This design comes from an exercise in tuning for small area, a short achievable clock period and few clock cycles on the open sky130 flow, not from production work. At most, simulation tests tie the RTL to the original design; equivalence was not proved. Not every run is shown, and edits may drop behaviour that the tests do not exercise. The RTL of runs 4, 5 and 7 to 9 was laid out without a check of its function.

--- design/flow/config.mk ---
export PLATFORM = sky130hd
export DESIGN_NAME = JAM
export DESIGN_NICKNAME = JAM
export VERILOG_FILES = /design/flow/design.v
export SDC_FILE = /design/flow/constraint.sdc
export NUM_CORES = 4
export LEC_CHECK = 0
export CAP_MARGIN = 20
export CORE_MARGIN = 2
export CORE_UTILIZATION = 40
export SLEW_MARGIN = 20
--- design/flow/constraint.sdc ---
create_clock -name core_clock -period 10.0 [get_ports {CLK}]
set_input_delay 2.0000 -clock core_clock [delete_from_list [all_inputs] [get_ports {CLK}]]
set_output_delay 2.0000 -clock core_clock [all_outputs]
set_load 0.01 [all_outputs]
--- design/flow/design.v ---
module JAM (
	input				CLK,
	input				RST,
	output	reg	[2:0]	W,
	output	reg	[2:0]	J,
	input		[6:0]	Cost,
	output	reg	[3:0]	MatchCount,
	output		[9:0]	MinCost,
	output	reg			Valid
);
localparam	P_INIT	= 2'd0;
localparam	P_EVAL	= 2'd1;
localparam	P_POP	= 2'd2;
localparam	P_FIN	= 2'd3;
reg [1:0]	phase;
reg [6:0]	u [0:7];		 
reg [9:0]	base;			 
reg [9:0]	S;				 
reg [9:0]	P;				 
reg [6:0]	rstk [0:6];		 
reg [2:0]	jstk [0:6];		 
reg [7:0]	mask;			 
reg [6:0]	m;				 
reg [6:0]	gm;				 
reg [2:0]	ga;				 
assign MinCost = base;
function [3:0] next_free;
	input [7:0] b;
	input [3:0] a;
	integer k;
	begin
		next_free = 4'd8;
		for (k = 7; k >= 0; k = k - 1)
			if (!b[k] && (a == 4'd8 || k > a)) next_free = k;
	end
endfunction
wire [6:0]	m_new  = (J == 3'd0 || Cost < m) ? Cost : m;
wire		g_take = !mask[J] && Cost <= gm;
wire [6:0]	gm_new = g_take ? Cost : gm;
wire [2:0]	ga_new = g_take ? J : ga;
wire [6:0]	R      = Cost - u[W];
wire [9:0]	c      = P + R;
wire		fit    = c <= S;
wire		leaf   = W == 3'd7;
wire [7:0]	mask_d = mask | (8'd1 << J);
wire [3:0]	n_desc = next_free(mask_d, 4'd8);
wire [3:0]	n_same = next_free(mask, {1'b0, J});
wire [2:0]	jp     = jstk[W - 3'd1];
wire [7:0]	mask_p = mask & ~(8'd1 << jp);
wire [3:0]	n_up   = next_free(mask_p, {1'b0, jp});
wire [9:0]	P_up   = P - rstk[W - 3'd1];
integer i;
always @(posedge CLK) begin
	if (RST) begin
		phase		<= P_INIT;
		W			<= 3'd0;
		J			<= 3'd0;
		mask		<= 8'd0;
		base		<= 10'd0;
		S			<= 10'd0;
		P			<= 10'd0;
		MatchCount	<= 4'd0;
		Valid		<= 1'b0;
		gm			<= 7'd127;
	end else begin
		case (phase)
		P_INIT: begin
			m	<= m_new;
			J	<= J + 3'd1;
			if (J == 3'd7) begin
				u[W]	<= m_new;
				base	<= base + m_new;
				S		<= S + (gm_new - m_new);
				mask	<= mask | (8'd1 << ga_new);
				gm		<= 7'd127;
				W		<= W + 3'd1;
				if (W == 3'd7) begin
					phase	<= P_EVAL;
					mask	<= 8'd0;
				end
			end else begin
				gm	<= gm_new;
				ga	<= ga_new;
			end
		end
		P_EVAL: begin
			if (leaf) begin
				if (c < S) begin
					S			<= c;
					MatchCount	<= 4'd1;
				end else if (c == S)
					MatchCount	<= MatchCount + 4'd1;
			end
			if (!leaf && fit) begin
				jstk[W]	<= J;
				rstk[W]	<= R;
				P		<= c;
				mask	<= mask_d;
				W		<= W + 3'd1;
				J		<= n_desc[2:0];
			end else if (!n_same[3]) begin
				J		<= n_same[2:0];
			end else if (W == 3'd0) begin
				phase	<= P_FIN;
			end else begin
				P		<= P_up;
				mask	<= mask_p;
				W		<= W - 3'd1;
				if (!n_up[3])
					J	<= n_up[2:0];
				else
					phase	<= P_POP;
			end
		end
		P_POP: begin
			if (W == 3'd0) begin
				phase	<= P_FIN;
			end else begin
				P		<= P_up;
				mask	<= mask_p;
				W		<= W - 3'd1;
				if (!n_up[3]) begin
					J		<= n_up[2:0];
					phase	<= P_EVAL;
				end
			end
		end
		P_FIN: begin
			if (!Valid) base <= base + S;
			Valid	<= 1'b1;
		end
		endcase
	end
end
endmodule
--- design/flow/run.sh ---
#!/bin/bash
# synth_recipe.tcl (not shown) runs the flow's synth.tcl, then flattens the netlist and writes it again
# the make line also repeats each setting of config.mk as NAME=value (left out here)
make -C /OpenROAD-flow-scripts/flow DESIGN_CONFIG=/design/flow/config.mk WORK_HOME=/design/flow/orfs CLKGATE_MAP_FILE= SYNTH_SCRIPT=/design/flow/synth_recipe.tcl finish
### Wiring heat map, run 1

Scale bar: 50 µm. The die is cut into 35 by 35 equal tiles; white is low, dark blue is high, scaled to the fullest tile. Values are wire area over tile area, all layers added.
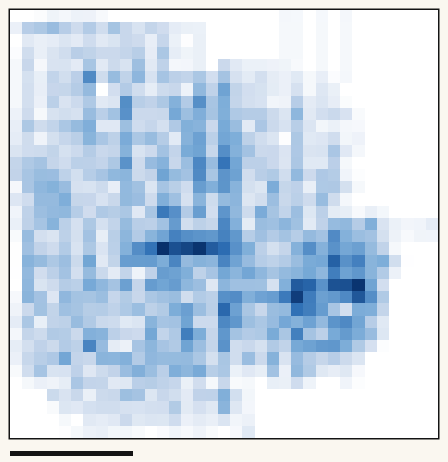
densest ninth of the die = center
mean over tiles = 0.14
emptiest ninth of the die = upper right
nearly empty tiles = 25%
tiles over half the peak = 9.7%
fullest tile = 0.62
Total Wirelength: 27.7 mm
average wire per standard cell: 18.7 µm

### Full-chip view from the flow's report step, run 1

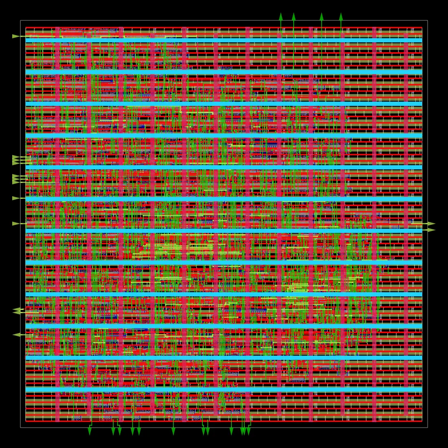
die area: 0.0304 mm²
row cnt: 62
filler-free cell count of the finished design: 1483

==> run summary, run 1 <==
Slew Limit Fails 0; CTS resizes 0; Worst-Skew Late Latency 0.44 ns; Worst-path clk slew 0.07 ns; simple-gate share of the synthesized area 10.6%; Core Area 0.0286 mm²; Net Count, Synth 1171; first-pass GRT wire length 44.3 mm; final hold vios 0; hold path startpoint Valid$_SDFFE_PP0P_; total grt overflow 0; main area contributors after synthesis edfxtp_1 35%, dfxtp_1 11%, ha_1 9.0%; utilization after layout 45.2%; most frequent cells in the layout 136 x edfxtp_1, 96 x nor2_1, 84 x ha_1, 83 x a21oi_1, 62 x inv_1; post-synth design cell area 0.0116 mm²; routability cong. 0.867; Setup crit start kind primary input; Initial Util 40.6%; H-tree levels 4; Tmin final 8.27 ns; Root Buffer clkbuf_16; Max-Cap Viols 0; drt drc 0; Critical path origin Cost[0]; hold path endpoint Valid$_SDFFE_PP0P_; proportion of synthesized area in mux cells 11.3%; I/O pin total 30; end of the worst register-to-register path rstk[6][0]$_DFFE_PP_; Post-Synth Adder-Cell Area 10.1%; Detail Route Antenna Nets 0; antenna violations before repair 0; post-CTS setup buffer count 0; TritonCTS Buffers 17; design area 0.0130 mm²; RSZ-0062 raised after global routing false; crit end category flip-flop; largest family of logic cells by synthesized area compound AO/OA/AOI/OAI gates; largest net degree at the start of global routing 63; register area share after synthesis 45.7%; worst min-delay path class flip-flop to flip-flop; commonest non-fill, non-tap cell in the layout edfxtp_1; n_diodes 0; Cell variety after synth 72; R2R Setup Slk 2.05 ns; xor and xnor area share after synthesis 3.00%; GRT Resource Usage Total 18.6%; Finish-stage setup viols 0; clk sink count 197; Cell Area, Placed 0.0123 mm²; status complete, no violations; final worst slack 1.73 ns; vias per cell 5.50; via count 8154; CTS tree done; Worst Path Arrival 8.33 ns; Post-synth EDFFs 136; Worst Hold Depth 2; Filler cells 2679; end of the critical path rstk[6][0]$_DFFE_PP_; 1st-iter DRT viols 528; r2r worst-path depth 22; drt pass-1 iters 4; Syn Area/Cell 10.8 µm²; Post-Place Setup Slack 1.25 ns; synth warn 1; cell count after synthesis 1072; layout cells sized above 1 11.5%; Setup Total Neg Slack 0 ns; required time of the critical path 10.06 ns; part of the cycle the worst path needs 82.7%; Yosys top cell by area edfxtp_1; DP HPWL 19.9 mm; vias in the first global route 8049; Post-Place Cells 1450; clk buf depth 2; max frequency 121 MHz; WS Path Type primary input to flip-flop; clock skew 0.0151 ns; Slew @ Worst Pin 1.09 ns
Testbench counts for the RTL of run 1, summed over its fixed seeds: cycles 51,223.
### Pin map, run 1

Scale bar: 50 µm. Pins as bars across the die edge, other pins in gray.
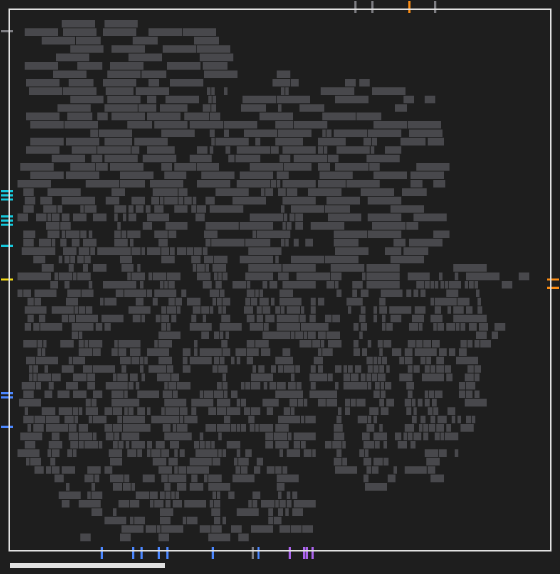
`Cost` -> cyan  # pins 7, direction input, edge left
`MinCost` -> blue  # pins 10, direction output, edge 7 bottom, 3 left
`RST` -> yellow  # pins 1, direction input, edge left
`MatchCount` -> purple  # pins 4, direction output, edge bottom
`J` -> orange  # pins 3, direction output, edge 2 right, 1 top
Die Y: 174 µm
Die W: 174 µm
PortBufs: 29

[run 1: cell usage after synthesis, types with 6 or more instances]
cell,count
xnor2_1,27
o22ai_1,14
o21bai_1,13
mux4_2,24
nor2b_1,21
o21ai_1,6
xor2_1,11
a221oi_1,6
nand2_1,47
o211ai_1,15
a21oi_1,83
nand3_1,16
ha_1,84
a211oi_1,26
o21a_1,8
nor4_1,8
mux2i_1,35
fa_1,6
o21ai_0,40
inv_1,62
nor2_1,97
nor3_1,26
buf_1,8
edfxtp_1,136
mux2_2,26
clkbuf_1,38
a31oi_1,6
dfxtp_1,61
nand2b_1,20
a21o_1,17
[run 1: worst max-delay path, cell delays in order]
cell	delay, ns
clkdlybuf4s50_1	0.46
inv_1	0.10
ha_1	0.15
inv_1	0.06
fa_1	0.39
a21o_1	0.20
a21oi_1	0.26
o21bai_1	0.10
a21oi_1	0.18
xnor2_1	0.26
ha_1	0.32
o41ai_1	0.87
nor2_1	0.15
xor2_1	0.20
ha_1	0.31
nand4_1	0.15
o21bai_1	0.14
a21oi_1	0.09
o31a_1	0.49
nor3b_1	0.42
nand2_1	0.18
nor2_1	0.85
[run 1: flip-flops by register name, indices dropped and copies added (netlist names), named ones only]
signal      count
P              10
jstk           21
u              56
J               3
S              10
W               3
ga              3
base           10
mask            8
MatchCount      4
gm              7
phase           2
m               7
rstk           49
Valid           1
[run 1: logic make-up (layout without fill, tap and decap cells)]
| group | after synthesis | count (layout) |
|---|---|---|
| AND/OR/NAND/NOR | 260 | 260 |
| multiplexers | 95 | 95 |
| flip-flops | 197 | 197 |
| AO/OA/AOI/OAI | 273 | 273 |
| adder cells (fa/ha/maj) | 90 | 90 |
| buffers and inverters | 118 | 145 |
| XOR/XNOR | 39 | 39 |
[run 1: layer usage]
metal  GRT usage, %  vias to the layer above  routed length (µm)
met5              0                        -                   0
met2           30.8                      174               13400
met3           2.87                       32                1060
met4           4.87                        0                 396
met1           25.6                     3932               12900
li1               -                     4016                   -
[run 1: final cells by class]
class                           count  area, µm²  share of cell area, %
Multi-Input combinational cell    757       5850                   45.2
Timing Repair Buffer               49        435                   3.36
Inverter                           64        240                   1.85
Sequential cell                   197       5310                   41.0
Tap cell                          384        480                   3.71
Clock inverter                     15        214                   1.65
Clock buffer                       17        425                   3.28
### Path with the least slack, run 1

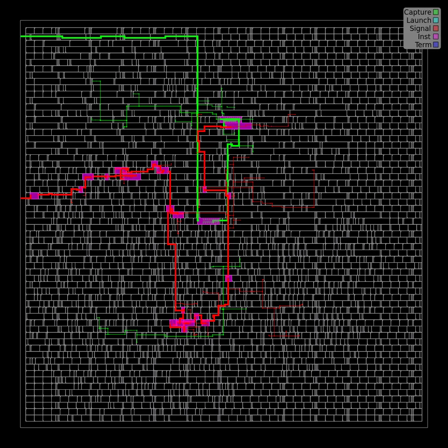

--- run 2 (diff from run 1) ---
--- a/design/flow/config.mk
+++ b/design/flow/config.mk
@@ -9,3 +9,4 @@
 export CORE_MARGIN = 2
 export CORE_UTILIZATION = 40
+export SETUP_SLACK_MARGIN = 4
 export SLEW_MARGIN = 20
### Path with the least slack, run 2

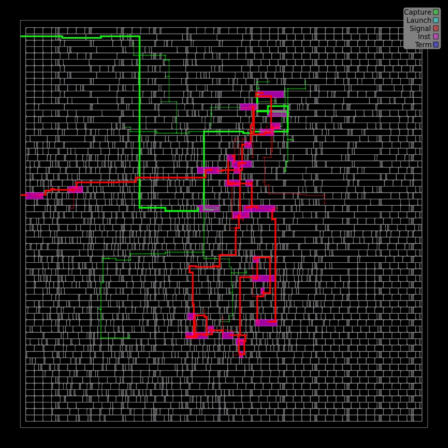
final worst slack: 3.63 ns
Tmin final: 6.37 ns
utilization after layout: 49.4%

### Signal wires by layer, run 2

Scale bar: 50 µm. Only two layers are drawn.
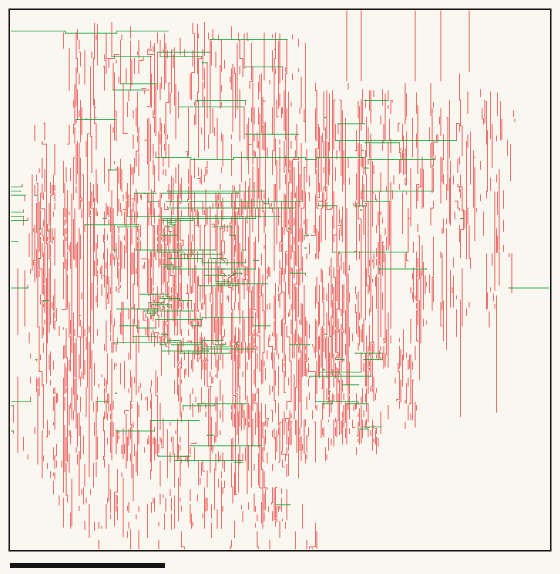
M2 -> red  # wire length 14600 µm
M3 -> green  # wire length 1440 µm
average wire per standard cell: 19.7 µm
GRT Resource Usage Total: 19.8%
Total Wirelength: 30.3 mm

### Full-chip view from the flow's report step, run 2

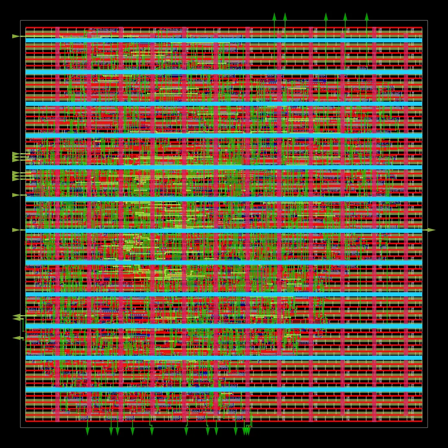
design area: 0.0141 mm²
I/O pin total: 30
filler-free cell count of the finished design: 1537

==> run 2 against run 1 <==
Effect of this change: still clean on timing, DRC and antenna; via count is 6.5% higher; area after synthesis unchanged; synthesized cell count stayed put; register-to-register slack better by 1.8 ns.
==> run summary, run 2 <==
die area 0.0304 mm² (unchanged); most frequent cells in the layout 136 x edfxtp_1, 86 x nor2_1, 73 x ha_1, 68 x a21oi_1, 60 x inv_1 (was 136 x edfxtp_1, 96 x nor2_1, 84 x ha_1, 83 x a21oi_1, 62 x inv_1); Worst path top cell family by delay compound AO/OA/AOI/OAI gates (unchanged); drt drc 0 (unchanged); Setup crit start kind primary input (unchanged); 1st-iter DRT viols 821 (was 528); RSZ-0062 raised after global routing true (was false); largest reg by FF count u (unchanged); drt pass-1 iters 6 (was 4); Final Hold Slack 0.498 ns (was 0.503 ns); crit end category flip-flop (unchanged); clock skew 0.0141 ns (was 0.0151 ns); max FFs per register 56 (unchanged); Worst Hold Depth 2 (unchanged); commonest non-fill, non-tap cell in the layout edfxtp_1 (unchanged); final net count 1239 (was 1185); via count 8680 (was 8154); PortBufs 29 (unchanged); vias in the first global route 8305 (was 8049); Net Count, Synth 1171 (unchanged); top-area cell type share of the netlist area 35.1% (unchanged); r2r worst-path depth 23 (was 22); storage element area 0.00531 mm² (about the same); main flop type after synthesis edfxtp_1 (unchanged); n_diodes 0 (unchanged); crit-path max cell delay 0.41 ns (was 0.87 ns); vias per cell 5.65 (was 5.50); synth warn 1 (unchanged); Yosys top cell by area edfxtp_1 (unchanged); Worst-Skew Late Latency 0.45 ns (was 0.44 ns); Detail Route Antenna Nets 0 (unchanged); Setup Total Neg Slack 0 ns (unchanged); hold path endpoint MatchCount[3]$_SDFFE_PP0P_ (was Valid$_SDFFE_PP0P_); Root Buffer clkbuf_16 (unchanged); clk buf depth 2 (unchanged); H-tree levels 4 (unchanged); clk sink count 197 (unchanged); complex-gate fraction of the synthesized area 15.3% (unchanged); Die Y 174 µm (unchanged); worst min-delay path class flip-flop to flip-flop (unchanged); Finish-stage setup viols 0 (unchanged); Initial Util 40.6% (unchanged); Multi-input gate area 0.00654 mm² (was 0.00585 mm²); Post-Place Setup Slack 2.12 ns (was 1.25 ns); Max-Cap Viols 0 (unchanged); antenna violations before repair 1 (was 0); Die W 174 µm (unchanged); hold buffers post-CTS 0 (unchanged); CTS tree done (unchanged); Worst-path clk slew 0.08 ns (was 0.07 ns); area grow syn2layout 21.7% (was 11.5%); Syn Area/Cell 10.8 µm² (unchanged); Slowest-stage cell, CP o31a_4 (was o41ai_1); Cell variety after synth 72 (unchanged); hold path startpoint MatchCount[3]$_SDFFE_PP0P_ (was Valid$_SDFFE_PP0P_); largest net degree at the start of global routing 62 (was 63); register area share after synthesis 45.7% (unchanged); required time of the critical path 10.16 ns (was 10.06 ns); Filler cells 2571 (was 2679); end of the worst register-to-register path rstk[0][0]$_DFFE_PP_ (was rstk[6][0]$_DFFE_PP_); WS Path Type primary input to flip-flop (unchanged); Core Area 0.0286 mm² (unchanged); status complete, no violations (unchanged); simple-gate share of the synthesized area 10.6% (unchanged); Worst Path Arrival 6.53 ns (was 8.33 ns); part of the cycle the worst path needs 63.7% (was 82.7%); worst rel slew slack 35.0% (was 27.4%); final hold vios 0 (unchanged); cell count after synthesis 1072 (unchanged); fraction of registers with async set/reset 0% (unchanged); total grt overflow 0 (unchanged); CP bufs+invs 5 (was 3); first-pass GRT wire length 46.7 mm (was 44.3 mm); largest family of logic cells by synthesized area compound AO/OA/AOI/OAI gates (unchanged); xor and xnor area share after synthesis 3.00% (unchanged); post-synth design cell area 0.0116 mm² (unchanged); routability cong. 0.844 (was 0.867); max frequency 157 MHz (was 121 MHz); main area contributors after synthesis edfxtp_1 35%, dfxtp_1 11%, ha_1 9.0% (unchanged); synthesized flop and latch total 197 (unchanged); Post-Synth Adder-Cell Area 10.1% (unchanged); layout cells sized above 1 23.6% (was 11.5%); proportion of synthesized area in mux cells 11.3% (unchanged); R2R Setup Slk 3.85 ns (was 2.05 ns); Post-synth EDFFs 136 (unchanged); DP HPWL 20.4 mm (was 19.9 mm); row cnt 62 (unchanged); CP Max Fanout 7 (was 13); TritonCTS Buffers 17 (unchanged); top cells by count, synth 136 x edfxtp_1, 97 x nor2_1, 84 x ha_1 (unchanged); Top Registers u (56), rstk (49), jstk (21) (unchanged); Slew @ Worst Pin 0.975 ns (was 1.09 ns); Slew Limit Fails 0 (unchanged); count leader, synth edfxtp_1 (unchanged)
-- run 2: kinds of logic (layout without fill, tap and decap cells) --
kind of cell,count (synthesis),in the layout
multiplexers,95,95
buffers and inverters,118,198
AND/OR/NAND/NOR,260,261
XOR/XNOR,39,39
AO/OA/AOI/OAI,273,273
flip-flops,197,197
adder cells (fa/ha/maj),90,90
-- run 2: worst max path at each step --
stage	startpoint	to	depth (start not counted)
2_1_floorplan	Cost[0]	jstk[0][0]$_DFFE_PP_	24
3_3_place_gp	Cost[1]	jstk[3][0]$_DFFE_PP_	20
3_5_place_dp	Cost[1]	rstk[3][6]$_DFFE_PP_	20
4_1_cts	Cost[0]	rstk[1][4]$_DFFE_PP_	25
5_1_grt	Cost[1]	rstk[1][1]$_DFFE_PP_	21
6_report	Cost[0]	rstk[0][0]$_DFFE_PP_	26
-- run 2: tightest hold or removal path, stage by stage, from the launching register on --
cell,delay [ns]
dfxtp_1,0.32
o21ai_0,0.07
a21oi_1,0.06
-- run 2: area by class of cell --
type	count	area share, %
Multi-Input combinational cell	758	46.3
Clock buffer	18	3.04
Inverter	64	1.81
Tap cell	384	3.40
Clock inverter	14	1.04
Sequential cell	197	37.6
Timing Repair Buffer	102	6.89
-- run 2: stage by stage --
step                std cells  util [%]  cell area [µm²]
global route             1537      49.4            14100
global placement         1440      43.4            12400
finish                   1537      49.4            14100
detailed placement       1440      43.4            12400
CTS                      1512      47.7            13600
floorplan                1072         -            11800
-- run 2: layer usage --
metal | share of wire (%) | up-vias | GRT usage (%)
li1 | - | 4136 | -
met1 | 45 | 4239 | 27.3
met2 | 48 | 257 | 32.3
met3 | 4.8 | 48 | 2.52
met4 | 2.1 | 0 | 6.93
met5 | 0 | - | 0
-- run 2: repair_timing --
action / 4_1_cts / 5_1_grt
resized for setup: 84 / 57
buffers inserted: 38 / 25
pin swaps: 42 / 46
cloned: 2 / 0
endpoints found under the setup margin: 117 / 115
--- run 3 (diff from run 2) ---
--- a/design/flow/config.mk
+++ b/design/flow/config.mk
@@ -6,4 +6,5 @@
 export NUM_CORES = 4
 export LEC_CHECK = 0
+export ABC_CLOCK_PERIOD_IN_PS = 4000
 export CAP_MARGIN = 20
 export CORE_MARGIN = 2
### Pin map, run 3

Scale bar: 50 µm. Pins as bars across the die edge, other pins in gray.
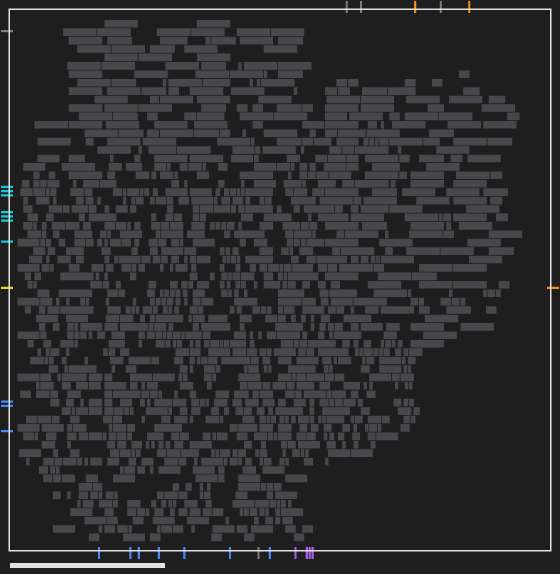
`MinCost` -> blue  # pins 10, direction output, edge 7 bottom, 3 left
`J` -> orange  # pins 3, direction output, edge 2 top, 1 right
`RST` -> yellow  # pins 1, direction input, edge left
`Cost` -> cyan  # pins 7, direction input, edge left
`MatchCount` -> purple  # pins 4, direction output, edge bottom

### Cells colored by class, run 3

Scale bar: 50 µm. Fill, decap, tap and diode cells in gray.
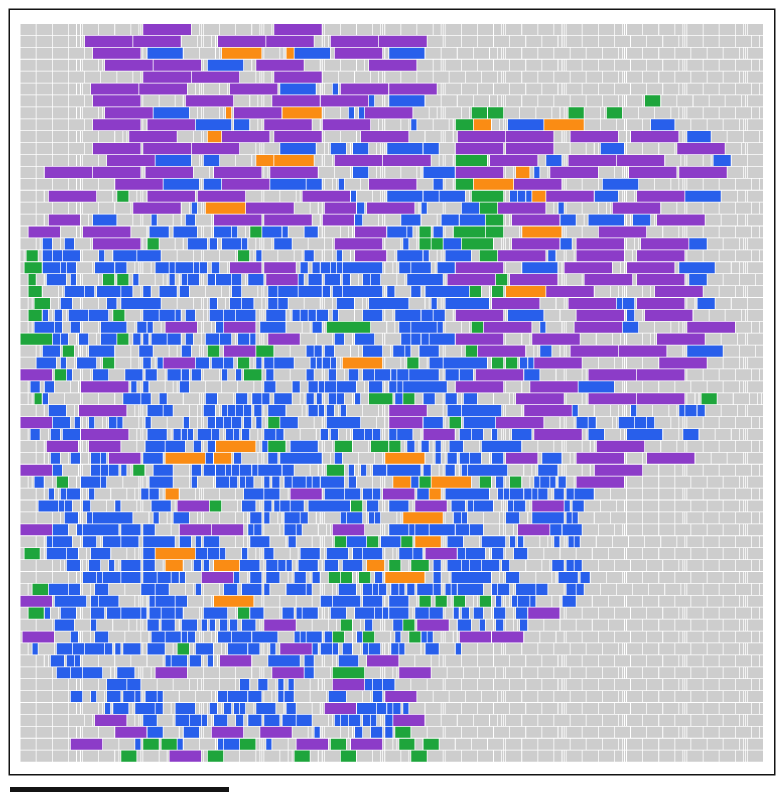
registers -> purple  # cells 197, share of their area 39%
remaining logic cells -> blue  # cells 822, share of their area 50%
clock drivers and dummy loads -> orange  # cells 32, share of their area 4.2%
remaining buffers and delay cells -> green  # cells 102, share of their area 7.1%
Core Area: 0.0286 mm²
Seq/total area: 37.6%

### Wiring heat map, run 3

Scale bar: 50 µm. The die is cut into 35 by 35 equal tiles; white is low, dark blue is high, scaled to the fullest tile. Values are wire area over tile area, all layers added.
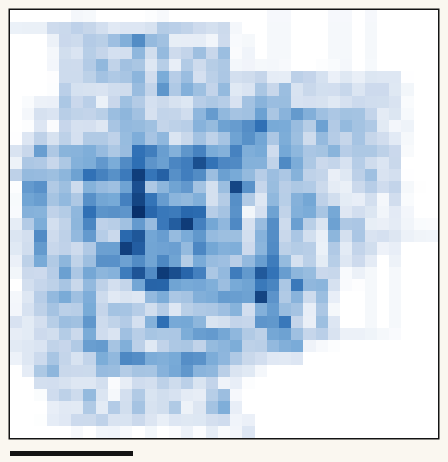
emptiest ninth of the die = lower right
nearly empty tiles = 23%
fullest tile = 0.63
densest ninth of the die = center
tiles over half the peak = 14%
via count: 8680

==> run 3 against run 2 <==
Effect of this change: still clean on timing, DRC and antenna; die area unchanged; sequential cell count unchanged; via count unchanged; final cell count unchanged; non-clock buffer count unchanged; area after synthesis unchanged; global-route usage unchanged; first-iteration DRC count unchanged; critical path type unchanged.
==> run summary, run 3 <==
end of the worst register-to-register path rstk[0][0]$_DFFE_PP_ (unchanged); routability cong. 0.844 (unchanged); H-tree levels 4 (unchanged); main flop type after synthesis edfxtp_1 (unchanged); Initial Util 40.6% (unchanged); Net Count, Synth 1171 (unchanged); DP HPWL 20.4 mm (unchanged); Total Wirelength 30.3 mm (unchanged); antenna violations before repair 1 (unchanged); Setup Total Neg Slack 0 ns (unchanged); required time of the critical path 10.16 ns (about the same); worst min-delay path class flip-flop to flip-flop (unchanged); post-synth design cell area 0.0116 mm² (unchanged); total grt overflow 0 (unchanged); largest net degree at the start of global routing 62 (unchanged); clock skew 0.0141 ns (unchanged); Yosys top cell by area edfxtp_1 (unchanged); GRT met1 Usage 27.3% (unchanged); Die W 174 µm (unchanged); Cell variety after synth 72 (unchanged); I/O pin total 30 (unchanged); fraction of registers with async set/reset 0% (unchanged); Slowest-stage cell, CP o31a_4 (unchanged); most frequent cells in the layout 136 x edfxtp_1, 86 x nor2_1, 73 x ha_1, 68 x a21oi_1, 60 x inv_1 (unchanged); row cnt 62 (unchanged); Max-Cap Viols 0 (unchanged); Post-synth EDFFs 136 (unchanged); RSZ-0062 raised after global routing true (unchanged); crit end category flip-flop (unchanged); met2 GRT Util 32.3% (unchanged); max frequency 157 MHz (unchanged); status complete, no violations (unchanged); max FFs per register 56 (unchanged); r2r worst-path depth 23 (unchanged); n_diodes 0 (unchanged); average wire per standard cell 19.7 µm (unchanged); drt pass-1 iters 6 (unchanged); 1st-iter DRT viols 821 (unchanged); Critical Path Stages 26 (unchanged); hold path startpoint MatchCount[3]$_SDFFE_PP0P_ (unchanged); Worst path top cell family by delay compound AO/OA/AOI/OAI gates (unchanged); vias in the first global route 8305 (unchanged); WS Path Type primary input to flip-flop (unchanged); GRT Resource Usage Total 19.8% (unchanged); synthesized flop and latch total 197 (unchanged); largest reg by FF count u (unchanged); storage element area 0.00531 mm² (unchanged); first-pass GRT wire length 46.7 mm (unchanged); Tmin final 6.37 ns (unchanged); clk sink count 197 (unchanged); drt drc 0 (unchanged); Die Y 174 µm (unchanged); M3 GR Usage 2.52% (unchanged); Final Hold Slack 0.498 ns (unchanged); crit-path max cell delay 0.41 ns (about the same); end of the critical path rstk[0][0]$_DFFE_PP_ (unchanged); clk buf depth 2 (unchanged); top cells by count, synth 136 x edfxtp_1, 97 x nor2_1, 84 x ha_1 (unchanged); Critical path origin Cost[0] (unchanged); Detail Route Antenna Nets 0 (unchanged); Setup crit start kind primary input (unchanged); Worst Path Arrival 6.53 ns (about the same); CP bufs+invs 5 (unchanged); Syn Area/Cell 10.8 µm² (unchanged); register area share after synthesis 45.7% (unchanged); R2R Setup Slk 3.85 ns (about the same); Root Buffer clkbuf_16 (unchanged); global route hottest layer met2 (unchanged); count leader, synth edfxtp_1 (unchanged); part of the cycle the worst path needs 63.7% (unchanged); top-area cell type share of the netlist area 35.1% (unchanged); area grow syn2layout 21.7% (unchanged); PortBufs 29 (unchanged); layout cells sized above 1 23.6% (unchanged); cell count after synthesis 1072 (unchanged); CTS tree done (unchanged); hold buffers post-CTS 0 (unchanged); main area contributors after synthesis edfxtp_1 35%, dfxtp_1 11%, ha_1 9.0% (unchanged); TritonCTS Buffers 17 (unchanged); Worst-path clk slew 0.08 ns (about the same); Worst-Skew Late Latency 0.45 ns (about the same); vias per cell 5.65 (unchanged); Filler cells 2571 (unchanged); CP Max Fanout 7 (unchanged); Slew Limit Fails 0 (unchanged); synth warn 1 (unchanged); final hold vios 0 (unchanged); Multi-input gate area 0.00654 mm² (unchanged); commonest non-fill, non-tap cell in the layout edfxtp_1 (unchanged); Slew @ Worst Pin 0.975 ns (unchanged); Finish-stage setup viols 0 (unchanged); Top Registers u (56), rstk (49), jstk (21) (unchanged); final net count 1239 (unchanged); die area 0.0304 mm² (unchanged); worst rel slew slack 35.0% (unchanged)
run 3: cell counts after synthesis:
Identical to the previous run, type by type.
run 3: how the worst min path moves through the flow:
stage | cells after the start | to
final | 2 | MatchCount[3]$_SDFFE_PP0P_
after global routing | 2 | MatchCount[2]$_SDFFE_PP0P_
after detailed placement | 2 | MatchCount[3]$_SDFFE_PP0P_
after floorplan | 2 | P[2]$_SDFFE_PP0P_
after global placement | 2 | MatchCount[3]$_SDFFE_PP0P_
after CTS | 2 | MatchCount[3]$_SDFFE_PP0P_
run 3: cell type report:
type / instances / share of cell area [%]
timing repair buffer: 102 / 6.89
multi-input combinational: 758 / 46.3
clock buffer: 18 / 3.04
clock inverter: 14 / 1.04
tap: 384 / 3.40
sequential: 197 / 37.6
inverter: 64 / 1.81
run 3: cell families (layout without fill, tap and decap cells):
group / Yosys count / count (layout) / synth area share [%]
compound gates: 273 / 273 / 15.3
buf+inv: 118 / 198 / 4.06
fa+ha+maj: 90 / 90 / 10.1
flops: 197 / 197 / 45.7
xor+xnor: 39 / 39 / 3.00
mux: 95 / 95 / 11.3
simple gates: 260 / 261 / 10.6
run 3: metrics by stage:
step | utilization [%] | worst slack [ns] | instances | area (µm²)
after global routing | 49.4 | 3.48 | 1537 | 14100
after CTS | 47.7 | 3.66 | 1512 | 13600
final | 49.4 | 3.63 | 1537 | 14100
after detailed placement | 43.4 | 2.12 | 1440 | 12400
after global placement | 43.4 | 2.31 | 1440 | 12400
after floorplan | - | 3.66 | 1072 | 11800
run 3: metal layers:
metal | up-vias | share of wire, %
met5 | - | 0
met4 | 0 | 2.1
met3 | 48 | 4.8
met2 | 257 | 48
met1 | 4239 | 45
li1 | 4136 | -
run 3: worst min-delay path: cells and delay by family, from the launching register on:
kind	cells	cell delay, ns
AO/OA/AOI/OAI	2	0.13
flip-flops	1	0.32
run 3: what timing repair did:
item | CTS | global route
resized for setup | 84 | 57
cloned | 2 | 0
pin swaps | 42 | 46
setup buffers | 38 | 25
endpoints found under the setup margin | 117 | 115
--- run 4 (changed files replaced; the others as in run 3) ---
==> design/flow/design.v <==
module JAM (
	input				CLK,
	input				RST,
	output	reg	[2:0]	W,
	output	reg	[2:0]	J,
	input		[6:0]	Cost,
	output	reg	[3:0]	MatchCount,
	output	reg	[9:0]	MinCost,
	output	reg			Valid
);
localparam	S_A		= 4'd0;		 
localparam	S_SEL	= 4'd1;		 
localparam	S_C		= 4'd2;		 
localparam	S_D		= 4'd3;		 
localparam	S_AUG	= 4'd4;		 
localparam	S_U		= 4'd5;		 
localparam	S_B1	= 4'd6;		 
localparam	S_B2	= 4'd7;		 
localparam	S_CNT	= 4'd8;		 
localparam	S_DONE	= 4'd9;
reg [3:0]	state;
reg [6:0]	nv   [0:7];		 
reg [7:0]	dst [0:7];		 
reg [3:0]	pred [0:7];		 
reg [2:0]	p    [0:7];		 
reg [7:0]	mcol;			 
reg [7:0]	sc;				 
reg [7:0]	delta;			 
reg [7:0]	ur;				 
reg [7:0]	bv;				 
reg [2:0]	bj;				 
reg [2:0]	jc;				 
reg [2:0]	I;				 
reg			first;
function [3:0] next_free;
	input [7:0] b;
	input [3:0] a;
	integer k;
	begin
		next_free = 4'd8;
		for (k = 7; k >= 0; k = k - 1)
			if (!b[k] && (a[3] || k > a)) next_free = k;
	end
endfunction
function [2:0] col_of;
	input [2:0] r;
	input [23:0] pp;
	integer k;
	begin
		col_of = 3'd0;
		for (k = 0; k < 8; k = k + 1)
			if (pp[3*k +: 3] == r) col_of = k;
	end
endfunction
wire [23:0]	p_flat = {p[7], p[6], p[5], p[4], p[3], p[2], p[1], p[0]};
wire [6:0]	nvJ   = nv[J];
wire [7:0]	dstJ = dst[J];
wire [6:0]	nv_up = sc[J] ? nvJ + delta[6:0] - dstJ[6:0] : nvJ;
wire [6:0]	nv_a  = (I == 3'd0) ? 7'd0 : nv_up;
wire [7:0]	d_a   = Cost + nv_a;
wire [8:0]	nd    = delta + Cost + nvJ - ur;
wire		upd   = nd < {1'b0, dstJ};
wire [7:0]	dn    = upd ? nd[7:0] : dstJ;
wire [7:0]	tc    = Cost + nvJ;
wire [3:0]	n_sc  = next_free(sc, {1'b0, J});
wire [3:0]	n_sc0 = next_free(sc, 4'd8);
wire [7:0]	onehotJ = 8'd1 << J;
wire [7:0]	trow  = dst[I];
wire [3:0]	n_cnt = next_free(~trow | sc, first ? 4'd8 : {1'b0, bj});
wire [2:0]	jbk   = pred[I - 3'd1][2:0];
wire [7:0]	sc_bk = sc & ~(8'd1 << jbk);
wire [3:0]	n_par = next_free(~dst[I - 3'd1] | sc_bk, {1'b0, jbk});
wire [3:0]	fa    = next_free(sc, 4'd8);
wire [3:0]	fb    = next_free(sc, fa);
wire [3:0]	fc    = next_free(sc, fb);
wire [7:0]	t5    = dst[5];
wire [7:0]	t6    = dst[6];
wire [7:0]	t7    = dst[7];
wire [2:0]	ra    = {t5[fc[2:0]], t5[fb[2:0]], t5[fa[2:0]]};
wire [2:0]	rb    = {t6[fc[2:0]], t6[fb[2:0]], t6[fa[2:0]]};
wire [2:0]	rc    = {t7[fc[2:0]], t7[fb[2:0]], t7[fa[2:0]]};
wire [2:0]	c5    = {2'b00, ra[0] & rb[1] & rc[2]} + {2'b00, ra[0] & rb[2] & rc[1]}
					+ {2'b00, ra[1] & rb[0] & rc[2]} + {2'b00, ra[1] & rb[2] & rc[0]}
					+ {2'b00, ra[2] & rb[0] & rc[1]} + {2'b00, ra[2] & rb[1] & rc[0]};
always @(posedge CLK) begin
	if (RST) begin
		state		<= S_A;
		I			<= 3'd0;
		W			<= 3'd0;
		J			<= 3'd0;
		mcol		<= 8'd0;
		sc			<= 8'd0;
		MinCost		<= 10'd0;
		MatchCount	<= 4'd0;
		Valid		<= 1'b0;
	end else begin
		case (state)
		S_A: begin
			nv[J]	<= nv_a;
			dst[J]	<= d_a;
			pred[J]	<= 4'b1000;
			sc[J]	<= 1'b0;
			if (J == 3'd0 || d_a < bv) begin
				bv	<= d_a;
				bj	<= J;
			end
			J		<= J + 3'd1;
			if (J == 3'd7) state <= S_SEL;
		end
		S_SEL: begin
			delta	<= bv;
			J		<= bj;
			if (!mcol[bj]) begin
				state	<= S_AUG;
			end else begin
				sc[bj]	<= 1'b1;
				jc		<= bj;
				W		<= p[bj];
				state	<= S_C;
			end
		end
		S_C: begin
			ur		<= Cost + nvJ;
			J		<= n_sc0[2:0];
			first	<= 1'b1;
			state	<= S_D;
		end
		S_D: begin
			if (upd) begin
				dst[J]	<= nd[7:0];
				pred[J]	<= {1'b0, jc};
			end
			if (first || dn < bv) begin
				bv	<= dn;
				bj	<= J;
			end
			first	<= 1'b0;
			if (!n_sc[3]) J <= n_sc[2:0];
			else state <= S_SEL;
		end
		S_AUG: begin
			mcol[J]	<= 1'b1;
			if (pred[J][3]) begin
				p[J]	<= I;
				J		<= 3'd0;
				if (I == 3'd7) begin
					state	<= S_U;
				end else begin
					I		<= I + 3'd1;
					W		<= I + 3'd1;
					state	<= S_A;
				end
			end else begin
				p[J]	<= p[pred[J][2:0]];
				J		<= pred[J][2:0];
			end
		end
		S_U: begin
			nv[J]	<= nv_up;
			J		<= J + 3'd1;
			if (J == 3'd7) begin
				W		<= 3'd0;
				J		<= col_of(3'd0, p_flat);
				state	<= S_B1;
			end
		end
		S_B1: begin
			ur		<= tc;
			MinCost	<= MinCost + Cost;
			sc		<= onehotJ;
			bv		<= onehotJ;
			J		<= next_free(onehotJ, 4'd8);
			state	<= S_B2;
		end
		S_B2: begin
			if (tc == ur) bv[J] <= 1'b1;
			if (!n_sc[3]) begin
				J		<= n_sc[2:0];
			end else begin
				dst[W]	<= bv | ((tc == ur) ? onehotJ : 8'd0);
				if (W == 3'd7) begin
					sc		<= 8'd0;
					I		<= 3'd0;
					first	<= 1'b1;
					state	<= S_CNT;
				end else begin
					W		<= W + 3'd1;
					J		<= col_of(W + 3'd1, p_flat);
					state	<= S_B1;
				end
			end
		end
		S_CNT: begin
			if (I == 3'd5) MatchCount <= MatchCount + {1'b0, c5};
			if (I != 3'd5 && !n_cnt[3]) begin
				pred[I]	<= {1'b0, n_cnt[2:0]};
				sc[n_cnt[2:0]]	<= 1'b1;
				I		<= I + 3'd1;
				first	<= 1'b1;
			end else if (I == 3'd0) begin
				state	<= S_DONE;
			end else if (!n_par[3]) begin
				pred[I - 3'd1]	<= {1'b0, n_par[2:0]};
				sc		<= sc_bk | (8'd1 << n_par[2:0]);
				first	<= 1'b1;
			end else begin
				I		<= I - 3'd1;
				sc		<= sc_bk;
				bj		<= jbk;
				first	<= 1'b0;
			end
		end
		default: begin
			Valid	<= 1'b1;
		end
		endcase
	end
end
endmodule
==> design/flow/config.mk <==
export PLATFORM = sky130hd
export DESIGN_NAME = JAM
export DESIGN_NICKNAME = JAM
export VERILOG_FILES = /design/flow/design.v
export SDC_FILE = /design/flow/constraint.sdc
export NUM_CORES = 4
export LEC_CHECK = 0
export CAP_MARGIN = 20
export CORE_MARGIN = 2
export CORE_UTILIZATION = 40
export SETUP_SLACK_MARGIN = 2
export SLEW_MARGIN = 20
### Cells colored by class, run 4

Scale bar: 50 µm. Fill, decap, tap and diode cells in gray.
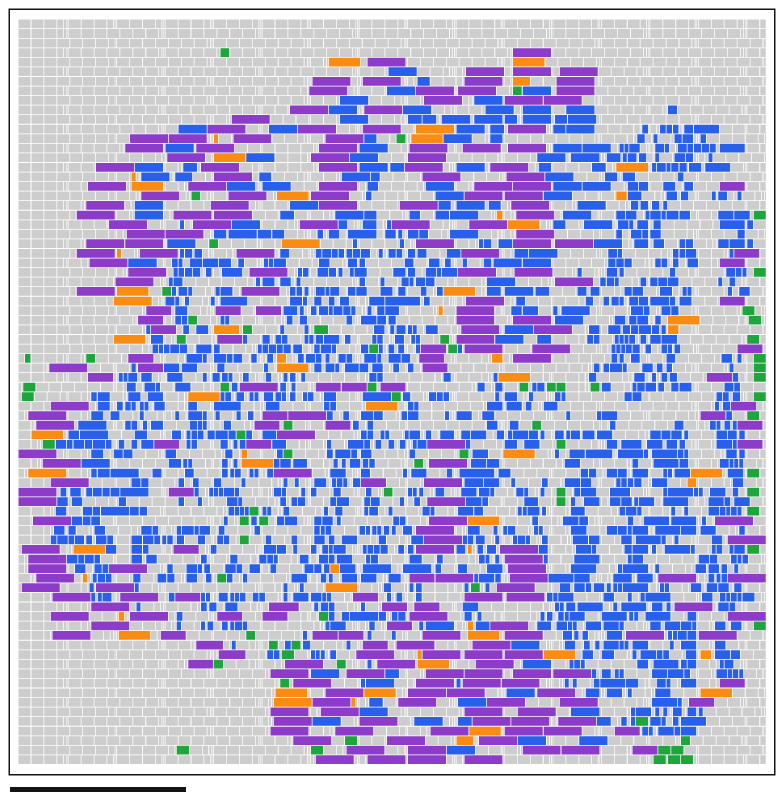
clock drivers and dummy loads -> orange  # cells 58, share of their area 5.5%
remaining logic cells -> blue  # cells 1339, share of their area 54%
remaining buffers and delay cells -> green  # cells 74, share of their area 3.2%
registers -> purple  # cells 260, share of their area 37%
row cnt: 78
utilization after layout: 45.2%
Core Area: 0.0452 mm²
Seq/total area: 35.7%
design area: 0.0204 mm²

### Wiring heat map, run 4

Scale bar: 50 µm. The die is cut into 22 by 22 equal tiles; white is low, dark blue is high, scaled to the fullest tile. Values are wire area over tile area, all layers added.
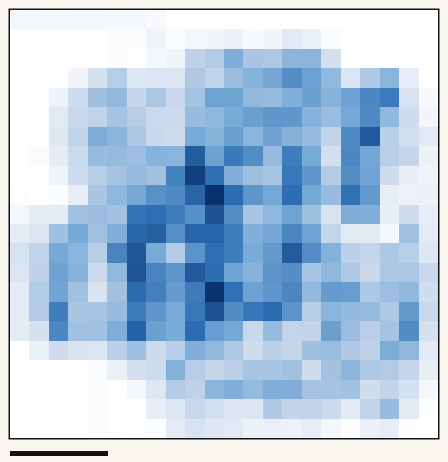
average wire per standard cell: 25.5 µm
via count: 14900

### Signal wires by layer, run 4

Scale bar: 50 µm. Only two layers are drawn.
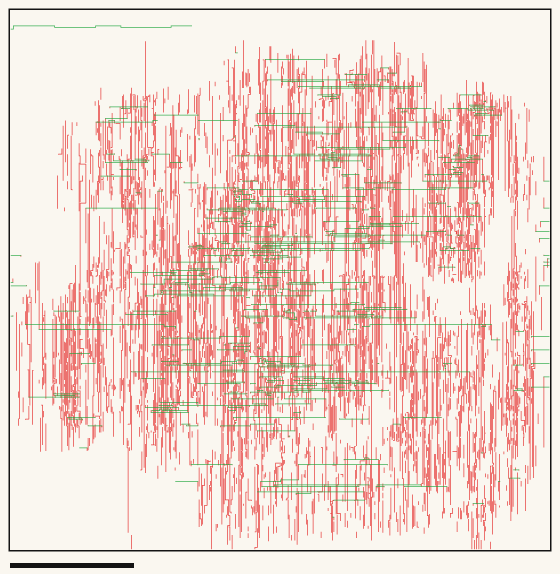
M2 -> red  # wire length 27.5 mm
M3 -> green  # wire length 4330 µm
GRT Resource Usage Total: 25.0%
Total Wirelength: 59.5 mm

==> run 4 against run 3 <==
Effect of this change: still clean; area after synthesis rose by 57%; clock skew up 0.018 ns; final cell count grew 52%; register-to-register slack got worse by 1.4 ns; sequential cell count grew 63; maximum frequency shrank 18%; routed wire length is 96% higher; highest routed layer unchanged.
==> run summary, run 4 <==
status complete, no violations (unchanged); 1st-iter DRT viols 1866 (was 821); max FFs per register 64 (was 56); vias per cell 6.38 (was 5.65); filler-free cell count of the finished design 2331 (was 1537); CP most frequent cell buf_4; largest reg by FF count dst (was u); drt drc 0 (unchanged); top cells by count, synth 207 x edfxtp_1, 147 x nor2_1, 123 x a21oi_1 (was 136 x edfxtp_1, 97 x nor2_1, 84 x ha_1); Filler cells 4209 (was 2571); Post-Place Cells 2262 (was 1440); Detail Route Antenna Nets 0 (unchanged); clk buf depth 3 (was 2); Worst path top cell family by delay adder cells (was compound AO/OA/AOI/OAI gates); Yosys top cell by area edfxtp_1 (unchanged); part of the cycle the worst path needs 77.7% (was 63.7%); I/O pin total 30 (unchanged); routability cong. 0.948 (was 0.844); Initial Util 40.3% (was 40.6%); total grt overflow 0 (unchanged); CP bufs+invs 7 (was 5); crit end category flip-flop (unchanged); main area contributors after synthesis edfxtp_1 34%, mux4_2 11%, dfxtp_1 5.8% (was edfxtp_1 35%, dfxtp_1 11%, ha_1 9.0%); most frequent cells in the layout 207 x edfxtp_1, 145 x nor2_1, 120 x a21oi_1, 112 x nand2_1, 89 x mux4_2 (was 136 x edfxtp_1, 86 x nor2_1, 73 x ha_1, 68 x a21oi_1, 60 x inv_1); synthesized flop and latch total 260 (was 197); H-tree levels 1 (was 4); Max-Cap Viols 0 (unchanged); vias in the first global route 14300 (was 8305); Die W 217 µm (was 174 µm); crit-path max cell delay 0.53 ns (was 0.41 ns); final hold vios 0 (unchanged); Syn Area/Cell 10.8 µm² (about the same); clock skew 0.0319 ns (was 0.0141 ns); main flop type after synthesis edfxtp_1 (unchanged); DP HPWL 43.5 mm (was 20.4 mm); RSZ-0062 raised after global routing false (was true); cell count after synthesis 1690 (was 1072); commonest non-fill, non-tap cell in the layout edfxtp_1 (unchanged); clk sink count 260 (was 197); Slowest-stage cell, CP fa_1 (was o31a_4); Root Buffer clkbuf_16 (unchanged); storage element area 0.00728 mm² (was 0.00531 mm²); required time of the critical path 10.37 ns (was 10.16 ns); synth warn 1 (unchanged); max frequency 129 MHz (was 157 MHz); worst rel slew slack 25.2% (was 35.0%); fraction of registers with async set/reset 0% (unchanged); TritonCTS Buffers 31 (was 17); WS Path Type primary input to flip-flop (unchanged); count leader, synth edfxtp_1 (unchanged); n_diodes 0 (unchanged); Net Count, Synth 1808 (was 1171); Worst-path clk slew 0.06 ns (was 0.08 ns); largest net degree at the start of global routing 53 (was 62); Cell variety after synth 97 (was 72); Slew Limit Fails 0 (unchanged); final net count 1824 (was 1239); Worst Path Arrival 8.14 ns (was 6.53 ns); register area share after synthesis 39.9% (was 45.7%); Setup crit start kind primary input (unchanged); Die Y 217 µm (was 174 µm); CTS tree done (unchanged); Finish-stage setup viols 0 (unchanged); layout cells sized above 1 15.3% (was 23.6%); drt pass-1 iters 6 (unchanged); Slew @ Worst Pin 1.12 ns (was 0.975 ns); antenna violations before repair 0 (was 1); first-pass GRT wire length 89.9 mm (was 46.7 mm); Setup Total Neg Slack 0 ns (unchanged); post-synth design cell area 0.0182 mm² (was 0.0116 mm²); Tmin final 7.77 ns (was 6.37 ns); CP Max Fanout 10 (was 7); PortBufs 29 (unchanged); area grow syn2layout 11.9% (was 21.7%); top-area cell type share of the netlist area 34.1% (was 35.1%); die area 0.0473 mm² (was 0.0304 mm²); hold buffers post-CTS 0 (unchanged); Top Registers dst (64), nv (56), pred (32) (was u (56), rstk (49), jstk (21)); Worst-Skew Late Latency 0.62 ns (was 0.45 ns); worst min-delay path class flip-flop to flip-flop (unchanged); Post-synth EDFFs 207 (was 136); Multi-input gate area 0.0103 mm² (was 0.00654 mm²)
run 4: worst paths after layout:
kind / start / to / slack, ns / cells after the start
max: Cost[1] / bv[2]$_DFFE_PP_ / 2.23 / 27
min: MinCost[2]$_SDFFE_PP0P_ / MinCost[2]$_SDFFE_PP0P_ / 0.47 / 2
max reg2reg: flip-flop / flip-flop / 2.43 / 24
min reg2reg: MinCost[2]$_SDFFE_PP0P_ / MinCost[2]$_SDFFE_PP0P_ / 0.47 / 2
run 4: what timing repair did:
item                       in CTS  in global routing
setup endpoints to repair      30                 14
gates resized for setup        11                 17
buffers inserted                4                  6
gates cloned                    0                  0
pin swaps                       3                 13
run 4: per-layer routing:
layer	track usage [%]	routed length (µm)
met5	0	0
met3	3.15	4330
met1	35.7	25900
met2	40.1	27500
met4	6.89	1770
run 4: cell type report:
class	instances	share of cell area [%]
repair buffers	74	3.07
inverters	91	1.67
multi-input cells	1248	50.6
clock inverters	24	1.34
flip-flops and latches	260	35.7
clock buffers	34	3.96
well taps	600	3.68
run 4: tightest hold or removal path, delay by kind of cell, from the launching register on:
| family | cells | cell delay [ns] |
|---|---|---|
| flops | 1 | 0.32 |
| simple gates | 1 | 0.05 |
| compound gates | 1 | 0.05 |
run 4: logic make-up (layout without fill, tap and decap cells):
logic type | after synthesis | after routing | synth area share, %
flops | 260 | 260 | 39.9
compound gates | 442 | 442 | 16.2
xor+xnor | 65 | 65 | 3.16
mux | 164 | 164 | 15.4
simple gates | 466 | 466 | 12.3
buf+inv | 182 | 223 | 4.20
fa+ha+maj | 111 | 111 | 8.74
run 4: metrics by stage:
stage	worst slack, ns	hold slack, ns	cell area, µm²	utilization, %
floorplan	2.12	0.424	18200	-
global placement	0.719	0.443	19100	42.3
detailed placement	0.511	0.458	19100	42.3
CTS	2.01	0.475	20300	44.9
global route	1.92	0.509	20400	45.2
finish	2.23	0.470	20400	45.2
### Pin map, run 4

Scale bar: 50 µm. Pins as bars across the die edge, other pins in gray.
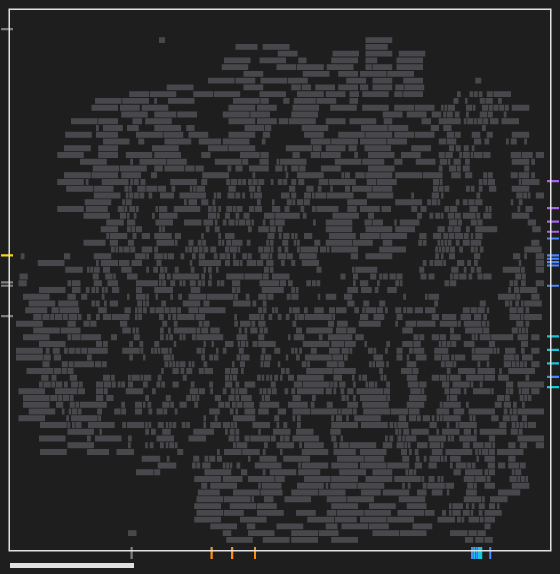

--- run 5 (diff from run 4) ---
--- a/design/flow/config.mk
+++ b/design/flow/config.mk
@@ -9,4 +9,4 @@
 export CORE_MARGIN = 2
 export CORE_UTILIZATION = 40
-export SETUP_SLACK_MARGIN = 2
+export SETUP_SLACK_MARGIN = 0
 export SLEW_MARGIN = 20
### Pin map, run 5

Scale bar: 50 µm. Pins as bars across the die edge, other pins in gray.
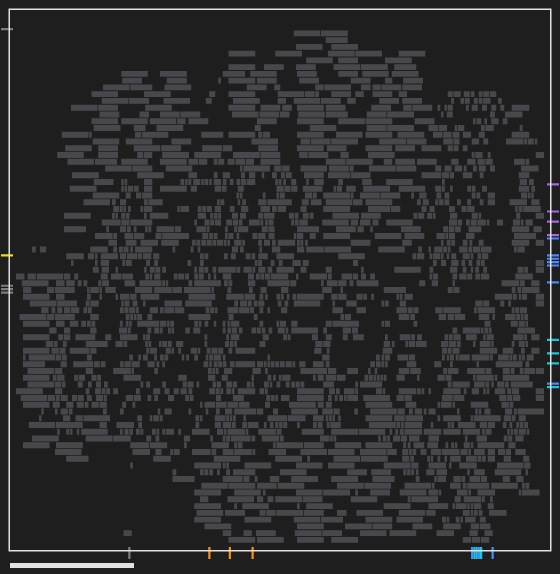
Die Y: 217 µm
Die W: 217 µm

### Signal wires by layer, run 5

Scale bar: 50 µm. Only two layers are drawn.
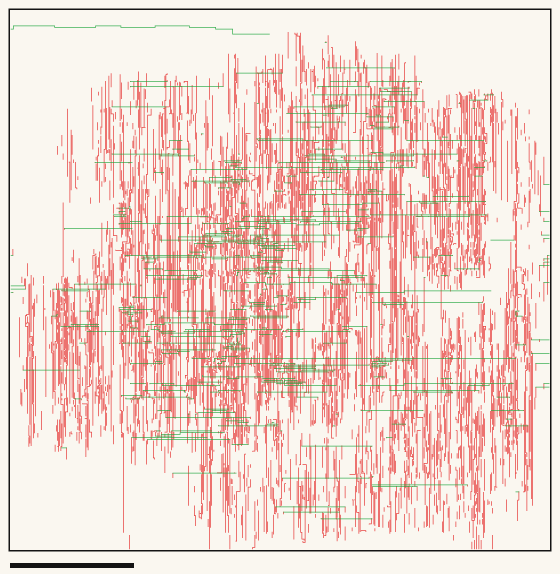
GRT Resource Usage Total: 24.9%
Total Wirelength: 58.8 mm
average wire per standard cell: 25.4 µm
via count: 14700

### Wiring heat map, run 5

Scale bar: 50 µm. The die is cut into 22 by 22 equal tiles; white is low, dark blue is high, scaled to the fullest tile. Values are wire area over tile area, all layers added.
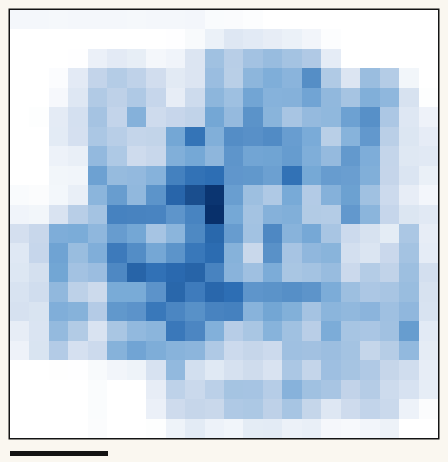
densest ninth of the die = center
mean over tiles = 0.20
tiles over half the peak = 18%
fullest tile = 0.69
nearly empty tiles = 16%
emptiest ninth of the die = upper left

==> run 5 against run 4 <==
Effect of this change: still clean; count of clock-buffer cells in the layout grew 2; hold slack got worse by 0.0018 ns.
==> run summary, run 5 <==
register area share after synthesis 39.9% (unchanged); n_diodes 0 (unchanged); clock skew 0.0261 ns (was 0.0319 ns); final net count 1814 (was 1824); 1st-iter DRT viols 1562 (was 1866); largest reg by FF count dst (unchanged); Cell variety after synth 97 (unchanged); Core Area 0.0452 mm² (unchanged); Net Count, Synth 1808 (unchanged); main area contributors after synthesis edfxtp_1 34%, mux4_2 11%, dfxtp_1 5.8% (unchanged); die area 0.0473 mm² (unchanged); Slew @ Worst Pin 1.12 ns (about the same); Syn Area/Cell 10.8 µm² (unchanged); CTS resizes 0 (was 11); drt pass-1 iters 6 (unchanged); Detail Route Antenna Nets 0 (unchanged); synthesized flop and latch total 260 (unchanged); vias in the first global route 14400 (was 14300); WS Path Type primary input to flip-flop (unchanged); worst rel slew slack 24.9% (was 25.2%); fraction of registers with async set/reset 0% (unchanged); hold buffers post-CTS 0 (unchanged); post-CTS setup buffer count 0 (was 4); part of the cycle the worst path needs 89.9% (was 77.7%); routability cong. 0.962 (was 0.948); r2r worst-path depth 23 (was 24); CTS tree done (unchanged); DP HPWL 43.8 mm (was 43.5 mm); I/O pin total 30 (unchanged); Initial Util 40.3% (unchanged); Worst Path Arrival 9.44 ns (was 8.14 ns); vias per cell 6.33 (was 6.38); clk buf depth 3 (unchanged); count leader, synth edfxtp_1 (unchanged); CP Max Fanout 15 (was 10); cell count after synthesis 1690 (unchanged); Root Buffer clkbuf_16 (unchanged); Post-synth EDFFs 207 (unchanged); drt drc 0 (unchanged); max frequency 111 MHz (was 129 MHz); top-area cell type share of the netlist area 34.1% (unchanged); Worst Hold Depth 2 (unchanged); most frequent cells in the layout 207 x edfxtp_1, 146 x nor2_1, 123 x a21oi_1, 113 x nand2_1 (was 207 x edfxtp_1, 145 x nor2_1, 120 x a21oi_1, 112 x nand2_1, 89 x mux4_2); first-pass GRT wire length 90.0 mm (was 89.9 mm); Setup Total Neg Slack 0 ns (unchanged); Worst-Skew Late Latency 0.59 ns (was 0.62 ns); Tmin final 8.99 ns (was 7.77 ns); Top Registers dst (64), nv (56), pred (32) (unchanged); required time of the critical path 10.45 ns (was 10.37 ns); post-synth design cell area 0.0182 mm² (unchanged); Max-Cap Viols 0 (unchanged); max FFs per register 64 (unchanged); hold path endpoint mcol[6]$_SDFFE_PP0P_ (was MinCost[2]$_SDFFE_PP0P_); top cells by count, synth 207 x edfxtp_1, 147 x nor2_1, 123 x a21oi_1 (unchanged); area grow syn2layout 10.4% (was 11.9%); antenna violations before repair 0 (unchanged); Yosys top cell by area edfxtp_1 (unchanged); final hold vios 0 (unchanged); Slew Limit Fails 0 (unchanged); status complete, no violations (unchanged); Worst-path clk slew 0.07 ns (was 0.06 ns); Finish-stage setup viols 0 (unchanged); clk sink count 260 (unchanged); worst min-delay path class flip-flop to flip-flop (unchanged); synth warn 1 (unchanged); PortBufs 29 (unchanged); Filler cells 4169 (was 4209); R2R Setup Slk 1.76 ns (was 2.43 ns); row cnt 78 (unchanged); total grt overflow 0 (unchanged); main flop type after synthesis edfxtp_1 (unchanged); Setup crit start kind primary input (unchanged); layout cells sized above 1 13.6% (was 15.3%); largest net degree at the start of global routing 53 (unchanged); RSZ-0062 raised after global routing false (unchanged); hold path startpoint mcol[6]$_SDFFE_PP0P_ (was MinCost[2]$_SDFFE_PP0P_); Critical path origin Cost[1] (unchanged); TritonCTS Buffers 30 (was 31); crit end category flip-flop (unchanged); commonest non-fill, non-tap cell in the layout edfxtp_1 (unchanged); H-tree levels 1 (unchanged)
[run 5: cell count changes in the layout (fill, tap and decap cells not counted), moves of 3 or more]
cell	previous run	this run
a21oi_2	3	0
a211oi_2	5	1
clkinv_1	8	5
a21oi_1	120	123
a2111oi_0	1	4
a211oi_1	30	34
buf_4	44	36
clkbuf_1	1	5
[run 5: worst max-delay path: stages]
cell,delay [ns]
clkdlybuf4s50_1,0.65
inv_1,0.17
fa_1,0.56
inv_1,0.06
fa_1,0.45
ha_1,0.30
a21oi_1,0.25
o2111ai_1,0.20
xor2_1,0.36
ha_1,0.34
a211oi_1,0.33
nor2b_1,0.18
o21ai_0,0.09
a31oi_1,0.40
nand2_1,0.42
o21a_1,0.33
ha_1,0.29
a21o_1,0.16
a21o_1,0.16
a21oi_1,0.15
o31ai_1,0.11
a2111oi_0,0.41
a211oi_1,0.22
nor2_1,0.43
mux2_2,0.40
[run 5: layout make-up]
cell class / count / area, µm² / area share (%)
clock inverters: 20 / 201 / 1.00
well taps: 600 / 751 / 3.73
flip-flops and latches: 260 / 7280 / 36.2
repair buffers: 65 / 556 / 2.76
multi-input cells: 1248 / 10200 / 50.7
inverters: 91 / 342 / 1.70
clock buffers: 36 / 795 / 3.95
[run 5: through the flow]
stage	instances	hold WS, ns	util, %	setup slack, ns	instance area [µm²]
after global routing	2320	0.501	44.5	0.518	20100
after floorplan	1690	0.424	-	1.86	18200
final	2320	0.468	44.5	1.01	20100
after detailed placement	2264	0.459	42.3	0.582	19100
after CTS	2320	0.472	44.5	1.15	20100
after global placement	2264	0.448	42.3	0.764	19100
[run 5: per-layer routing]
metal	part of all wire [%]	GRT usage (%)
met4	3.0	6.94
met5	0	0
met1	43	35.1
met3	7.5	3.60
met2	46	40.2
[run 5: kinds of logic (layout without fill, tap and decap cells)]
kind of cell,Yosys count,after routing,share of synthesized area (%)
AND/OR/NAND/NOR,466,466,12.3
buffers and inverters,182,212,4.20
multiplexers,164,164,15.4
XOR/XNOR,65,65,3.16
flip-flops,260,260,39.9
AO/OA/AOI/OAI,442,442,16.2
adder cells (fa/ha/maj),111,111,8.74
### Cells colored by class, run 5

Scale bar: 50 µm. Fill, decap, tap and diode cells in gray.
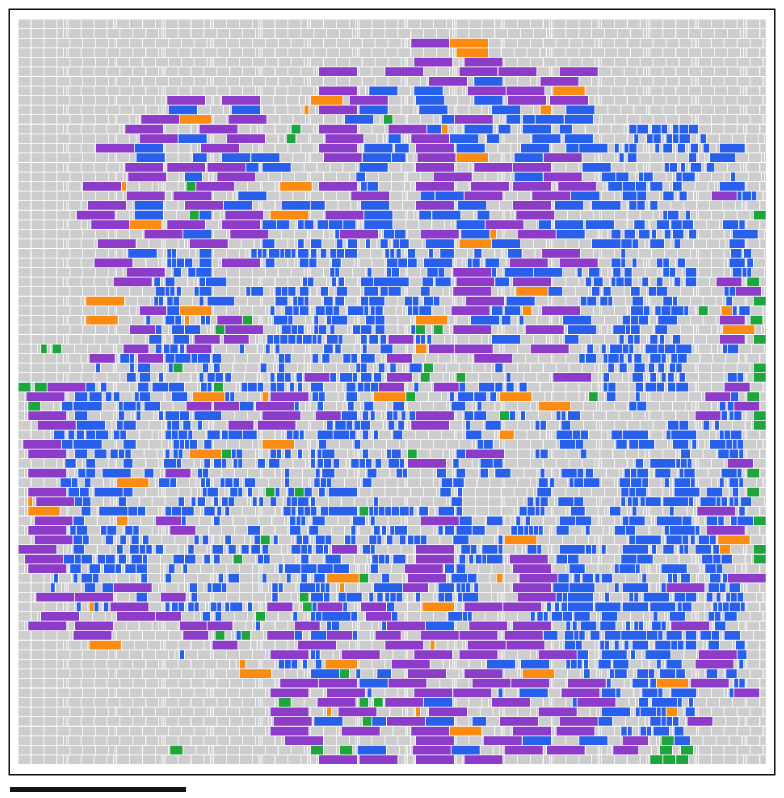

--- run 6 (diff from run 5) ---
--- a/design/flow/design.v
+++ b/design/flow/design.v
@@ -69,18 +69,9 @@
 wire [3:0]	n_cnt = next_free(~trow | sc, first ? 4'd8 : {1'b0, bj});
 wire [2:0]	jbk   = pred[I - 3'd1][2:0];
-wire [7:0]	sc_bk = sc & ~(8'd1 << jbk);
-wire [3:0]	n_par = next_free(~dst[I - 3'd1] | sc_bk, {1'b0, jbk});
 wire [3:0]	fa    = next_free(sc, 4'd8);
 wire [3:0]	fb    = next_free(sc, fa);
-wire [3:0]	fc    = next_free(sc, fb);
-wire [7:0]	t5    = dst[5];
 wire [7:0]	t6    = dst[6];
 wire [7:0]	t7    = dst[7];
-wire [2:0]	ra    = {t5[fc[2:0]], t5[fb[2:0]], t5[fa[2:0]]};
-wire [2:0]	rb    = {t6[fc[2:0]], t6[fb[2:0]], t6[fa[2:0]]};
-wire [2:0]	rc    = {t7[fc[2:0]], t7[fb[2:0]], t7[fa[2:0]]};
-wire [2:0]	c5    = {2'b00, ra[0] & rb[1] & rc[2]} + {2'b00, ra[0] & rb[2] & rc[1]}
-					+ {2'b00, ra[1] & rb[0] & rc[2]} + {2'b00, ra[1] & rb[2] & rc[0]}
-					+ {2'b00, ra[2] & rb[0] & rc[1]} + {2'b00, ra[2] & rb[1] & rc[0]};
+wire [1:0]	c6    = {1'b0, t6[fa[2:0]] & t7[fb[2:0]]} + {1'b0, t6[fb[2:0]] & t7[fa[2:0]]};
 always @(posedge CLK) begin
 	if (RST) begin
@@ -192,21 +183,19 @@
 		end
 		S_CNT: begin
-			if (I == 3'd5) MatchCount <= MatchCount + {1'b0, c5};
-			if (I != 3'd5 && !n_cnt[3]) begin
+			if (I == 3'd6 || n_cnt[3]) begin
+				if (I == 3'd6) MatchCount <= MatchCount + {2'b00, c6};
+				if (I == 3'd0) begin
+					state	<= S_DONE;
+				end else begin
+					I		<= I - 3'd1;
+					sc[jbk]	<= 1'b0;
+					bj		<= jbk;
+					first	<= 1'b0;
+				end
+			end else begin
 				pred[I]	<= {1'b0, n_cnt[2:0]};
 				sc[n_cnt[2:0]]	<= 1'b1;
 				I		<= I + 3'd1;
 				first	<= 1'b1;
-			end else if (I == 3'd0) begin
-				state	<= S_DONE;
-			end else if (!n_par[3]) begin
-				pred[I - 3'd1]	<= {1'b0, n_par[2:0]};
-				sc		<= sc_bk | (8'd1 << n_par[2:0]);
-				first	<= 1'b1;
-			end else begin
-				I		<= I - 3'd1;
-				sc		<= sc_bk;
-				bj		<= jbk;
-				first	<= 1'b0;
 			end
 		end
--- a/design/flow/config.mk
+++ b/design/flow/config.mk
@@ -9,4 +9,4 @@
 export CORE_MARGIN = 2
 export CORE_UTILIZATION = 40
-export SETUP_SLACK_MARGIN = 0
+export SETUP_SLACK_MARGIN = 4
 export SLEW_MARGIN = 20
### Cells colored by class, run 6

Scale bar: 50 µm. Fill, decap, tap and diode cells in gray.
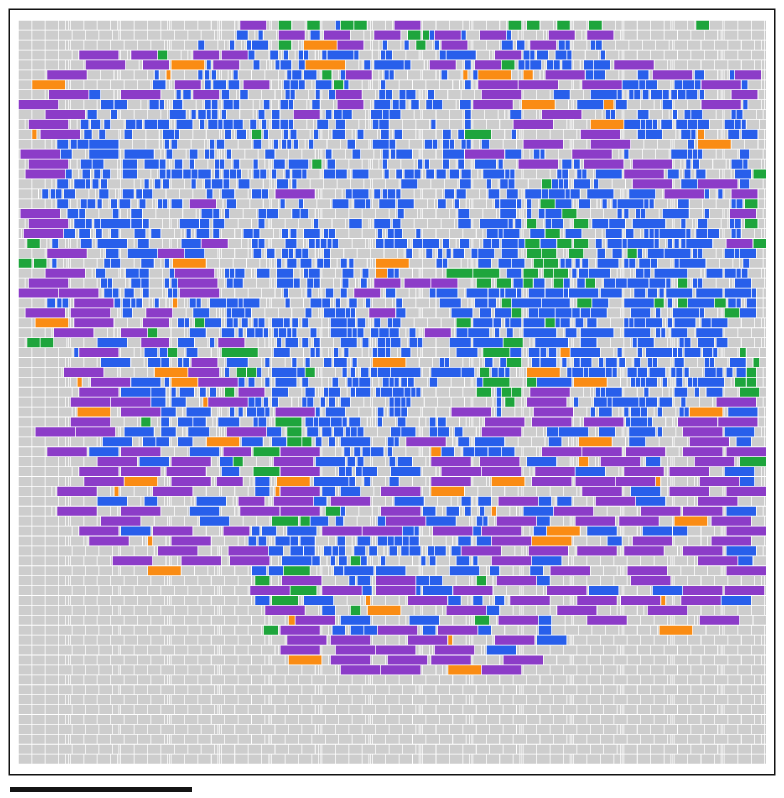
utilization after layout: 47.5%
row cnt: 75
design area: 0.0199 mm²
Core Area: 0.0419 mm²
Seq/total area: 36.6%

### Full-chip view from the flow's report step, run 6

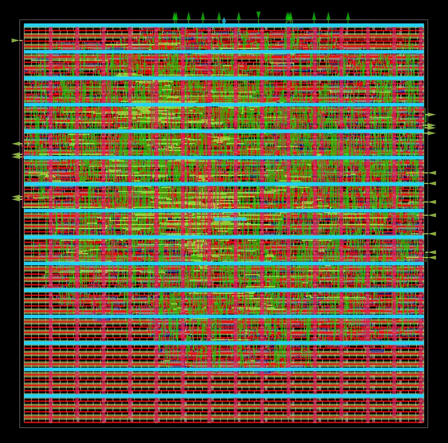
filler-free cell count of the finished design: 2208
die area: 0.0439 mm²
Total Wirelength: 53.4 mm

==> run 6 against run 5 <==
Effect of this change: die area is 7.2% lower; routed wire length down 9.2%; synthesized cell count fell by 6.0%.
==> run summary, run 6 <==
crit end category flip-flop (unchanged); max FFs per register 64 (unchanged); top cells by count, synth 207 x edfxtp_1, 157 x nor2_1, 122 x a21oi_1 (was 207 x edfxtp_1, 147 x nor2_1, 123 x a21oi_1); final worst slack 3.24 ns (was 1.01 ns); commonest non-fill, non-tap cell in the layout edfxtp_1 (unchanged); clk buf depth 3 (unchanged); Die Y 210 µm (was 217 µm); clk sink count 260 (unchanged); drt pass-1 iters 6 (unchanged); TritonCTS Buffers 29 (was 30); fraction of registers with async set/reset 0% (unchanged); RSZ-0062 raised after global routing true (was false); largest net degree at the start of global routing 50 (was 53); cell count after synthesis 1589 (was 1690); Cell Area, Placed 0.0179 mm² (was 0.0191 mm²); main area contributors after synthesis edfxtp_1 37%, mux4_2 7.6%, dfxtp_1 6.3% (was edfxtp_1 34%, mux4_2 11%, dfxtp_1 5.8%); Detail Route Antenna Nets 0 (unchanged); Setup crit start kind primary input (unchanged); antenna violations before repair 0 (unchanged); Multi-input gate area 0.00945 mm² (was 0.0102 mm²); Die W 210 µm (was 217 µm); xor and xnor area share after synthesis 3.42% (was 3.16%); Slew @ Worst Pin 1.11 ns (was 1.12 ns); CP Max Fanout 8 (was 15); Syn Area/Cell 10.6 µm² (was 10.8 µm²); count leader, synth edfxtp_1 (unchanged); storage element area 0.00728 mm² (about the same); Post-synth EDFFs 207 (unchanged); Worst Path Arrival 7.07 ns (was 9.44 ns); max frequency 148 MHz (was 111 MHz); Yosys top cell by area edfxtp_1 (unchanged); Cell variety after synth 82 (was 97); routability cong. 0.948 (was 0.962); Net Count, Synth 1705 (was 1808); vias in the first global route 13300 (was 14400); final net count 1762 (was 1814); worst rel slew slack 25.3% (was 24.9%); main flop type after synthesis edfxtp_1 (unchanged); Initial Util 40.4% (was 40.3%); Root Buffer clkbuf_16 (unchanged); drt drc 0 (unchanged); post-synth design cell area 0.0169 mm² (was 0.0182 mm²); vias per cell 6.04 (was 6.33); PortBufs 29 (unchanged); Post-Place Setup Slack 1.55 ns (was 0.582 ns); Filler cells 3819 (was 4169); top-area cell type share of the netlist area 36.8% (was 34.1%); complex-gate fraction of the synthesized area 14.4% (was 16.2%); largest family of logic cells by synthesized area compound AO/OA/AOI/OAI gates (unchanged); Finish-stage setup viols 0 (unchanged); Worst-path clk slew 0.06 ns (was 0.07 ns); required time of the critical path 10.31 ns (was 10.45 ns); register area share after synthesis 43.1% (was 39.9%); largest reg by FF count dst (unchanged); part of the cycle the worst path needs 67.6% (was 89.9%); Post-Synth Adder-Cell Area 9.09% (was 8.74%); CTS tree done (unchanged); Top Registers dst (64), nv (56), pred (32) (unchanged); synthesized flop and latch total 260 (unchanged); H-tree levels 1 (unchanged); layout cells sized above 1 18.8% (was 13.6%); Critical path origin Cost[1] (unchanged); Worst-Skew Late Latency 0.60 ns (was 0.59 ns); DP HPWL 39.0 mm (was 43.8 mm); area grow syn2layout 17.7% (was 10.4%); Tmin final 6.76 ns (was 8.99 ns); I/O pin total 30 (unchanged); final hold vios 0 (unchanged); 1st-iter DRT viols 1387 (was 1562); most frequent cells in the layout 207 x edfxtp_1, 138 x nor2_1, 106 x a21oi_1, 105 x inv_1, 95 x nand2_1 (was 207 x edfxtp_1, 146 x nor2_1, 123 x a21oi_1, 113 x nand2_1); worst min-delay path class flip-flop to flip-flop (unchanged); Post-Place Cells 2095 (was 2264); first-pass GRT wire length 80.9 mm (was 90.0 mm); n_diodes 0 (unchanged); clock skew 0.0302 ns (was 0.0261 ns); WS Path Type primary input to flip-flop (unchanged); Slew Limit Fails 0 (unchanged); hold path startpoint mcol[2]$_SDFFE_PP0P_ (was mcol[6]$_SDFFE_PP0P_); status complete, no violations (unchanged); proportion of synthesized area in mux cells 13.1% (was 15.4%); total grt overflow 0 (unchanged); synth warn 1 (unchanged); Max-Cap Viols 0 (unchanged); Final Hold Slack 0.475 ns (was 0.468 ns); Setup Total Neg Slack 0 ns (unchanged); simple-gate share of the synthesized area 12.3% (about the same)
Testbench counts for the RTL of run 6, summed over its fixed seeds: cycles 13,815.
### Signal wires by layer, run 6

Scale bar: 50 µm. Only two layers are drawn.
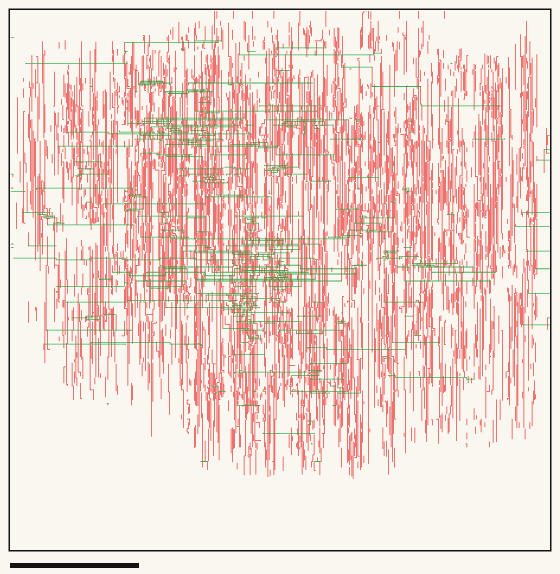
M2 -> red  # wire length 26.1 mm
M3 -> green  # wire length 3400 µm
average wire per standard cell: 24.2 µm
via count: 13300
GRT Resource Usage Total: 24.2%

## run 6: changes by cell type after synthesis, sizes merged, moves of 12 or more
cell / before / now
nand2: 114 / 98
nand3: 37 / 25
mux4: 89 / 58
clkbuf: 60 / 47
a31oi: 32 / 13
mux2i: 45 / 63
inv: 90 / 110
## run 6: final timing paths
| path | end | slack, ns | depth (start not counted) |
|---|---|---|---|
| hold / removal | mcol[2]$_SDFFE_PP0P_ | 0.48 | 2 |
| setup reg to reg | bv[1]$_DFFE_PP_ | 3.53 | 25 |
| setup / recovery | bv[1]$_DFFE_PP_ | 3.24 | 26 |
| hold reg to reg | mcol[2]$_SDFFE_PP0P_ | 0.48 | 2 |
## run 6: routing by layer
layer,share of wire [%],vias up,track usage [%]
li1,-,6025,-
met1,41,6629,31.5
met3,6.4,119,3.83
met5,0.026,-,0.779
met2,49,554,41.3
met4,3.6,2,7.63
## run 6: final cells by class
| cell class | instances | share of cell area, % |
|---|---|---|
| Inverter | 110 | 2.09 |
| Multi-Input combinational cell | 1136 | 47.5 |
| Clock inverter | 18 | 0.817 |
| Timing Repair Buffer | 109 | 5.84 |
| Clock buffer | 36 | 3.78 |
| Tap cell | 539 | 3.39 |
| Sequential cell | 260 | 36.6 |
## run 6: repair_timing
item                       4_1_cts  5_1_grt
cloned                           1        0
setup endpoints to repair      214      207
resized for setup               98       40
hold endpoints to repair         0        0
buffers inserted                42       16
hold buffers                     0        0
pin swaps                       48       33
## run 6: critical path, stage by stage
cell	delay, ns
buf_12	0.08
inv_4	0.03
fa_1	0.47
inv_1	0.05
fa_1	0.50
ha_2	0.19
inv_2	0.04
fa_2	0.61
inv_2	0.07
ha_4	0.21
a21o_1	0.15
a21o_1	0.17
a21o_1	0.19
o2111ai_4	0.26
nand4_4	0.23
nor2_2	0.16
a21oi_2	0.06
ha_1	0.34
a21o_1	0.19
a21oi_2	0.13
o21ai_1	0.08
nor2_1	0.15
o311ai_2	0.12
a211o_1	0.30
nor3_4	0.16
buf_12	0.15
### Wiring heat map, run 6

Scale bar: 50 µm. The die is cut into 21 by 21 equal tiles; white is low, dark blue is high, scaled to the fullest tile. Values are wire area over tile area, all layers added.
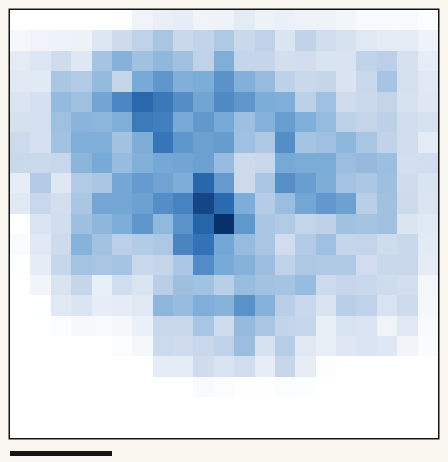

## Run 7: files that changed since run 6, shown whole
==> design/flow/design.v <==
module JAM (
	input				CLK,
	input				RST,
	output	reg	[2:0]	W,
	output	reg	[2:0]	J,
	input		[6:0]	Cost,
	output	reg	[3:0]	MatchCount,
	output	reg	[9:0]	MinCost,
	output	reg			Valid
);
localparam	S_A		= 4'd0;		 
localparam	S_WAIT	= 4'd1;		 
localparam	S_SEL	= 4'd2;		 
localparam	S_C		= 4'd3;		 
localparam	S_D		= 4'd4;		 
localparam	S_AUG	= 4'd5;		 
localparam	S_U		= 4'd6;		 
localparam	S_B1	= 4'd7;		 
localparam	S_B2	= 4'd8;		 
localparam	S_CNT	= 4'd9;		 
localparam	S_DONE	= 4'd10;
localparam	O_NONE	= 3'd0;
localparam	O_A		= 3'd1;
localparam	O_C		= 3'd2;
localparam	O_D		= 3'd3;
localparam	O_B1	= 3'd4;
localparam	O_B2	= 3'd5;
localparam	O_U		= 3'd6;
reg [3:0]	state;
reg [6:0]	nv   [0:7];		 
reg [7:0]	dst  [0:7];		 
reg [3:0]	pred [0:7];		 
reg [2:0]	p    [0:7];		 
reg [7:0]	mcol;			 
reg [7:0]	sc;				 
reg [8:0]	delta;			 
reg [7:0]	bv;				 
reg [2:0]	bj;				 
reg [2:0]	jc;				 
reg [2:0]	I;				 
reg			first;
reg [2:0]	op2;
reg [6:0]	c2;				 
reg [2:0]	j2;				 
reg [2:0]	w2;				 
reg			f2;				 
function [3:0] next_free;
	input [7:0] b;
	input [3:0] a;
	integer k;
	begin
		next_free = 4'd8;
		for (k = 7; k >= 0; k = k - 1)
			if (!b[k] && (a[3] || k > a)) next_free = k;
	end
endfunction
function [2:0] col_of;
	input [2:0] r;
	input [23:0] pp;
	integer k;
	begin
		col_of = 3'd0;
		for (k = 0; k < 8; k = k + 1)
			if (pp[3*k +: 3] == r) col_of = k;
	end
endfunction
wire [23:0]	p_flat = {p[7], p[6], p[5], p[4], p[3], p[2], p[1], p[0]};
wire [6:0]	nv2   = nv[j2];
wire [7:0]	dst2  = dst[j2];
wire [6:0]	nv_up2 = sc[j2] ? nv2 + delta[6:0] - dst2[6:0] : nv2;
wire [6:0]	nv_a  = (I == 3'd0) ? 7'd0 : nv_up2;
wire [7:0]	d_a   = c2 + nv_a;
wire [8:0]	nd    = delta + c2 + nv2;
wire		upd   = nd < {1'b0, dst2};
wire [7:0]	dn    = upd ? nd[7:0] : dst2;
wire [7:0]	tc    = c2 + nv2;
wire		tight = tc == delta[7:0];
wire [7:0]	onehot2 = 8'd1 << j2;
wire [3:0]	n_sc  = next_free(sc, {1'b0, J});
wire [3:0]	n_sc0 = next_free(sc, 4'd8);
wire [7:0]	onehotJ = 8'd1 << J;
wire [7:0]	trow  = dst[I];
wire [3:0]	n_cnt = next_free(~trow | sc, first ? 4'd8 : {1'b0, bj});
wire [2:0]	jbk   = pred[I - 3'd1][2:0];
wire [7:0]	sc_bk = sc & ~(8'd1 << jbk);
wire [3:0]	n_par = next_free(~dst[I - 3'd1] | sc_bk, {1'b0, jbk});
wire [3:0]	fa    = next_free(sc, 4'd8);
wire [3:0]	fb    = next_free(sc, fa);
wire [3:0]	fc    = next_free(sc, fb);
wire [7:0]	t5    = dst[5];
wire [7:0]	t6    = dst[6];
wire [7:0]	t7    = dst[7];
wire [2:0]	ra    = {t5[fc[2:0]], t5[fb[2:0]], t5[fa[2:0]]};
wire [2:0]	rb    = {t6[fc[2:0]], t6[fb[2:0]], t6[fa[2:0]]};
wire [2:0]	rc    = {t7[fc[2:0]], t7[fb[2:0]], t7[fa[2:0]]};
wire [2:0]	c5    = {2'b00, ra[0] & rb[1] & rc[2]} + {2'b00, ra[0] & rb[2] & rc[1]}
					+ {2'b00, ra[1] & rb[0] & rc[2]} + {2'b00, ra[1] & rb[2] & rc[0]}
					+ {2'b00, ra[2] & rb[0] & rc[1]} + {2'b00, ra[2] & rb[1] & rc[0]};
always @(posedge CLK) begin
	if (RST) begin
		state		<= S_A;
		op2			<= O_NONE;
		I			<= 3'd0;
		W			<= 3'd0;
		J			<= 3'd0;
		mcol		<= 8'd0;
		sc			<= 8'd0;
		MinCost		<= 10'd0;
		MatchCount	<= 4'd0;
		Valid		<= 1'b0;
	end else begin
		c2	<= Cost;
		j2	<= J;
		w2	<= W;
		case (op2)
		O_A: begin
			nv[j2]	<= nv_a;
			dst[j2]	<= d_a;
			pred[j2]	<= 4'b1000;
			sc[j2]	<= 1'b0;
			if (j2 == 3'd0 || d_a < bv) begin
				bv	<= d_a;
				bj	<= j2;
			end
		end
		O_U: begin
			nv[j2]	<= nv_up2;
		end
		O_C: begin
			delta	<= delta - {1'b0, tc};
		end
		O_D: begin
			if (upd) begin
				dst[j2]	<= nd[7:0];
				pred[j2]	<= {1'b0, jc};
			end
			if (f2 || dn < bv) begin
				bv	<= dn;
				bj	<= j2;
			end
		end
		O_B1: begin
			delta	<= {1'b0, tc};
			MinCost	<= MinCost + c2;
			bv		<= onehot2;
		end
		O_B2: begin
			if (tight) bv[j2] <= 1'b1;
			if (f2) dst[w2] <= bv | (tight ? onehot2 : 8'd0);
		end
		default: ;
		endcase
		op2	<= O_NONE;
		f2	<= 1'b0;
		case (state)
		S_A: begin
			op2		<= O_A;
			J		<= J + 3'd1;
			if (J == 3'd7) state <= S_WAIT;
		end
		S_WAIT: begin
			state	<= S_SEL;
		end
		S_SEL: begin
			delta	<= {1'b0, bv};
			J		<= bj;
			if (!mcol[bj]) begin
				state	<= S_AUG;
			end else begin
				sc[bj]	<= 1'b1;
				jc		<= bj;
				W		<= p[bj];
				state	<= S_C;
			end
		end
		S_C: begin
			op2		<= O_C;
			J		<= n_sc0[2:0];
			first	<= 1'b1;
			state	<= S_D;
		end
		S_D: begin
			op2		<= O_D;
			f2		<= first;
			first	<= 1'b0;
			if (!n_sc[3]) J <= n_sc[2:0];
			else state <= S_WAIT;
		end
		S_AUG: begin
			mcol[J]	<= 1'b1;
			if (pred[J][3]) begin
				p[J]	<= I;
				J		<= 3'd0;
				if (I == 3'd7) begin
					state	<= S_U;
				end else begin
					I		<= I + 3'd1;
					W		<= I + 3'd1;
					state	<= S_A;
				end
			end else begin
				p[J]	<= p[pred[J][2:0]];
				J		<= pred[J][2:0];
			end
		end
		S_U: begin
			op2		<= O_U;
			J		<= J + 3'd1;
			if (J == 3'd7) begin
				W		<= 3'd0;
				J		<= col_of(3'd0, p_flat);
				state	<= S_B1;
			end
		end
		S_B1: begin
			op2		<= O_B1;
			sc		<= onehotJ;
			J		<= next_free(onehotJ, 4'd8);
			state	<= S_B2;
		end
		S_B2: begin
			op2		<= O_B2;
			if (!n_sc[3]) begin
				J		<= n_sc[2:0];
			end else begin
				f2		<= 1'b1;
				if (W == 3'd7) begin
					sc		<= 8'd0;
					I		<= 3'd0;
					first	<= 1'b1;
					state	<= S_CNT;
				end else begin
					W		<= W + 3'd1;
					J		<= col_of(W + 3'd1, p_flat);
					state	<= S_B1;
				end
			end
		end
		S_CNT: begin
			if (I == 3'd5) MatchCount <= MatchCount + {1'b0, c5};
			if (I != 3'd5 && !n_cnt[3]) begin
				pred[I]	<= {1'b0, n_cnt[2:0]};
				sc[n_cnt[2:0]]	<= 1'b1;
				I		<= I + 3'd1;
				first	<= 1'b1;
			end else if (I == 3'd0) begin
				state	<= S_DONE;
			end else if (!n_par[3]) begin
				pred[I - 3'd1]	<= {1'b0, n_par[2:0]};
				sc		<= sc_bk | (8'd1 << n_par[2:0]);
				first	<= 1'b1;
			end else begin
				I		<= I - 3'd1;
				sc		<= sc_bk;
				bj		<= jbk;
				first	<= 1'b0;
			end
		end
		default: begin
			Valid	<= 1'b1;
		end
		endcase
	end
end
endmodule
==> design/flow/config.mk <==
export PLATFORM = sky130hd
export DESIGN_NAME = JAM
export DESIGN_NICKNAME = JAM
export VERILOG_FILES = /design/flow/design.v
export SDC_FILE = /design/flow/constraint.sdc
export NUM_CORES = 4
export LEC_CHECK = 0
export CAP_MARGIN = 20
export CORE_MARGIN = 2
export CORE_UTILIZATION = 40
export SETUP_SLACK_MARGIN = 5
export SLEW_MARGIN = 20
### Wiring heat map, run 7

Scale bar: 50 µm. The die is cut into 23 by 23 equal tiles; white is low, dark blue is high, scaled to the fullest tile. Values are wire area over tile area, all layers added.
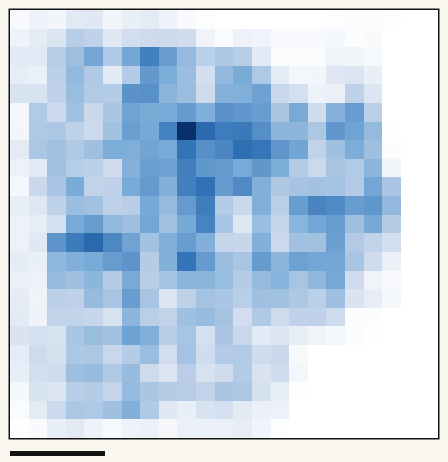
fullest tile = 0.86
mean over tiles = 0.22
emptiest ninth of the die = lower right
nearly empty tiles = 19%
tiles over half the peak = 16%
densest ninth of the die = center
GRT Resource Usage Total: 25.9%
average wire per standard cell: 25.2 µm

### Pin map, run 7

Scale bar: 50 µm. Pins as bars across the die edge, other pins in gray.
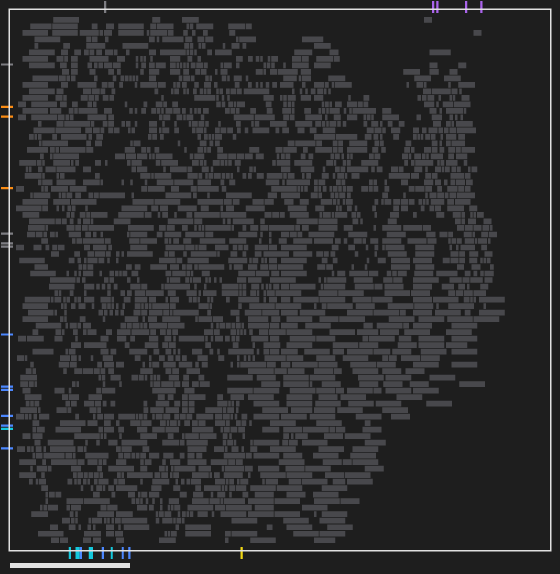
`RST` -> yellow  # pins 1, direction input, edge bottom
`MinCost` -> blue  # pins 10, direction output, edge 6 left, 4 bottom
`J` -> orange  # pins 3, direction output, edge left
`MatchCount` -> purple  # pins 4, direction output, edge top
`Cost` -> cyan  # pins 7, direction input, edge 6 bottom, 1 left
all pins by edge = 14 left, 11 bottom, 5 top
Die W: 226 µm
Die Y: 226 µm

==> run 7 against run 6 <==
Effect of this change: still clean on timing, DRC and antenna; sequential share of layout area decreased by 4.6 points; area after synthesis grew 16%; register-to-register slack improved by 0.32 ns; final cell count is 22% higher; maximum frequency increased by 10%; largest cell class unchanged; highest routed layer unchanged.
==> run summary, run 7 <==
I/O pin total 30 (unchanged); main flop type after synthesis edfxtp_1 (unchanged); Core Area 0.0487 mm² (was 0.0419 mm²); top cells by count, synth 206 x edfxtp_1, 193 x nor2_1, 159 x nand2_1 (was 207 x edfxtp_1, 157 x nor2_1, 122 x a21oi_1); clock skew 0.0466 ns (was 0.0302 ns); most frequent cells in the layout 206 x edfxtp_1, 175 x nor2_1, 152 x nand2_1, 121 x a21oi_1, 89 x ha_1 (was 207 x edfxtp_1, 138 x nor2_1, 106 x a21oi_1, 105 x inv_1, 95 x nand2_1); Slew @ Worst Pin 1.03 ns (was 1.11 ns); row cnt 81 (was 75); WS Path Type flip-flop to flip-flop (was primary input to flip-flop); first-pass GRT wire length 99.6 mm (was 80.9 mm); main area contributors after synthesis edfxtp_1 31%, mux4_2 9.7%, dfxtp_1 6.8% (was edfxtp_1 37%, mux4_2 7.6%, dfxtp_1 6.3%); largest net degree at the start of global routing 47 (was 50); part of the cycle the worst path needs 61.5% (was 67.6%); Slowest-stage cell, CP fa_2 (unchanged); drt drc 0 (unchanged); Post-Synth Adder-Cell Area 8.46% (was 9.09%); Worst Path Arrival 6.41 ns (was 7.07 ns); filler-free cell count of the finished design 2691 (was 2208); worst rel slew slack 29.4% (was 25.3%); Filler cells 4441 (was 3819); CP Max Fanout 8 (unchanged); via count 17000 (was 13300); clk buf depth 3 (unchanged); Total Wirelength 67.7 mm (was 53.4 mm); antenna violations before repair 2 (was 0); proportion of synthesized area in mux cells 15.3% (was 13.1%); CP bufs+invs 1 (was 6); post-synth design cell area 0.0197 mm² (was 0.0169 mm²); storage element area 0.00755 mm² (was 0.00728 mm²); DP HPWL 48.2 mm (was 39.0 mm); top-area cell type share of the netlist area 31.4% (was 36.8%); synth warn 1 (unchanged); drt pass-1 iters 9 (was 6); register area share after synthesis 38.3% (was 43.1%); Worst-path clk slew 0.06 ns (about the same); Cell variety after synth 90 (was 82); Worst-Skew Late Latency 0.61 ns (was 0.60 ns); vias in the first global route 16100 (was 13300); CP most frequent cell a21oi_2 (was a21o_1); count leader, synth edfxtp_1 (unchanged); worst min-delay path class flip-flop to flip-flop (unchanged); layout cells sized above 1 23.1% (was 18.8%); max FFs per register 64 (unchanged); total grt overflow 0 (unchanged); Worst path top cell family by delay compound AO/OA/AOI/OAI gates (was adder cells); clk sink count 273 (was 260); Yosys top cell by area edfxtp_1 (unchanged); Multi-input gate area 0.0124 mm² (was 0.00945 mm²); area grow syn2layout 20.1% (was 17.7%); status complete, no violations (unchanged); complex-gate fraction of the synthesized area 17.4% (was 14.4%); fraction of registers with async set/reset 0% (unchanged); Syn Area/Cell 10.2 µm² (was 10.6 µm²); largest reg by FF count dst (unchanged); H-tree levels 1 (unchanged); Post-synth EDFFs 206 (was 207); Post-Place Setup Slack 2.80 ns (was 1.55 ns); Setup crit start kind flip-flop (was primary input); Final Hold Slack 0.462 ns (was 0.475 ns); Finish-stage setup viols 0 (unchanged); Detail Route Antenna Nets 0 (unchanged); die area 0.0510 mm² (was 0.0439 mm²); crit-path max cell delay 0.59 ns (was 0.61 ns); Initial Util 40.4% (about the same); required time of the critical path 10.26 ns (was 10.31 ns); crit end category flip-flop (unchanged)
### Path with the least slack, run 7

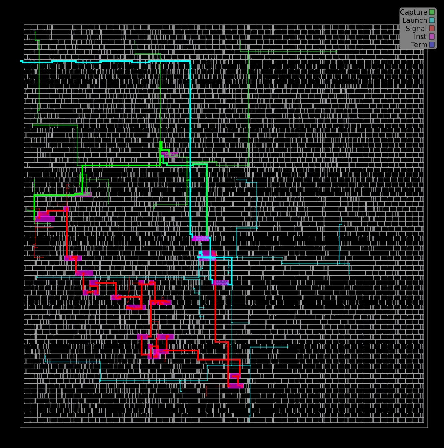
Setup Total Neg Slack: 0 ns
final worst slack: 3.85 ns
Tmin final: 6.15 ns

-- run 7: repair_timing --
| item | 4_1_cts | 5_1_grt |
|---|---|---|
| setup buffers | 60 | 36 |
| gates cloned | 1 | 3 |
| setup endpoints to repair | 210 | 209 |
| gates resized for setup | 121 | 88 |
| endpoints found under the hold margin | 0 | 0 |
| pin swaps | 59 | 64 |
-- run 7: worst min-delay path, stage by stage, from the launching register on --
cell	delay (ns)
dfxtp_1	0.32
inv_1	0.05
a21oi_1	0.05
-- run 7: path summary, 6_finish.rpt --
| check | startpoint | slack (ns) | depth (start not counted) | to |
|---|---|---|---|---|
| worst max-delay path | flip-flop | 3.85 | 25 | bv[1]$_DFFE_PP_ |
| worst min-delay path | Valid$_SDFFE_PP0N_ | 0.46 | 2 | Valid$_SDFFE_PP0N_ |
| worst max register to register | flip-flop | 3.85 | 25 | bv[1]$_DFFE_PP_ |
| worst min register to register | Valid$_SDFFE_PP0N_ | 0.46 | 2 | Valid$_SDFFE_PP0N_ |
-- run 7: layout make-up --
type | instances | share of cell area (%)
clock inverters | 22 | 0.937
inverters | 74 | 1.22
multi-input cells | 1470 | 52.5
well taps | 664 | 3.52
flip-flops and latches | 273 | 32.0
repair buffers | 154 | 6.64
clock buffers | 34 | 3.28
-- run 7: stage by stage --
step | util [%] | cell area, µm²
after CTS | 46.9 | 22800
after floorplan | - | 19900
after global routing | 48.5 | 23600
after detailed placement | 42.5 | 20700
after global placement | 42.5 | 20700
final | 48.5 | 23600
-- run 7: kinds of logic (layout without fill, tap and decap cells) --
family / after synthesis / in the layout
xor+xnor: 66 / 66
buf+inv: 178 / 284
mux: 191 / 191
compound gates: 507 / 508
flops: 273 / 273
fa+ha+maj: 120 / 120
simple gates: 585 / 585
-- run 7: layer usage --
layer	global-route usage, %	wire [µm]
met1	35.3	27800
met2	40.9	30700
met5	0	26
met4	10.7	3040
met3	4.50	6140
### Signal wires by layer, run 7

Scale bar: 50 µm. Only two layers are drawn.
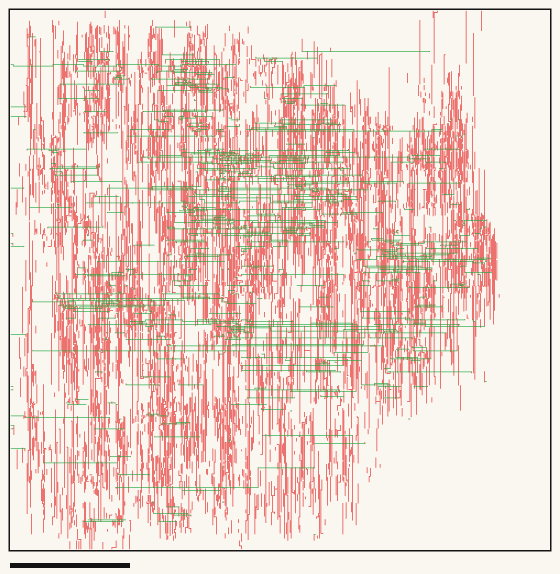

--- run 8 (diff from run 7) ---
--- a/design/flow/design.v
+++ b/design/flow/design.v
@@ -15,9 +15,9 @@
 localparam	S_D		= 4'd4;		 
 localparam	S_AUG	= 4'd5;		 
-localparam	S_U		= 4'd6;		 
 localparam	S_B1	= 4'd7;		 
 localparam	S_B2	= 4'd8;		 
 localparam	S_CNT	= 4'd9;		 
 localparam	S_DONE	= 4'd10;
+localparam	S_UW	= 4'd6;		 
 localparam	O_NONE	= 3'd0;
 localparam	O_A		= 3'd1;
@@ -26,5 +26,4 @@
 localparam	O_B1	= 3'd4;
 localparam	O_B2	= 3'd5;
-localparam	O_U		= 3'd6;
 reg [3:0]	state;
 reg [6:0]	nv   [0:7];		 
@@ -35,4 +34,5 @@
 reg [7:0]	sc;				 
 reg [8:0]	delta;			 
+reg [7:0]	ur;				 
 reg [7:0]	bv;				 
 reg [2:0]	bj;				 
@@ -45,4 +45,6 @@
 reg [2:0]	w2;				 
 reg			f2;				 
+reg [6:0]	nvp;			 
+reg [7:0]	dstp;			 
 function [3:0] next_free;
 	input [7:0] b;
@@ -66,16 +68,18 @@
 endfunction
 wire [23:0]	p_flat = {p[7], p[6], p[5], p[4], p[3], p[2], p[1], p[0]};
-wire [6:0]	nv2   = nv[j2];
-wire [7:0]	dst2  = dst[j2];
-wire [6:0]	nv_up2 = sc[j2] ? nv2 + delta[6:0] - dst2[6:0] : nv2;
-wire [6:0]	nv_a  = (I == 3'd0) ? 7'd0 : nv_up2;
-wire [7:0]	d_a   = c2 + nv_a;
-wire [8:0]	nd    = delta + c2 + nv2;
-wire		upd   = nd < {1'b0, dst2};
-wire [7:0]	dn    = upd ? nd[7:0] : dst2;
-wire [7:0]	tc    = c2 + nv2;
-wire		tight = tc == delta[7:0];
+wire [8:0]	nd    = delta + c2 + nvp;
+wire		upd   = nd < {1'b0, dstp};
+wire		take  = f2 || (upd ? nd < {1'b0, bv} : dstp < bv);
+wire [7:0]	d_a   = c2 + nvp;
+wire [7:0]	tc    = c2 + nvp;
+wire		tight = tc == ur;
 wire [7:0]	onehot2 = 8'd1 << j2;
+wire		byp   = (op2 == O_B1 || op2 == O_B2) && j2 == J;
+wire [6:0]	nvJ   = byp ? nvp : nv[J];
+wire [7:0]	dstJ  = dst[J];
+wire [6:0]	nv_upJ = ((state == S_A || ((state == S_B1 || state == S_B2) && W == 3'd0)) && sc[J]) ? nvJ + delta[6:0] - dstJ[6:0] : nvJ;
+wire [6:0]	nv_iss = (state == S_A && I == 3'd0) ? 7'd0 : nv_upJ;
 wire [3:0]	n_sc  = next_free(sc, {1'b0, J});
+wire [3:0]	n_mc  = next_free(mcol, {1'b0, J});
 wire [3:0]	n_sc0 = next_free(sc, 4'd8);
 wire [7:0]	onehotJ = 8'd1 << J;
@@ -111,9 +115,11 @@
 	end else begin
 		c2	<= Cost;
+		nvp	<= nv_iss;
+		dstp	<= dstJ;
 		j2	<= J;
 		w2	<= W;
 		case (op2)
 		O_A: begin
-			nv[j2]	<= nv_a;
+			nv[j2]	<= nvp;
 			dst[j2]	<= d_a;
 			pred[j2]	<= 4'b1000;
@@ -124,7 +130,4 @@
 			end
 		end
-		O_U: begin
-			nv[j2]	<= nv_up2;
-		end
 		O_C: begin
 			delta	<= delta - {1'b0, tc};
@@ -135,15 +138,17 @@
 				pred[j2]	<= {1'b0, jc};
 			end
-			if (f2 || dn < bv) begin
-				bv	<= dn;
+			if (take) begin
+				bv	<= upd ? nd[7:0] : dstp;
 				bj	<= j2;
 			end
 		end
 		O_B1: begin
-			delta	<= {1'b0, tc};
+			nv[j2]	<= nvp;
+			ur		<= tc;
 			MinCost	<= MinCost + c2;
 			bv		<= onehot2;
 		end
 		O_B2: begin
+			nv[j2]	<= nvp;
 			if (tight) bv[j2] <= 1'b1;
 			if (f2) dst[w2] <= bv | (tight ? onehot2 : 8'd0);
@@ -193,5 +198,5 @@
 				J		<= 3'd0;
 				if (I == 3'd7) begin
-					state	<= S_U;
+					state	<= S_UW;
 				end else begin
 					I		<= I + 3'd1;
@@ -204,16 +209,12 @@
 			end
 		end
-		S_U: begin
-			op2		<= O_U;
-			J		<= J + 3'd1;
-			if (J == 3'd7) begin
-				W		<= 3'd0;
-				J		<= col_of(3'd0, p_flat);
-				state	<= S_B1;
-			end
+		S_UW: begin
+			W		<= 3'd0;
+			J		<= col_of(3'd0, p_flat);
+			state	<= S_B1;
 		end
 		S_B1: begin
 			op2		<= O_B1;
-			sc		<= onehotJ;
+			mcol	<= onehotJ;
 			J		<= next_free(onehotJ, 4'd8);
 			state	<= S_B2;
@@ -221,6 +222,6 @@
 		S_B2: begin
 			op2		<= O_B2;
-			if (!n_sc[3]) begin
-				J		<= n_sc[2:0];
+			if (!n_mc[3]) begin
+				J		<= n_mc[2:0];
 			end else begin
 				f2		<= 1'b1;
--- a/design/flow/config.mk
+++ b/design/flow/config.mk
@@ -9,4 +9,4 @@
 export CORE_MARGIN = 2
 export CORE_UTILIZATION = 40
-export SETUP_SLACK_MARGIN = 5
+export SETUP_SLACK_MARGIN = 4
 export SLEW_MARGIN = 20
### Signal wires by layer, run 8

Scale bar: 50 µm. Only two layers are drawn.
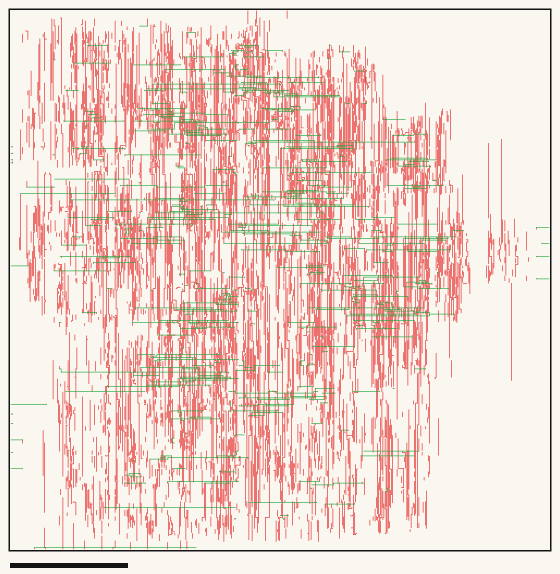
M2 -> red  # wire length 29.3 mm
M3 -> green  # wire length 4690 µm
average wire per standard cell: 24.3 µm
GRT Resource Usage Total: 24.1%
via count: 16100
Total Wirelength: 63.2 mm

### Path with the least slack, run 8

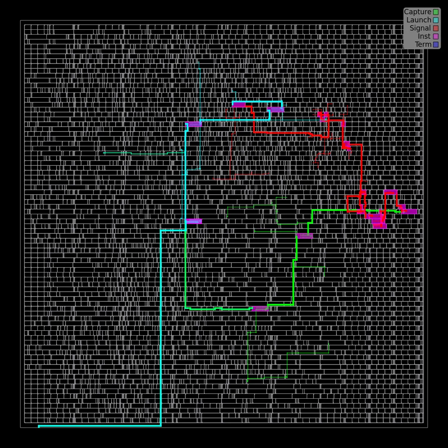
final worst slack: 4.38 ns
Tmin final: 5.62 ns
utilization after layout: 44.8%
filler-free cell count of the finished design: 2603

==> run 8 against run 7 <==
Effect of this change: still clean; first-iteration DRC count is 16% lower; cell area is 5.4% lower; utilization is 3.6 points lower.
==> run summary, run 8 <==
row cnt 82 (was 81); cell count after synthesis 1911 (was 1920); first-pass GRT wire length 97.0 mm (was 99.6 mm); DP HPWL 46.0 mm (was 48.2 mm); n_diodes 0 (unchanged); main area contributors after synthesis edfxtp_1 34%, mux4_2 10%, dfxtp_1 6.4% (was edfxtp_1 31%, mux4_2 9.7%, dfxtp_1 6.8%); Post-synth EDFFs 229 (was 206); hold path endpoint MinCost[5]$_SDFFE_PP0P_ (was Valid$_SDFFE_PP0N_); Worst Hold Depth 2 (unchanged); Setup crit start kind flip-flop (unchanged); Well Taps 672 (was 664); Finish-stage setup viols 0 (unchanged); Root Buffer clkbuf_16 (unchanged); H-tree levels 2 (was 1); number of non-clock inverters 89 (was 74); I/O pin total 30 (unchanged); Core Area 0.0499 mm² (was 0.0487 mm²); Slew @ Worst Pin 1.18 ns (was 1.03 ns); post-synth design cell area 0.0201 mm² (was 0.0197 mm²); total grt overflow 0 (unchanged); 1st-iter DRT viols 1606 (was 1901); clock skew 0.0247 ns (was 0.0466 ns); top cells by count, synth 229 x edfxtp_1, 165 x a21oi_1, 159 x nor2_1 (was 206 x edfxtp_1, 193 x nor2_1, 159 x nand2_1); most frequent cells in the layout 229 x edfxtp_1, 164 x a21oi_1, 159 x nor2_1, 150 x nand2_1, 100 x ha_1 (was 206 x edfxtp_1, 175 x nor2_1, 152 x nand2_1, 121 x a21oi_1, 89 x ha_1); TritonCTS Buffers 37 (was 30); clk sink count 293 (was 273); required time of the critical path 10.42 ns (was 10.26 ns); status complete, no violations (unchanged); sequential cell count 293 (was 273); Worst Path Arrival 6.04 ns (was 6.41 ns); max FFs per register 64 (unchanged); vias in the first global route 15700 (was 16100); Seq/total area 36.5% (was 32.0%); WS Path Type flip-flop to flip-flop (unchanged); nonclk buf count 58 (was 154); antenna violations before repair 0 (was 2); top-area cell type share of the netlist area 34.2% (was 31.4%); area grow syn2layout 11.2% (was 20.1%); drt pass-1 iters 5 (was 9); Post-Place Cells 2535 (was 2534); Yosys top cell by area edfxtp_1 (unchanged); Max-Cap Viols 0 (unchanged); Worst-Skew Late Latency 0.55 ns (was 0.61 ns); Net Count, Synth 2041 (was 2048); worst-path cell chain nand4_1 > nor2_1 > a21boi_1 > o22ai_1 > a21oi_1 > a21oi_2 > mux2_2 > nand2_1 > o211ai_1 > and3_1 > fa_1 > fa_1 > inv_1 > fa_1 > inv_1 > fa_1 > mux2i_1 > nor2_1; count leader, synth edfxtp_1 (unchanged); CLK BUF 40 (was 34); synthesized flop and latch total 293 (was 273); clk buf depth 3 (unchanged); design area 0.0224 mm² (was 0.0236 mm²); Syn Area/Cell 10.5 µm² (was 10.2 µm²); commonest non-fill, non-tap cell in the layout edfxtp_1 (unchanged); worst min-delay path class flip-flop to flip-flop (unchanged); ClkCell Share 5.64% (was 4.22%); register area share after synthesis 40.6% (was 38.3%); CP Max Fanout 21 (was 8); layout cells sized above 1 13.2% (was 23.1%); Post-Place Setup Slack 4.05 ns (was 2.80 ns); crit end category flip-flop (unchanged); fraction of registers with async set/reset 0% (unchanged); hold path startpoint MinCost[5]$_SDFFE_PP0P_ (was Valid$_SDFFE_PP0N_)
### Pin map, run 8

Scale bar: 50 µm. Pins as bars across the die edge, other pins in gray.
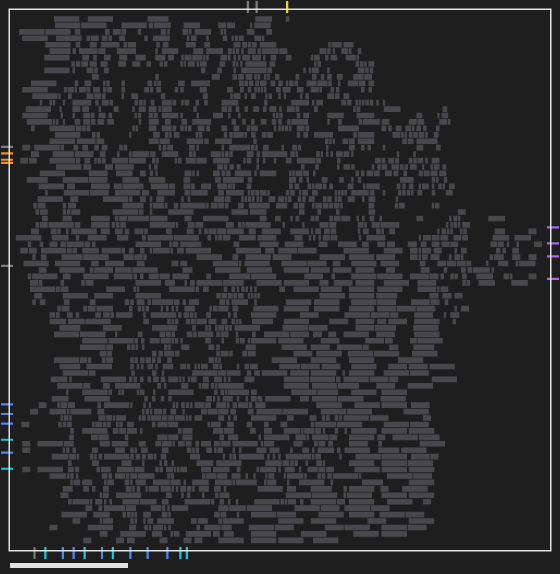
Die W: 228 µm
Die Y: 228 µm

-- run 8: cell count changes in the layout (fill, tap and decap cells not counted), sizes merged, moves of 10 or more --
cell | before | now
a21oi | 152 | 167
nor2 | 194 | 166
nor4 | 3 | 14
buf | 123 | 30
o221ai | 17 | 7
a211oi | 29 | 47
inv | 72 | 87
edfxtp | 206 | 229
xor2 | 26 | 38
a31oi | 37 | 18
-- run 8: worst max-delay path by stage --
stage                                start                    endpoint  slack [ns]  cells past startpoint
after floorplan           sc[0]$_SDFF_PP0_  MatchCount[1]$_SDFFE_PP0P_        4.94                     19
after global placement    sc[3]$_SDFF_PP0_  MatchCount[1]$_SDFFE_PP0P_        4.15                     18
after detailed placement  sc[2]$_SDFF_PP0_  MatchCount[1]$_SDFFE_PP0P_        4.05                     18
after CTS                 sc[2]$_SDFF_PP0_  MatchCount[1]$_SDFFE_PP0P_        4.07                     18
after global routing      sc[3]$_SDFF_PP0_  MatchCount[1]$_SDFFE_PP0P_        4.01                     16
final                     sc[4]$_SDFF_PP0_  MatchCount[1]$_SDFFE_PP0P_        4.38                     18
-- run 8: cell families (layout without fill, tap and decap cells) --
family,after synthesis,in the layout,share of synthesized area (%)
AND/OR/NAND/NOR,545,545,12.9
AO/OA/AOI/OAI,483,483,15.5
flip-flops,293,293,40.6
multiplexers,199,199,15.6
buffers and inverters,195,215,3.83
adder cells (fa/ha/maj),124,124,8.46
XOR/XNOR,72,72,3.14
-- run 8: tightest hold or removal path, delay by kind of cell (launching register included) --
kind,cells,cell delay (ns)
flops,1,0.32
compound gates,1,0.05
simple gates,1,0.06
-- run 8: timing repair --
action / 4_1_cts / 5_1_grt
setup endpoints to repair: 0 / 11
gates resized for setup: 0 / 5
setup buffers: 0 / 0
endpoints found under the hold margin: 0 / 0
-- run 8: metal layers --
layer	wire, µm	vias to the layer above	track usage (%)
li1	-	7203	-
met1	27200	7983	33.7
met2	29300	747	38.6
met3	4690	120	3.40
met4	2020	0	7.88
met5	0	-	0
### Full-chip view from the flow's report step, run 8

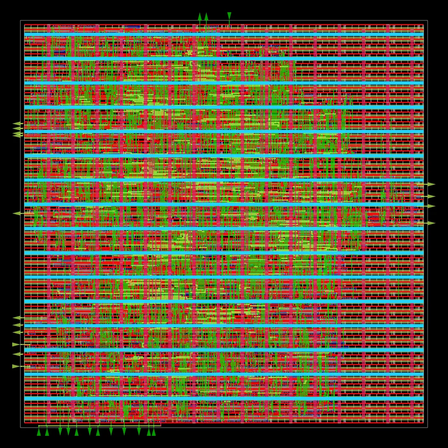

--- run 9 (diff from run 8) ---
--- a/design/flow/design.v
+++ b/design/flow/design.v
@@ -10,5 +10,4 @@
 );
 localparam	S_A		= 4'd0;		 
-localparam	S_WAIT	= 4'd1;		 
 localparam	S_SEL	= 4'd2;		 
 localparam	S_C		= 4'd3;		 
@@ -22,5 +21,4 @@
 localparam	O_NONE	= 3'd0;
 localparam	O_A		= 3'd1;
-localparam	O_C		= 3'd2;
 localparam	O_D		= 3'd3;
 localparam	O_B1	= 3'd4;
@@ -45,5 +43,6 @@
 reg [2:0]	w2;				 
 reg			f2;				 
-reg [6:0]	nvp;			 
+reg [8:0]	q2;				 
+wire [6:0]	nvp = q2[6:0];
 reg [7:0]	dstp;			 
 function [3:0] next_free;
@@ -68,11 +67,18 @@
 endfunction
 wire [23:0]	p_flat = {p[7], p[6], p[5], p[4], p[3], p[2], p[1], p[0]};
-wire [8:0]	nd    = delta + c2 + nvp;
+wire [8:0]	nd    = q2 + c2;
 wire		upd   = nd < {1'b0, dstp};
 wire		take  = f2 || (upd ? nd < {1'b0, bv} : dstp < bv);
 wire [7:0]	d_a   = c2 + nvp;
-wire [7:0]	tc    = c2 + nvp;
+wire [7:0]	tc    = d_a;
 wire		tight = tc == ur;
 wire [7:0]	onehot2 = 8'd1 << j2;
+wire		take_a = j2 == 3'd0 || d_a < bv;
+wire		take_f = (op2 == O_A) ? take_a : (op2 == O_D) && take;
+wire [7:0]	val_f  = (op2 == O_A) ? d_a : (upd ? nd[7:0] : dstp);
+wire [7:0]	bv_f   = take_f ? val_f : bv;
+wire [2:0]	bj_f   = take_f ? j2 : bj;
+wire		mc_f   = take_f ? mcol[j2] : mcol[bj];
+wire [2:0]	p_f    = take_f ? p[j2] : p[bj];
 wire		byp   = (op2 == O_B1 || op2 == O_B2) && j2 == J;
 wire [6:0]	nvJ   = byp ? nvp : nv[J];
@@ -89,13 +95,20 @@
 wire [7:0]	sc_bk = sc & ~(8'd1 << jbk);
 wire [3:0]	n_par = next_free(~dst[I - 3'd1] | sc_bk, {1'b0, jbk});
-wire [3:0]	fa    = next_free(sc, 4'd8);
-wire [3:0]	fb    = next_free(sc, fa);
-wire [3:0]	fc    = next_free(sc, fb);
+wire [7:0]	fr    = ~sc;
+reg  [7:0]	f_lo, f_hi;
+integer q;
+always @(*) begin
+	for (q = 0; q < 8; q = q + 1) begin
+		f_lo[q] = fr[q] && ((fr & ((8'd1 << q) - 8'd1)) == 8'd0);
+		f_hi[q] = fr[q] && ((fr & ~((8'd2 << q) - 8'd1)) == 8'd0);
+	end
+end
+wire [7:0]	f_mid = fr & ~f_lo & ~f_hi;
 wire [7:0]	t5    = dst[5];
 wire [7:0]	t6    = dst[6];
 wire [7:0]	t7    = dst[7];
-wire [2:0]	ra    = {t5[fc[2:0]], t5[fb[2:0]], t5[fa[2:0]]};
-wire [2:0]	rb    = {t6[fc[2:0]], t6[fb[2:0]], t6[fa[2:0]]};
-wire [2:0]	rc    = {t7[fc[2:0]], t7[fb[2:0]], t7[fa[2:0]]};
+wire [2:0]	ra    = {|(t5 & f_hi), |(t5 & f_mid), |(t5 & f_lo)};
+wire [2:0]	rb    = {|(t6 & f_hi), |(t6 & f_mid), |(t6 & f_lo)};
+wire [2:0]	rc    = {|(t7 & f_hi), |(t7 & f_mid), |(t7 & f_lo)};
 wire [2:0]	c5    = {2'b00, ra[0] & rb[1] & rc[2]} + {2'b00, ra[0] & rb[2] & rc[1]}
 					+ {2'b00, ra[1] & rb[0] & rc[2]} + {2'b00, ra[1] & rb[2] & rc[0]}
@@ -115,5 +128,5 @@
 	end else begin
 		c2	<= Cost;
-		nvp	<= nv_iss;
+		q2	<= (state == S_D) ? delta + {2'b00, nvJ} - {2'b00, nv[jc]} : {2'b00, nv_iss};
 		dstp	<= dstJ;
 		j2	<= J;
@@ -125,11 +138,8 @@
 			pred[j2]	<= 4'b1000;
 			sc[j2]	<= 1'b0;
-			if (j2 == 3'd0 || d_a < bv) begin
+			if (take_a) begin
 				bv	<= d_a;
 				bj	<= j2;
 			end
-		end
-		O_C: begin
-			delta	<= delta - {1'b0, tc};
 		end
 		O_D: begin
@@ -162,23 +172,20 @@
 			op2		<= O_A;
 			J		<= J + 3'd1;
-			if (J == 3'd7) state <= S_WAIT;
-		end
-		S_WAIT: begin
-			state	<= S_SEL;
+			if (J == 3'd7) state <= S_SEL;
 		end
 		S_SEL: begin
-			delta	<= {1'b0, bv};
-			J		<= bj;
-			if (!mcol[bj]) begin
+			delta	<= {1'b0, bv_f};
+			J		<= bj_f;
+			if (!mc_f) begin
 				state	<= S_AUG;
 			end else begin
-				sc[bj]	<= 1'b1;
-				jc		<= bj;
-				W		<= p[bj];
+				sc[bj_f]	<= 1'b1;
+				jc		<= bj_f;
+				W		<= p_f;
 				state	<= S_C;
 			end
 		end
 		S_C: begin
-			op2		<= O_C;
+			delta	<= delta - {2'b00, Cost};
 			J		<= n_sc0[2:0];
 			first	<= 1'b1;
@@ -190,5 +197,5 @@
 			first	<= 1'b0;
 			if (!n_sc[3]) J <= n_sc[2:0];
-			else state <= S_WAIT;
+			else state <= S_SEL;
 		end
 		S_AUG: begin
### Full-chip view from the flow's report step, run 9

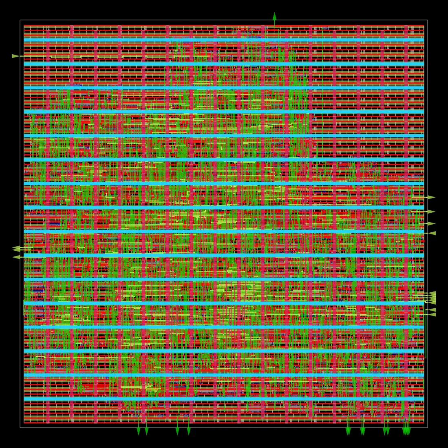
die area: 0.0537 mm²
design area: 0.0230 mm²

### Cells colored by class, run 9

Scale bar: 50 µm. Fill, decap, tap and diode cells in gray.
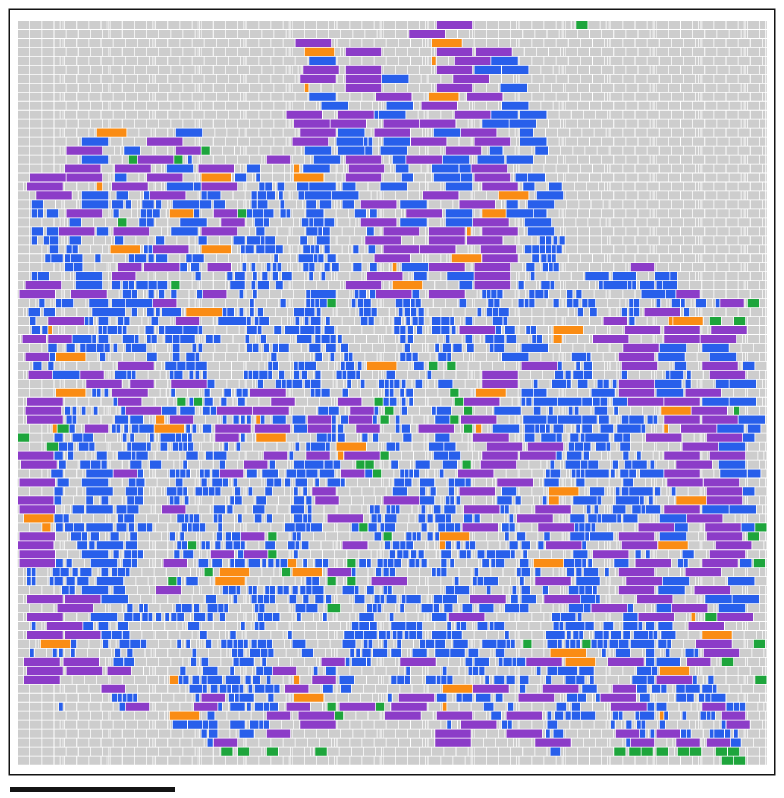
remaining logic cells -> blue  # cells 1575, share of their area 54%
registers -> purple  # cells 301, share of their area 38%
clock drivers and dummy loads -> orange  # cells 65, share of their area 5.2%
remaining buffers and delay cells -> green  # cells 70, share of their area 2.7%
row cnt: 83
Seq/total area: 36.3%

==> run 9 against run 8 <==
Effect of this change: still clean on timing, DRC and antenna; maximum frequency decreased by 2.9%; hold slack better by 0.0020 ns; area after synthesis rose by 3.1%; via count is 4.0% higher; utilization fell by 0.089 points; register-to-register slack worse by 0.17 ns; critical path type unchanged.
==> run summary, run 9 <==
status complete, no violations (unchanged); Initial Util 40.4% (was 40.3%); PortBufs 29 (unchanged); main flop type after synthesis edfxtp_1 (unchanged); H-tree levels 2 (unchanged); Die Y 232 µm (was 228 µm); most frequent cells in the layout 231 x edfxtp_1, 179 x a21oi_1, 160 x nor2_1, 156 x nand2_1, 107 x inv_1 (was 229 x edfxtp_1, 164 x a21oi_1, 159 x nor2_1, 150 x nand2_1, 100 x ha_1); required time of the critical path 10.19 ns (was 10.42 ns); drt drc 0 (unchanged); clk sink count 301 (was 293); Post-Place Cells 2626 (was 2535); GRT met1 Usage 32.8% (was 33.7%); routability cong. 0.954 (was 0.946); Worst-Skew Late Latency 0.59 ns (was 0.55 ns); synthesized flop and latch total 301 (was 293); met2 GRT Util 43.4% (was 38.6%); max FFs per register 64 (unchanged); Top Registers dst (64), nv (56), pred (32) (unchanged); crit end category flip-flop (unchanged); clock skew 0.0302 ns (was 0.0247 ns); largest net degree at the start of global routing 53 (was 39); largest reg by FF count dst (unchanged); top-area cell type share of the netlist area 33.5% (was 34.2%); Worst-path clk slew 0.06 ns (was 0.07 ns); main area contributors after synthesis edfxtp_1 33%, mux4_2 11%, dfxtp_1 6.8% (was edfxtp_1 34%, mux4_2 10%, dfxtp_1 6.4%); drt pass-1 iters 5 (unchanged); total grt overflow 0 (unchanged); Slew Limit Fails 0 (unchanged); RSZ-0062 raised after global routing true (was false); vias in the first global route 16500 (was 15700); max frequency 173 MHz (was 178 MHz); M3 GR Usage 4.22% (was 3.40%); Net Count, Synth 2110 (was 2041); final hold vios 0 (unchanged)
### Wiring heat map, run 9

Scale bar: 50 µm. The die is cut into 23 by 23 equal tiles; white is low, dark blue is high, scaled to the fullest tile. Values are wire area over tile area, all layers added.
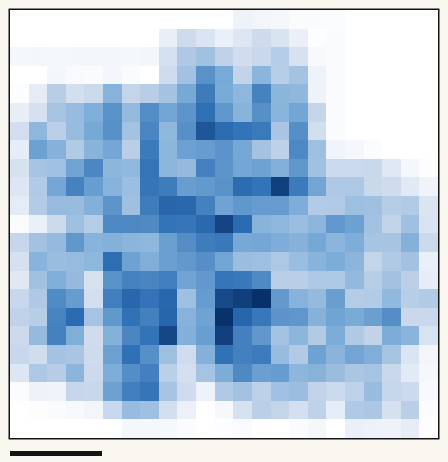
average wire per standard cell: 25.4 µm
GRT Resource Usage Total: 25.6%
Total Wirelength: 68.4 mm

## run 9: changes by cell type in the layout (fill, tap and decap cells not counted), moves of 14 or more
cell	before	now
inv_1	86	107
nor2b_1	26	42
a21oi_1	164	179
mux2i_1	77	62
xnor2_1	34	48
## run 9: cells by family (layout without fill, tap and decap cells)
kind of cell / after synthesis / count (layout) / share of synthesized area [%]
compound gates: 528 / 528 / 16.6
xor+xnor: 77 / 77 / 3.25
fa+ha+maj: 111 / 111 / 7.42
buf+inv: 225 / 246 / 4.30
flops: 301 / 301 / 40.2
mux: 196 / 196 / 15.7
simple gates: 552 / 552 / 12.5
## run 9: through the flow
step | util (%) | hold slack [ns]
CTS | 44.7 | 0.486
detailed placement | 42.4 | 0.477
global route | 44.8 | 0.508
global placement | 42.4 | 0.470
floorplan | - | 0.490
finish | 44.8 | 0.478
## run 9: what timing repair did
item,in CTS,in global routing
setup endpoints to repair,0,81
resized for setup,0,8
hold endpoints to repair,0,0
hold buffers,0,0
## run 9: routing by layer
metal	vias to the layer above	part of all wire [%]
li1	7528	-
met1	8285	41
met2	730	49
met3	151	6.8
met4	0	3.7
met5	-	0
## run 9: final timing paths
path	from	to	slack (ns)
max reg2reg	q2[0]$_DFFE_PN_	dst[0][3]$_DFFE_PP_	4.22
max	q2[0]$_DFFE_PN_	dst[0][3]$_DFFE_PP_	4.22
min	MinCost[5]$_SDFFE_PP0P_	MinCost[5]$_SDFFE_PP0P_	0.48
min reg2reg	MinCost[5]$_SDFFE_PP0P_	MinCost[5]$_SDFFE_PP0P_	0.48
## run 9: worst max-delay path, delay by kind of cell, from the launching register on
kind,cells,cell delay (ns)
AO/OA/AOI/OAI,7,1.70
buffers and inverters,2,0.44
AND/OR/NAND/NOR,5,1.71
flip-flops,1,0.49
adder cells (fa/ha/maj),3,1.02
## run 9: cell type report
type                    instances  area (µm²)  share of cell area (%)
repair buffers                 70         597                    2.60
flip-flops and latches        301        8340                    36.3
multi-input cells            1464       11600                    50.5
clock buffers                  47         963                    4.20
well taps                     680         851                    3.71
inverters                     111         417                    1.81
clock inverters                18         184                   0.801

==> notes/layouts.md <==
Pictures saved along the way, in no particular order.

Full-chip view from the flow's report step.
(a)
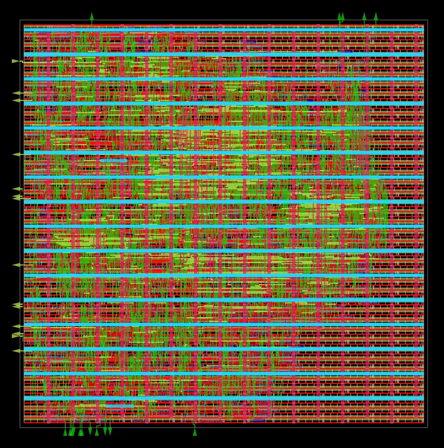
(b)
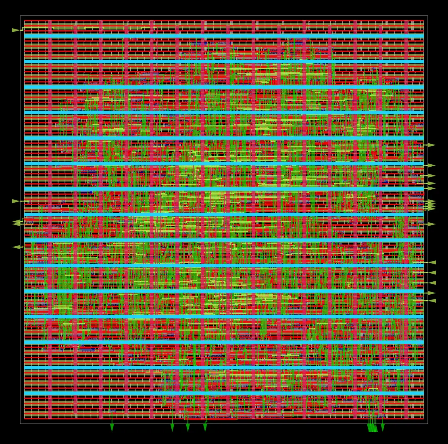
(b) is run 4.
(a) is run 7.


==> notes/layouts.md <==
Pictures saved along the way, in no particular order.

Path with the least slack.
picture 1
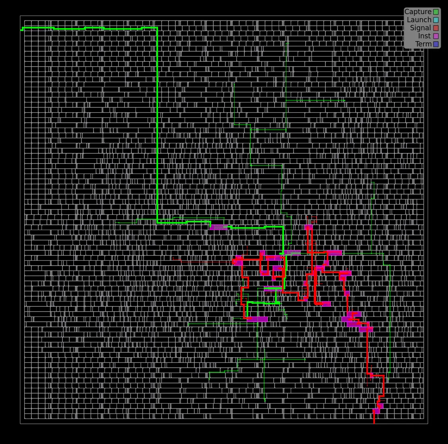
picture 2
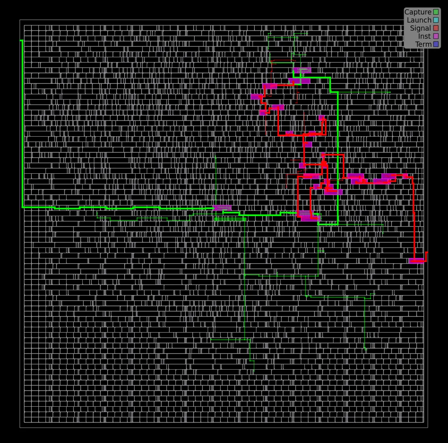
run 6: picture 2
run 4: picture 1

[separate check: timing with driven ports]
In the flow no input, the clock included, has a driving cell. The finished layouts below were timed again as built, in two steps. Step 1 assumes that a clkbuf_16 drives the clock port and a buf_2 every other input. Step 2 times the ports against the registers' clock, not the clock port: input delays grow and output delays shrink by t, the midpoint of the rising clock arrivals with the driver on. a / b / c = ideal ports / drivers / drivers and shift; a / b = the first two.
run | t (ns) | setup WS [ns] | hold slack, ns | worst setup path after step 2 | slew at the worst register clock pin (ns)
run 1 | 0.487 | 1.726 / 1.756 / 1.268 | 0.503 / 0.503 / 0.503 | input to register | 0.09 / 0.09
run 2 | 0.493 | 3.632 / 3.637 / 3.144 | 0.498 / 0.498 / 0.498 | input to register | 0.08 / 0.08
run 3 | 0.493 | 3.632 / 3.637 / 3.144 | 0.498 / 0.498 / 0.498 | input to register | 0.08 / 0.08
run 4 | 0.655 | 2.226 / 2.257 / 1.602 | 0.470 / 0.470 / 0.470 | input to register | 0.08 / 0.08
run 5 | 0.629 | 1.008 / 1.042 / 0.413 | 0.468 / 0.468 / 0.468 | input to register | 0.07 / 0.07
run 6 | 0.635 | 3.236 / 3.222 / 2.587 | 0.475 / 0.475 / 0.475 | input to register | 0.08 / 0.08
run 7 | 0.649 | 3.854 / 3.854 / 3.854 | 0.462 / 0.462 / 0.462 | register to register | 0.08 / 0.08
run 8 | 0.591 | 4.383 / 4.383 / 4.383 | 0.476 / 0.476 / 0.476 | register to register | 0.07 / 0.07
run 9 | 0.625 | 4.217 / 4.217 / 4.217 | 0.478 / 0.478 / 0.478 | register to register | 0.07 / 0.07
After both steps every run listed still meets setup and hold. For run 6, which loses most, drivers alone change the setup slack by -0.014 ns; drivers and shift together by -0.649 ns.
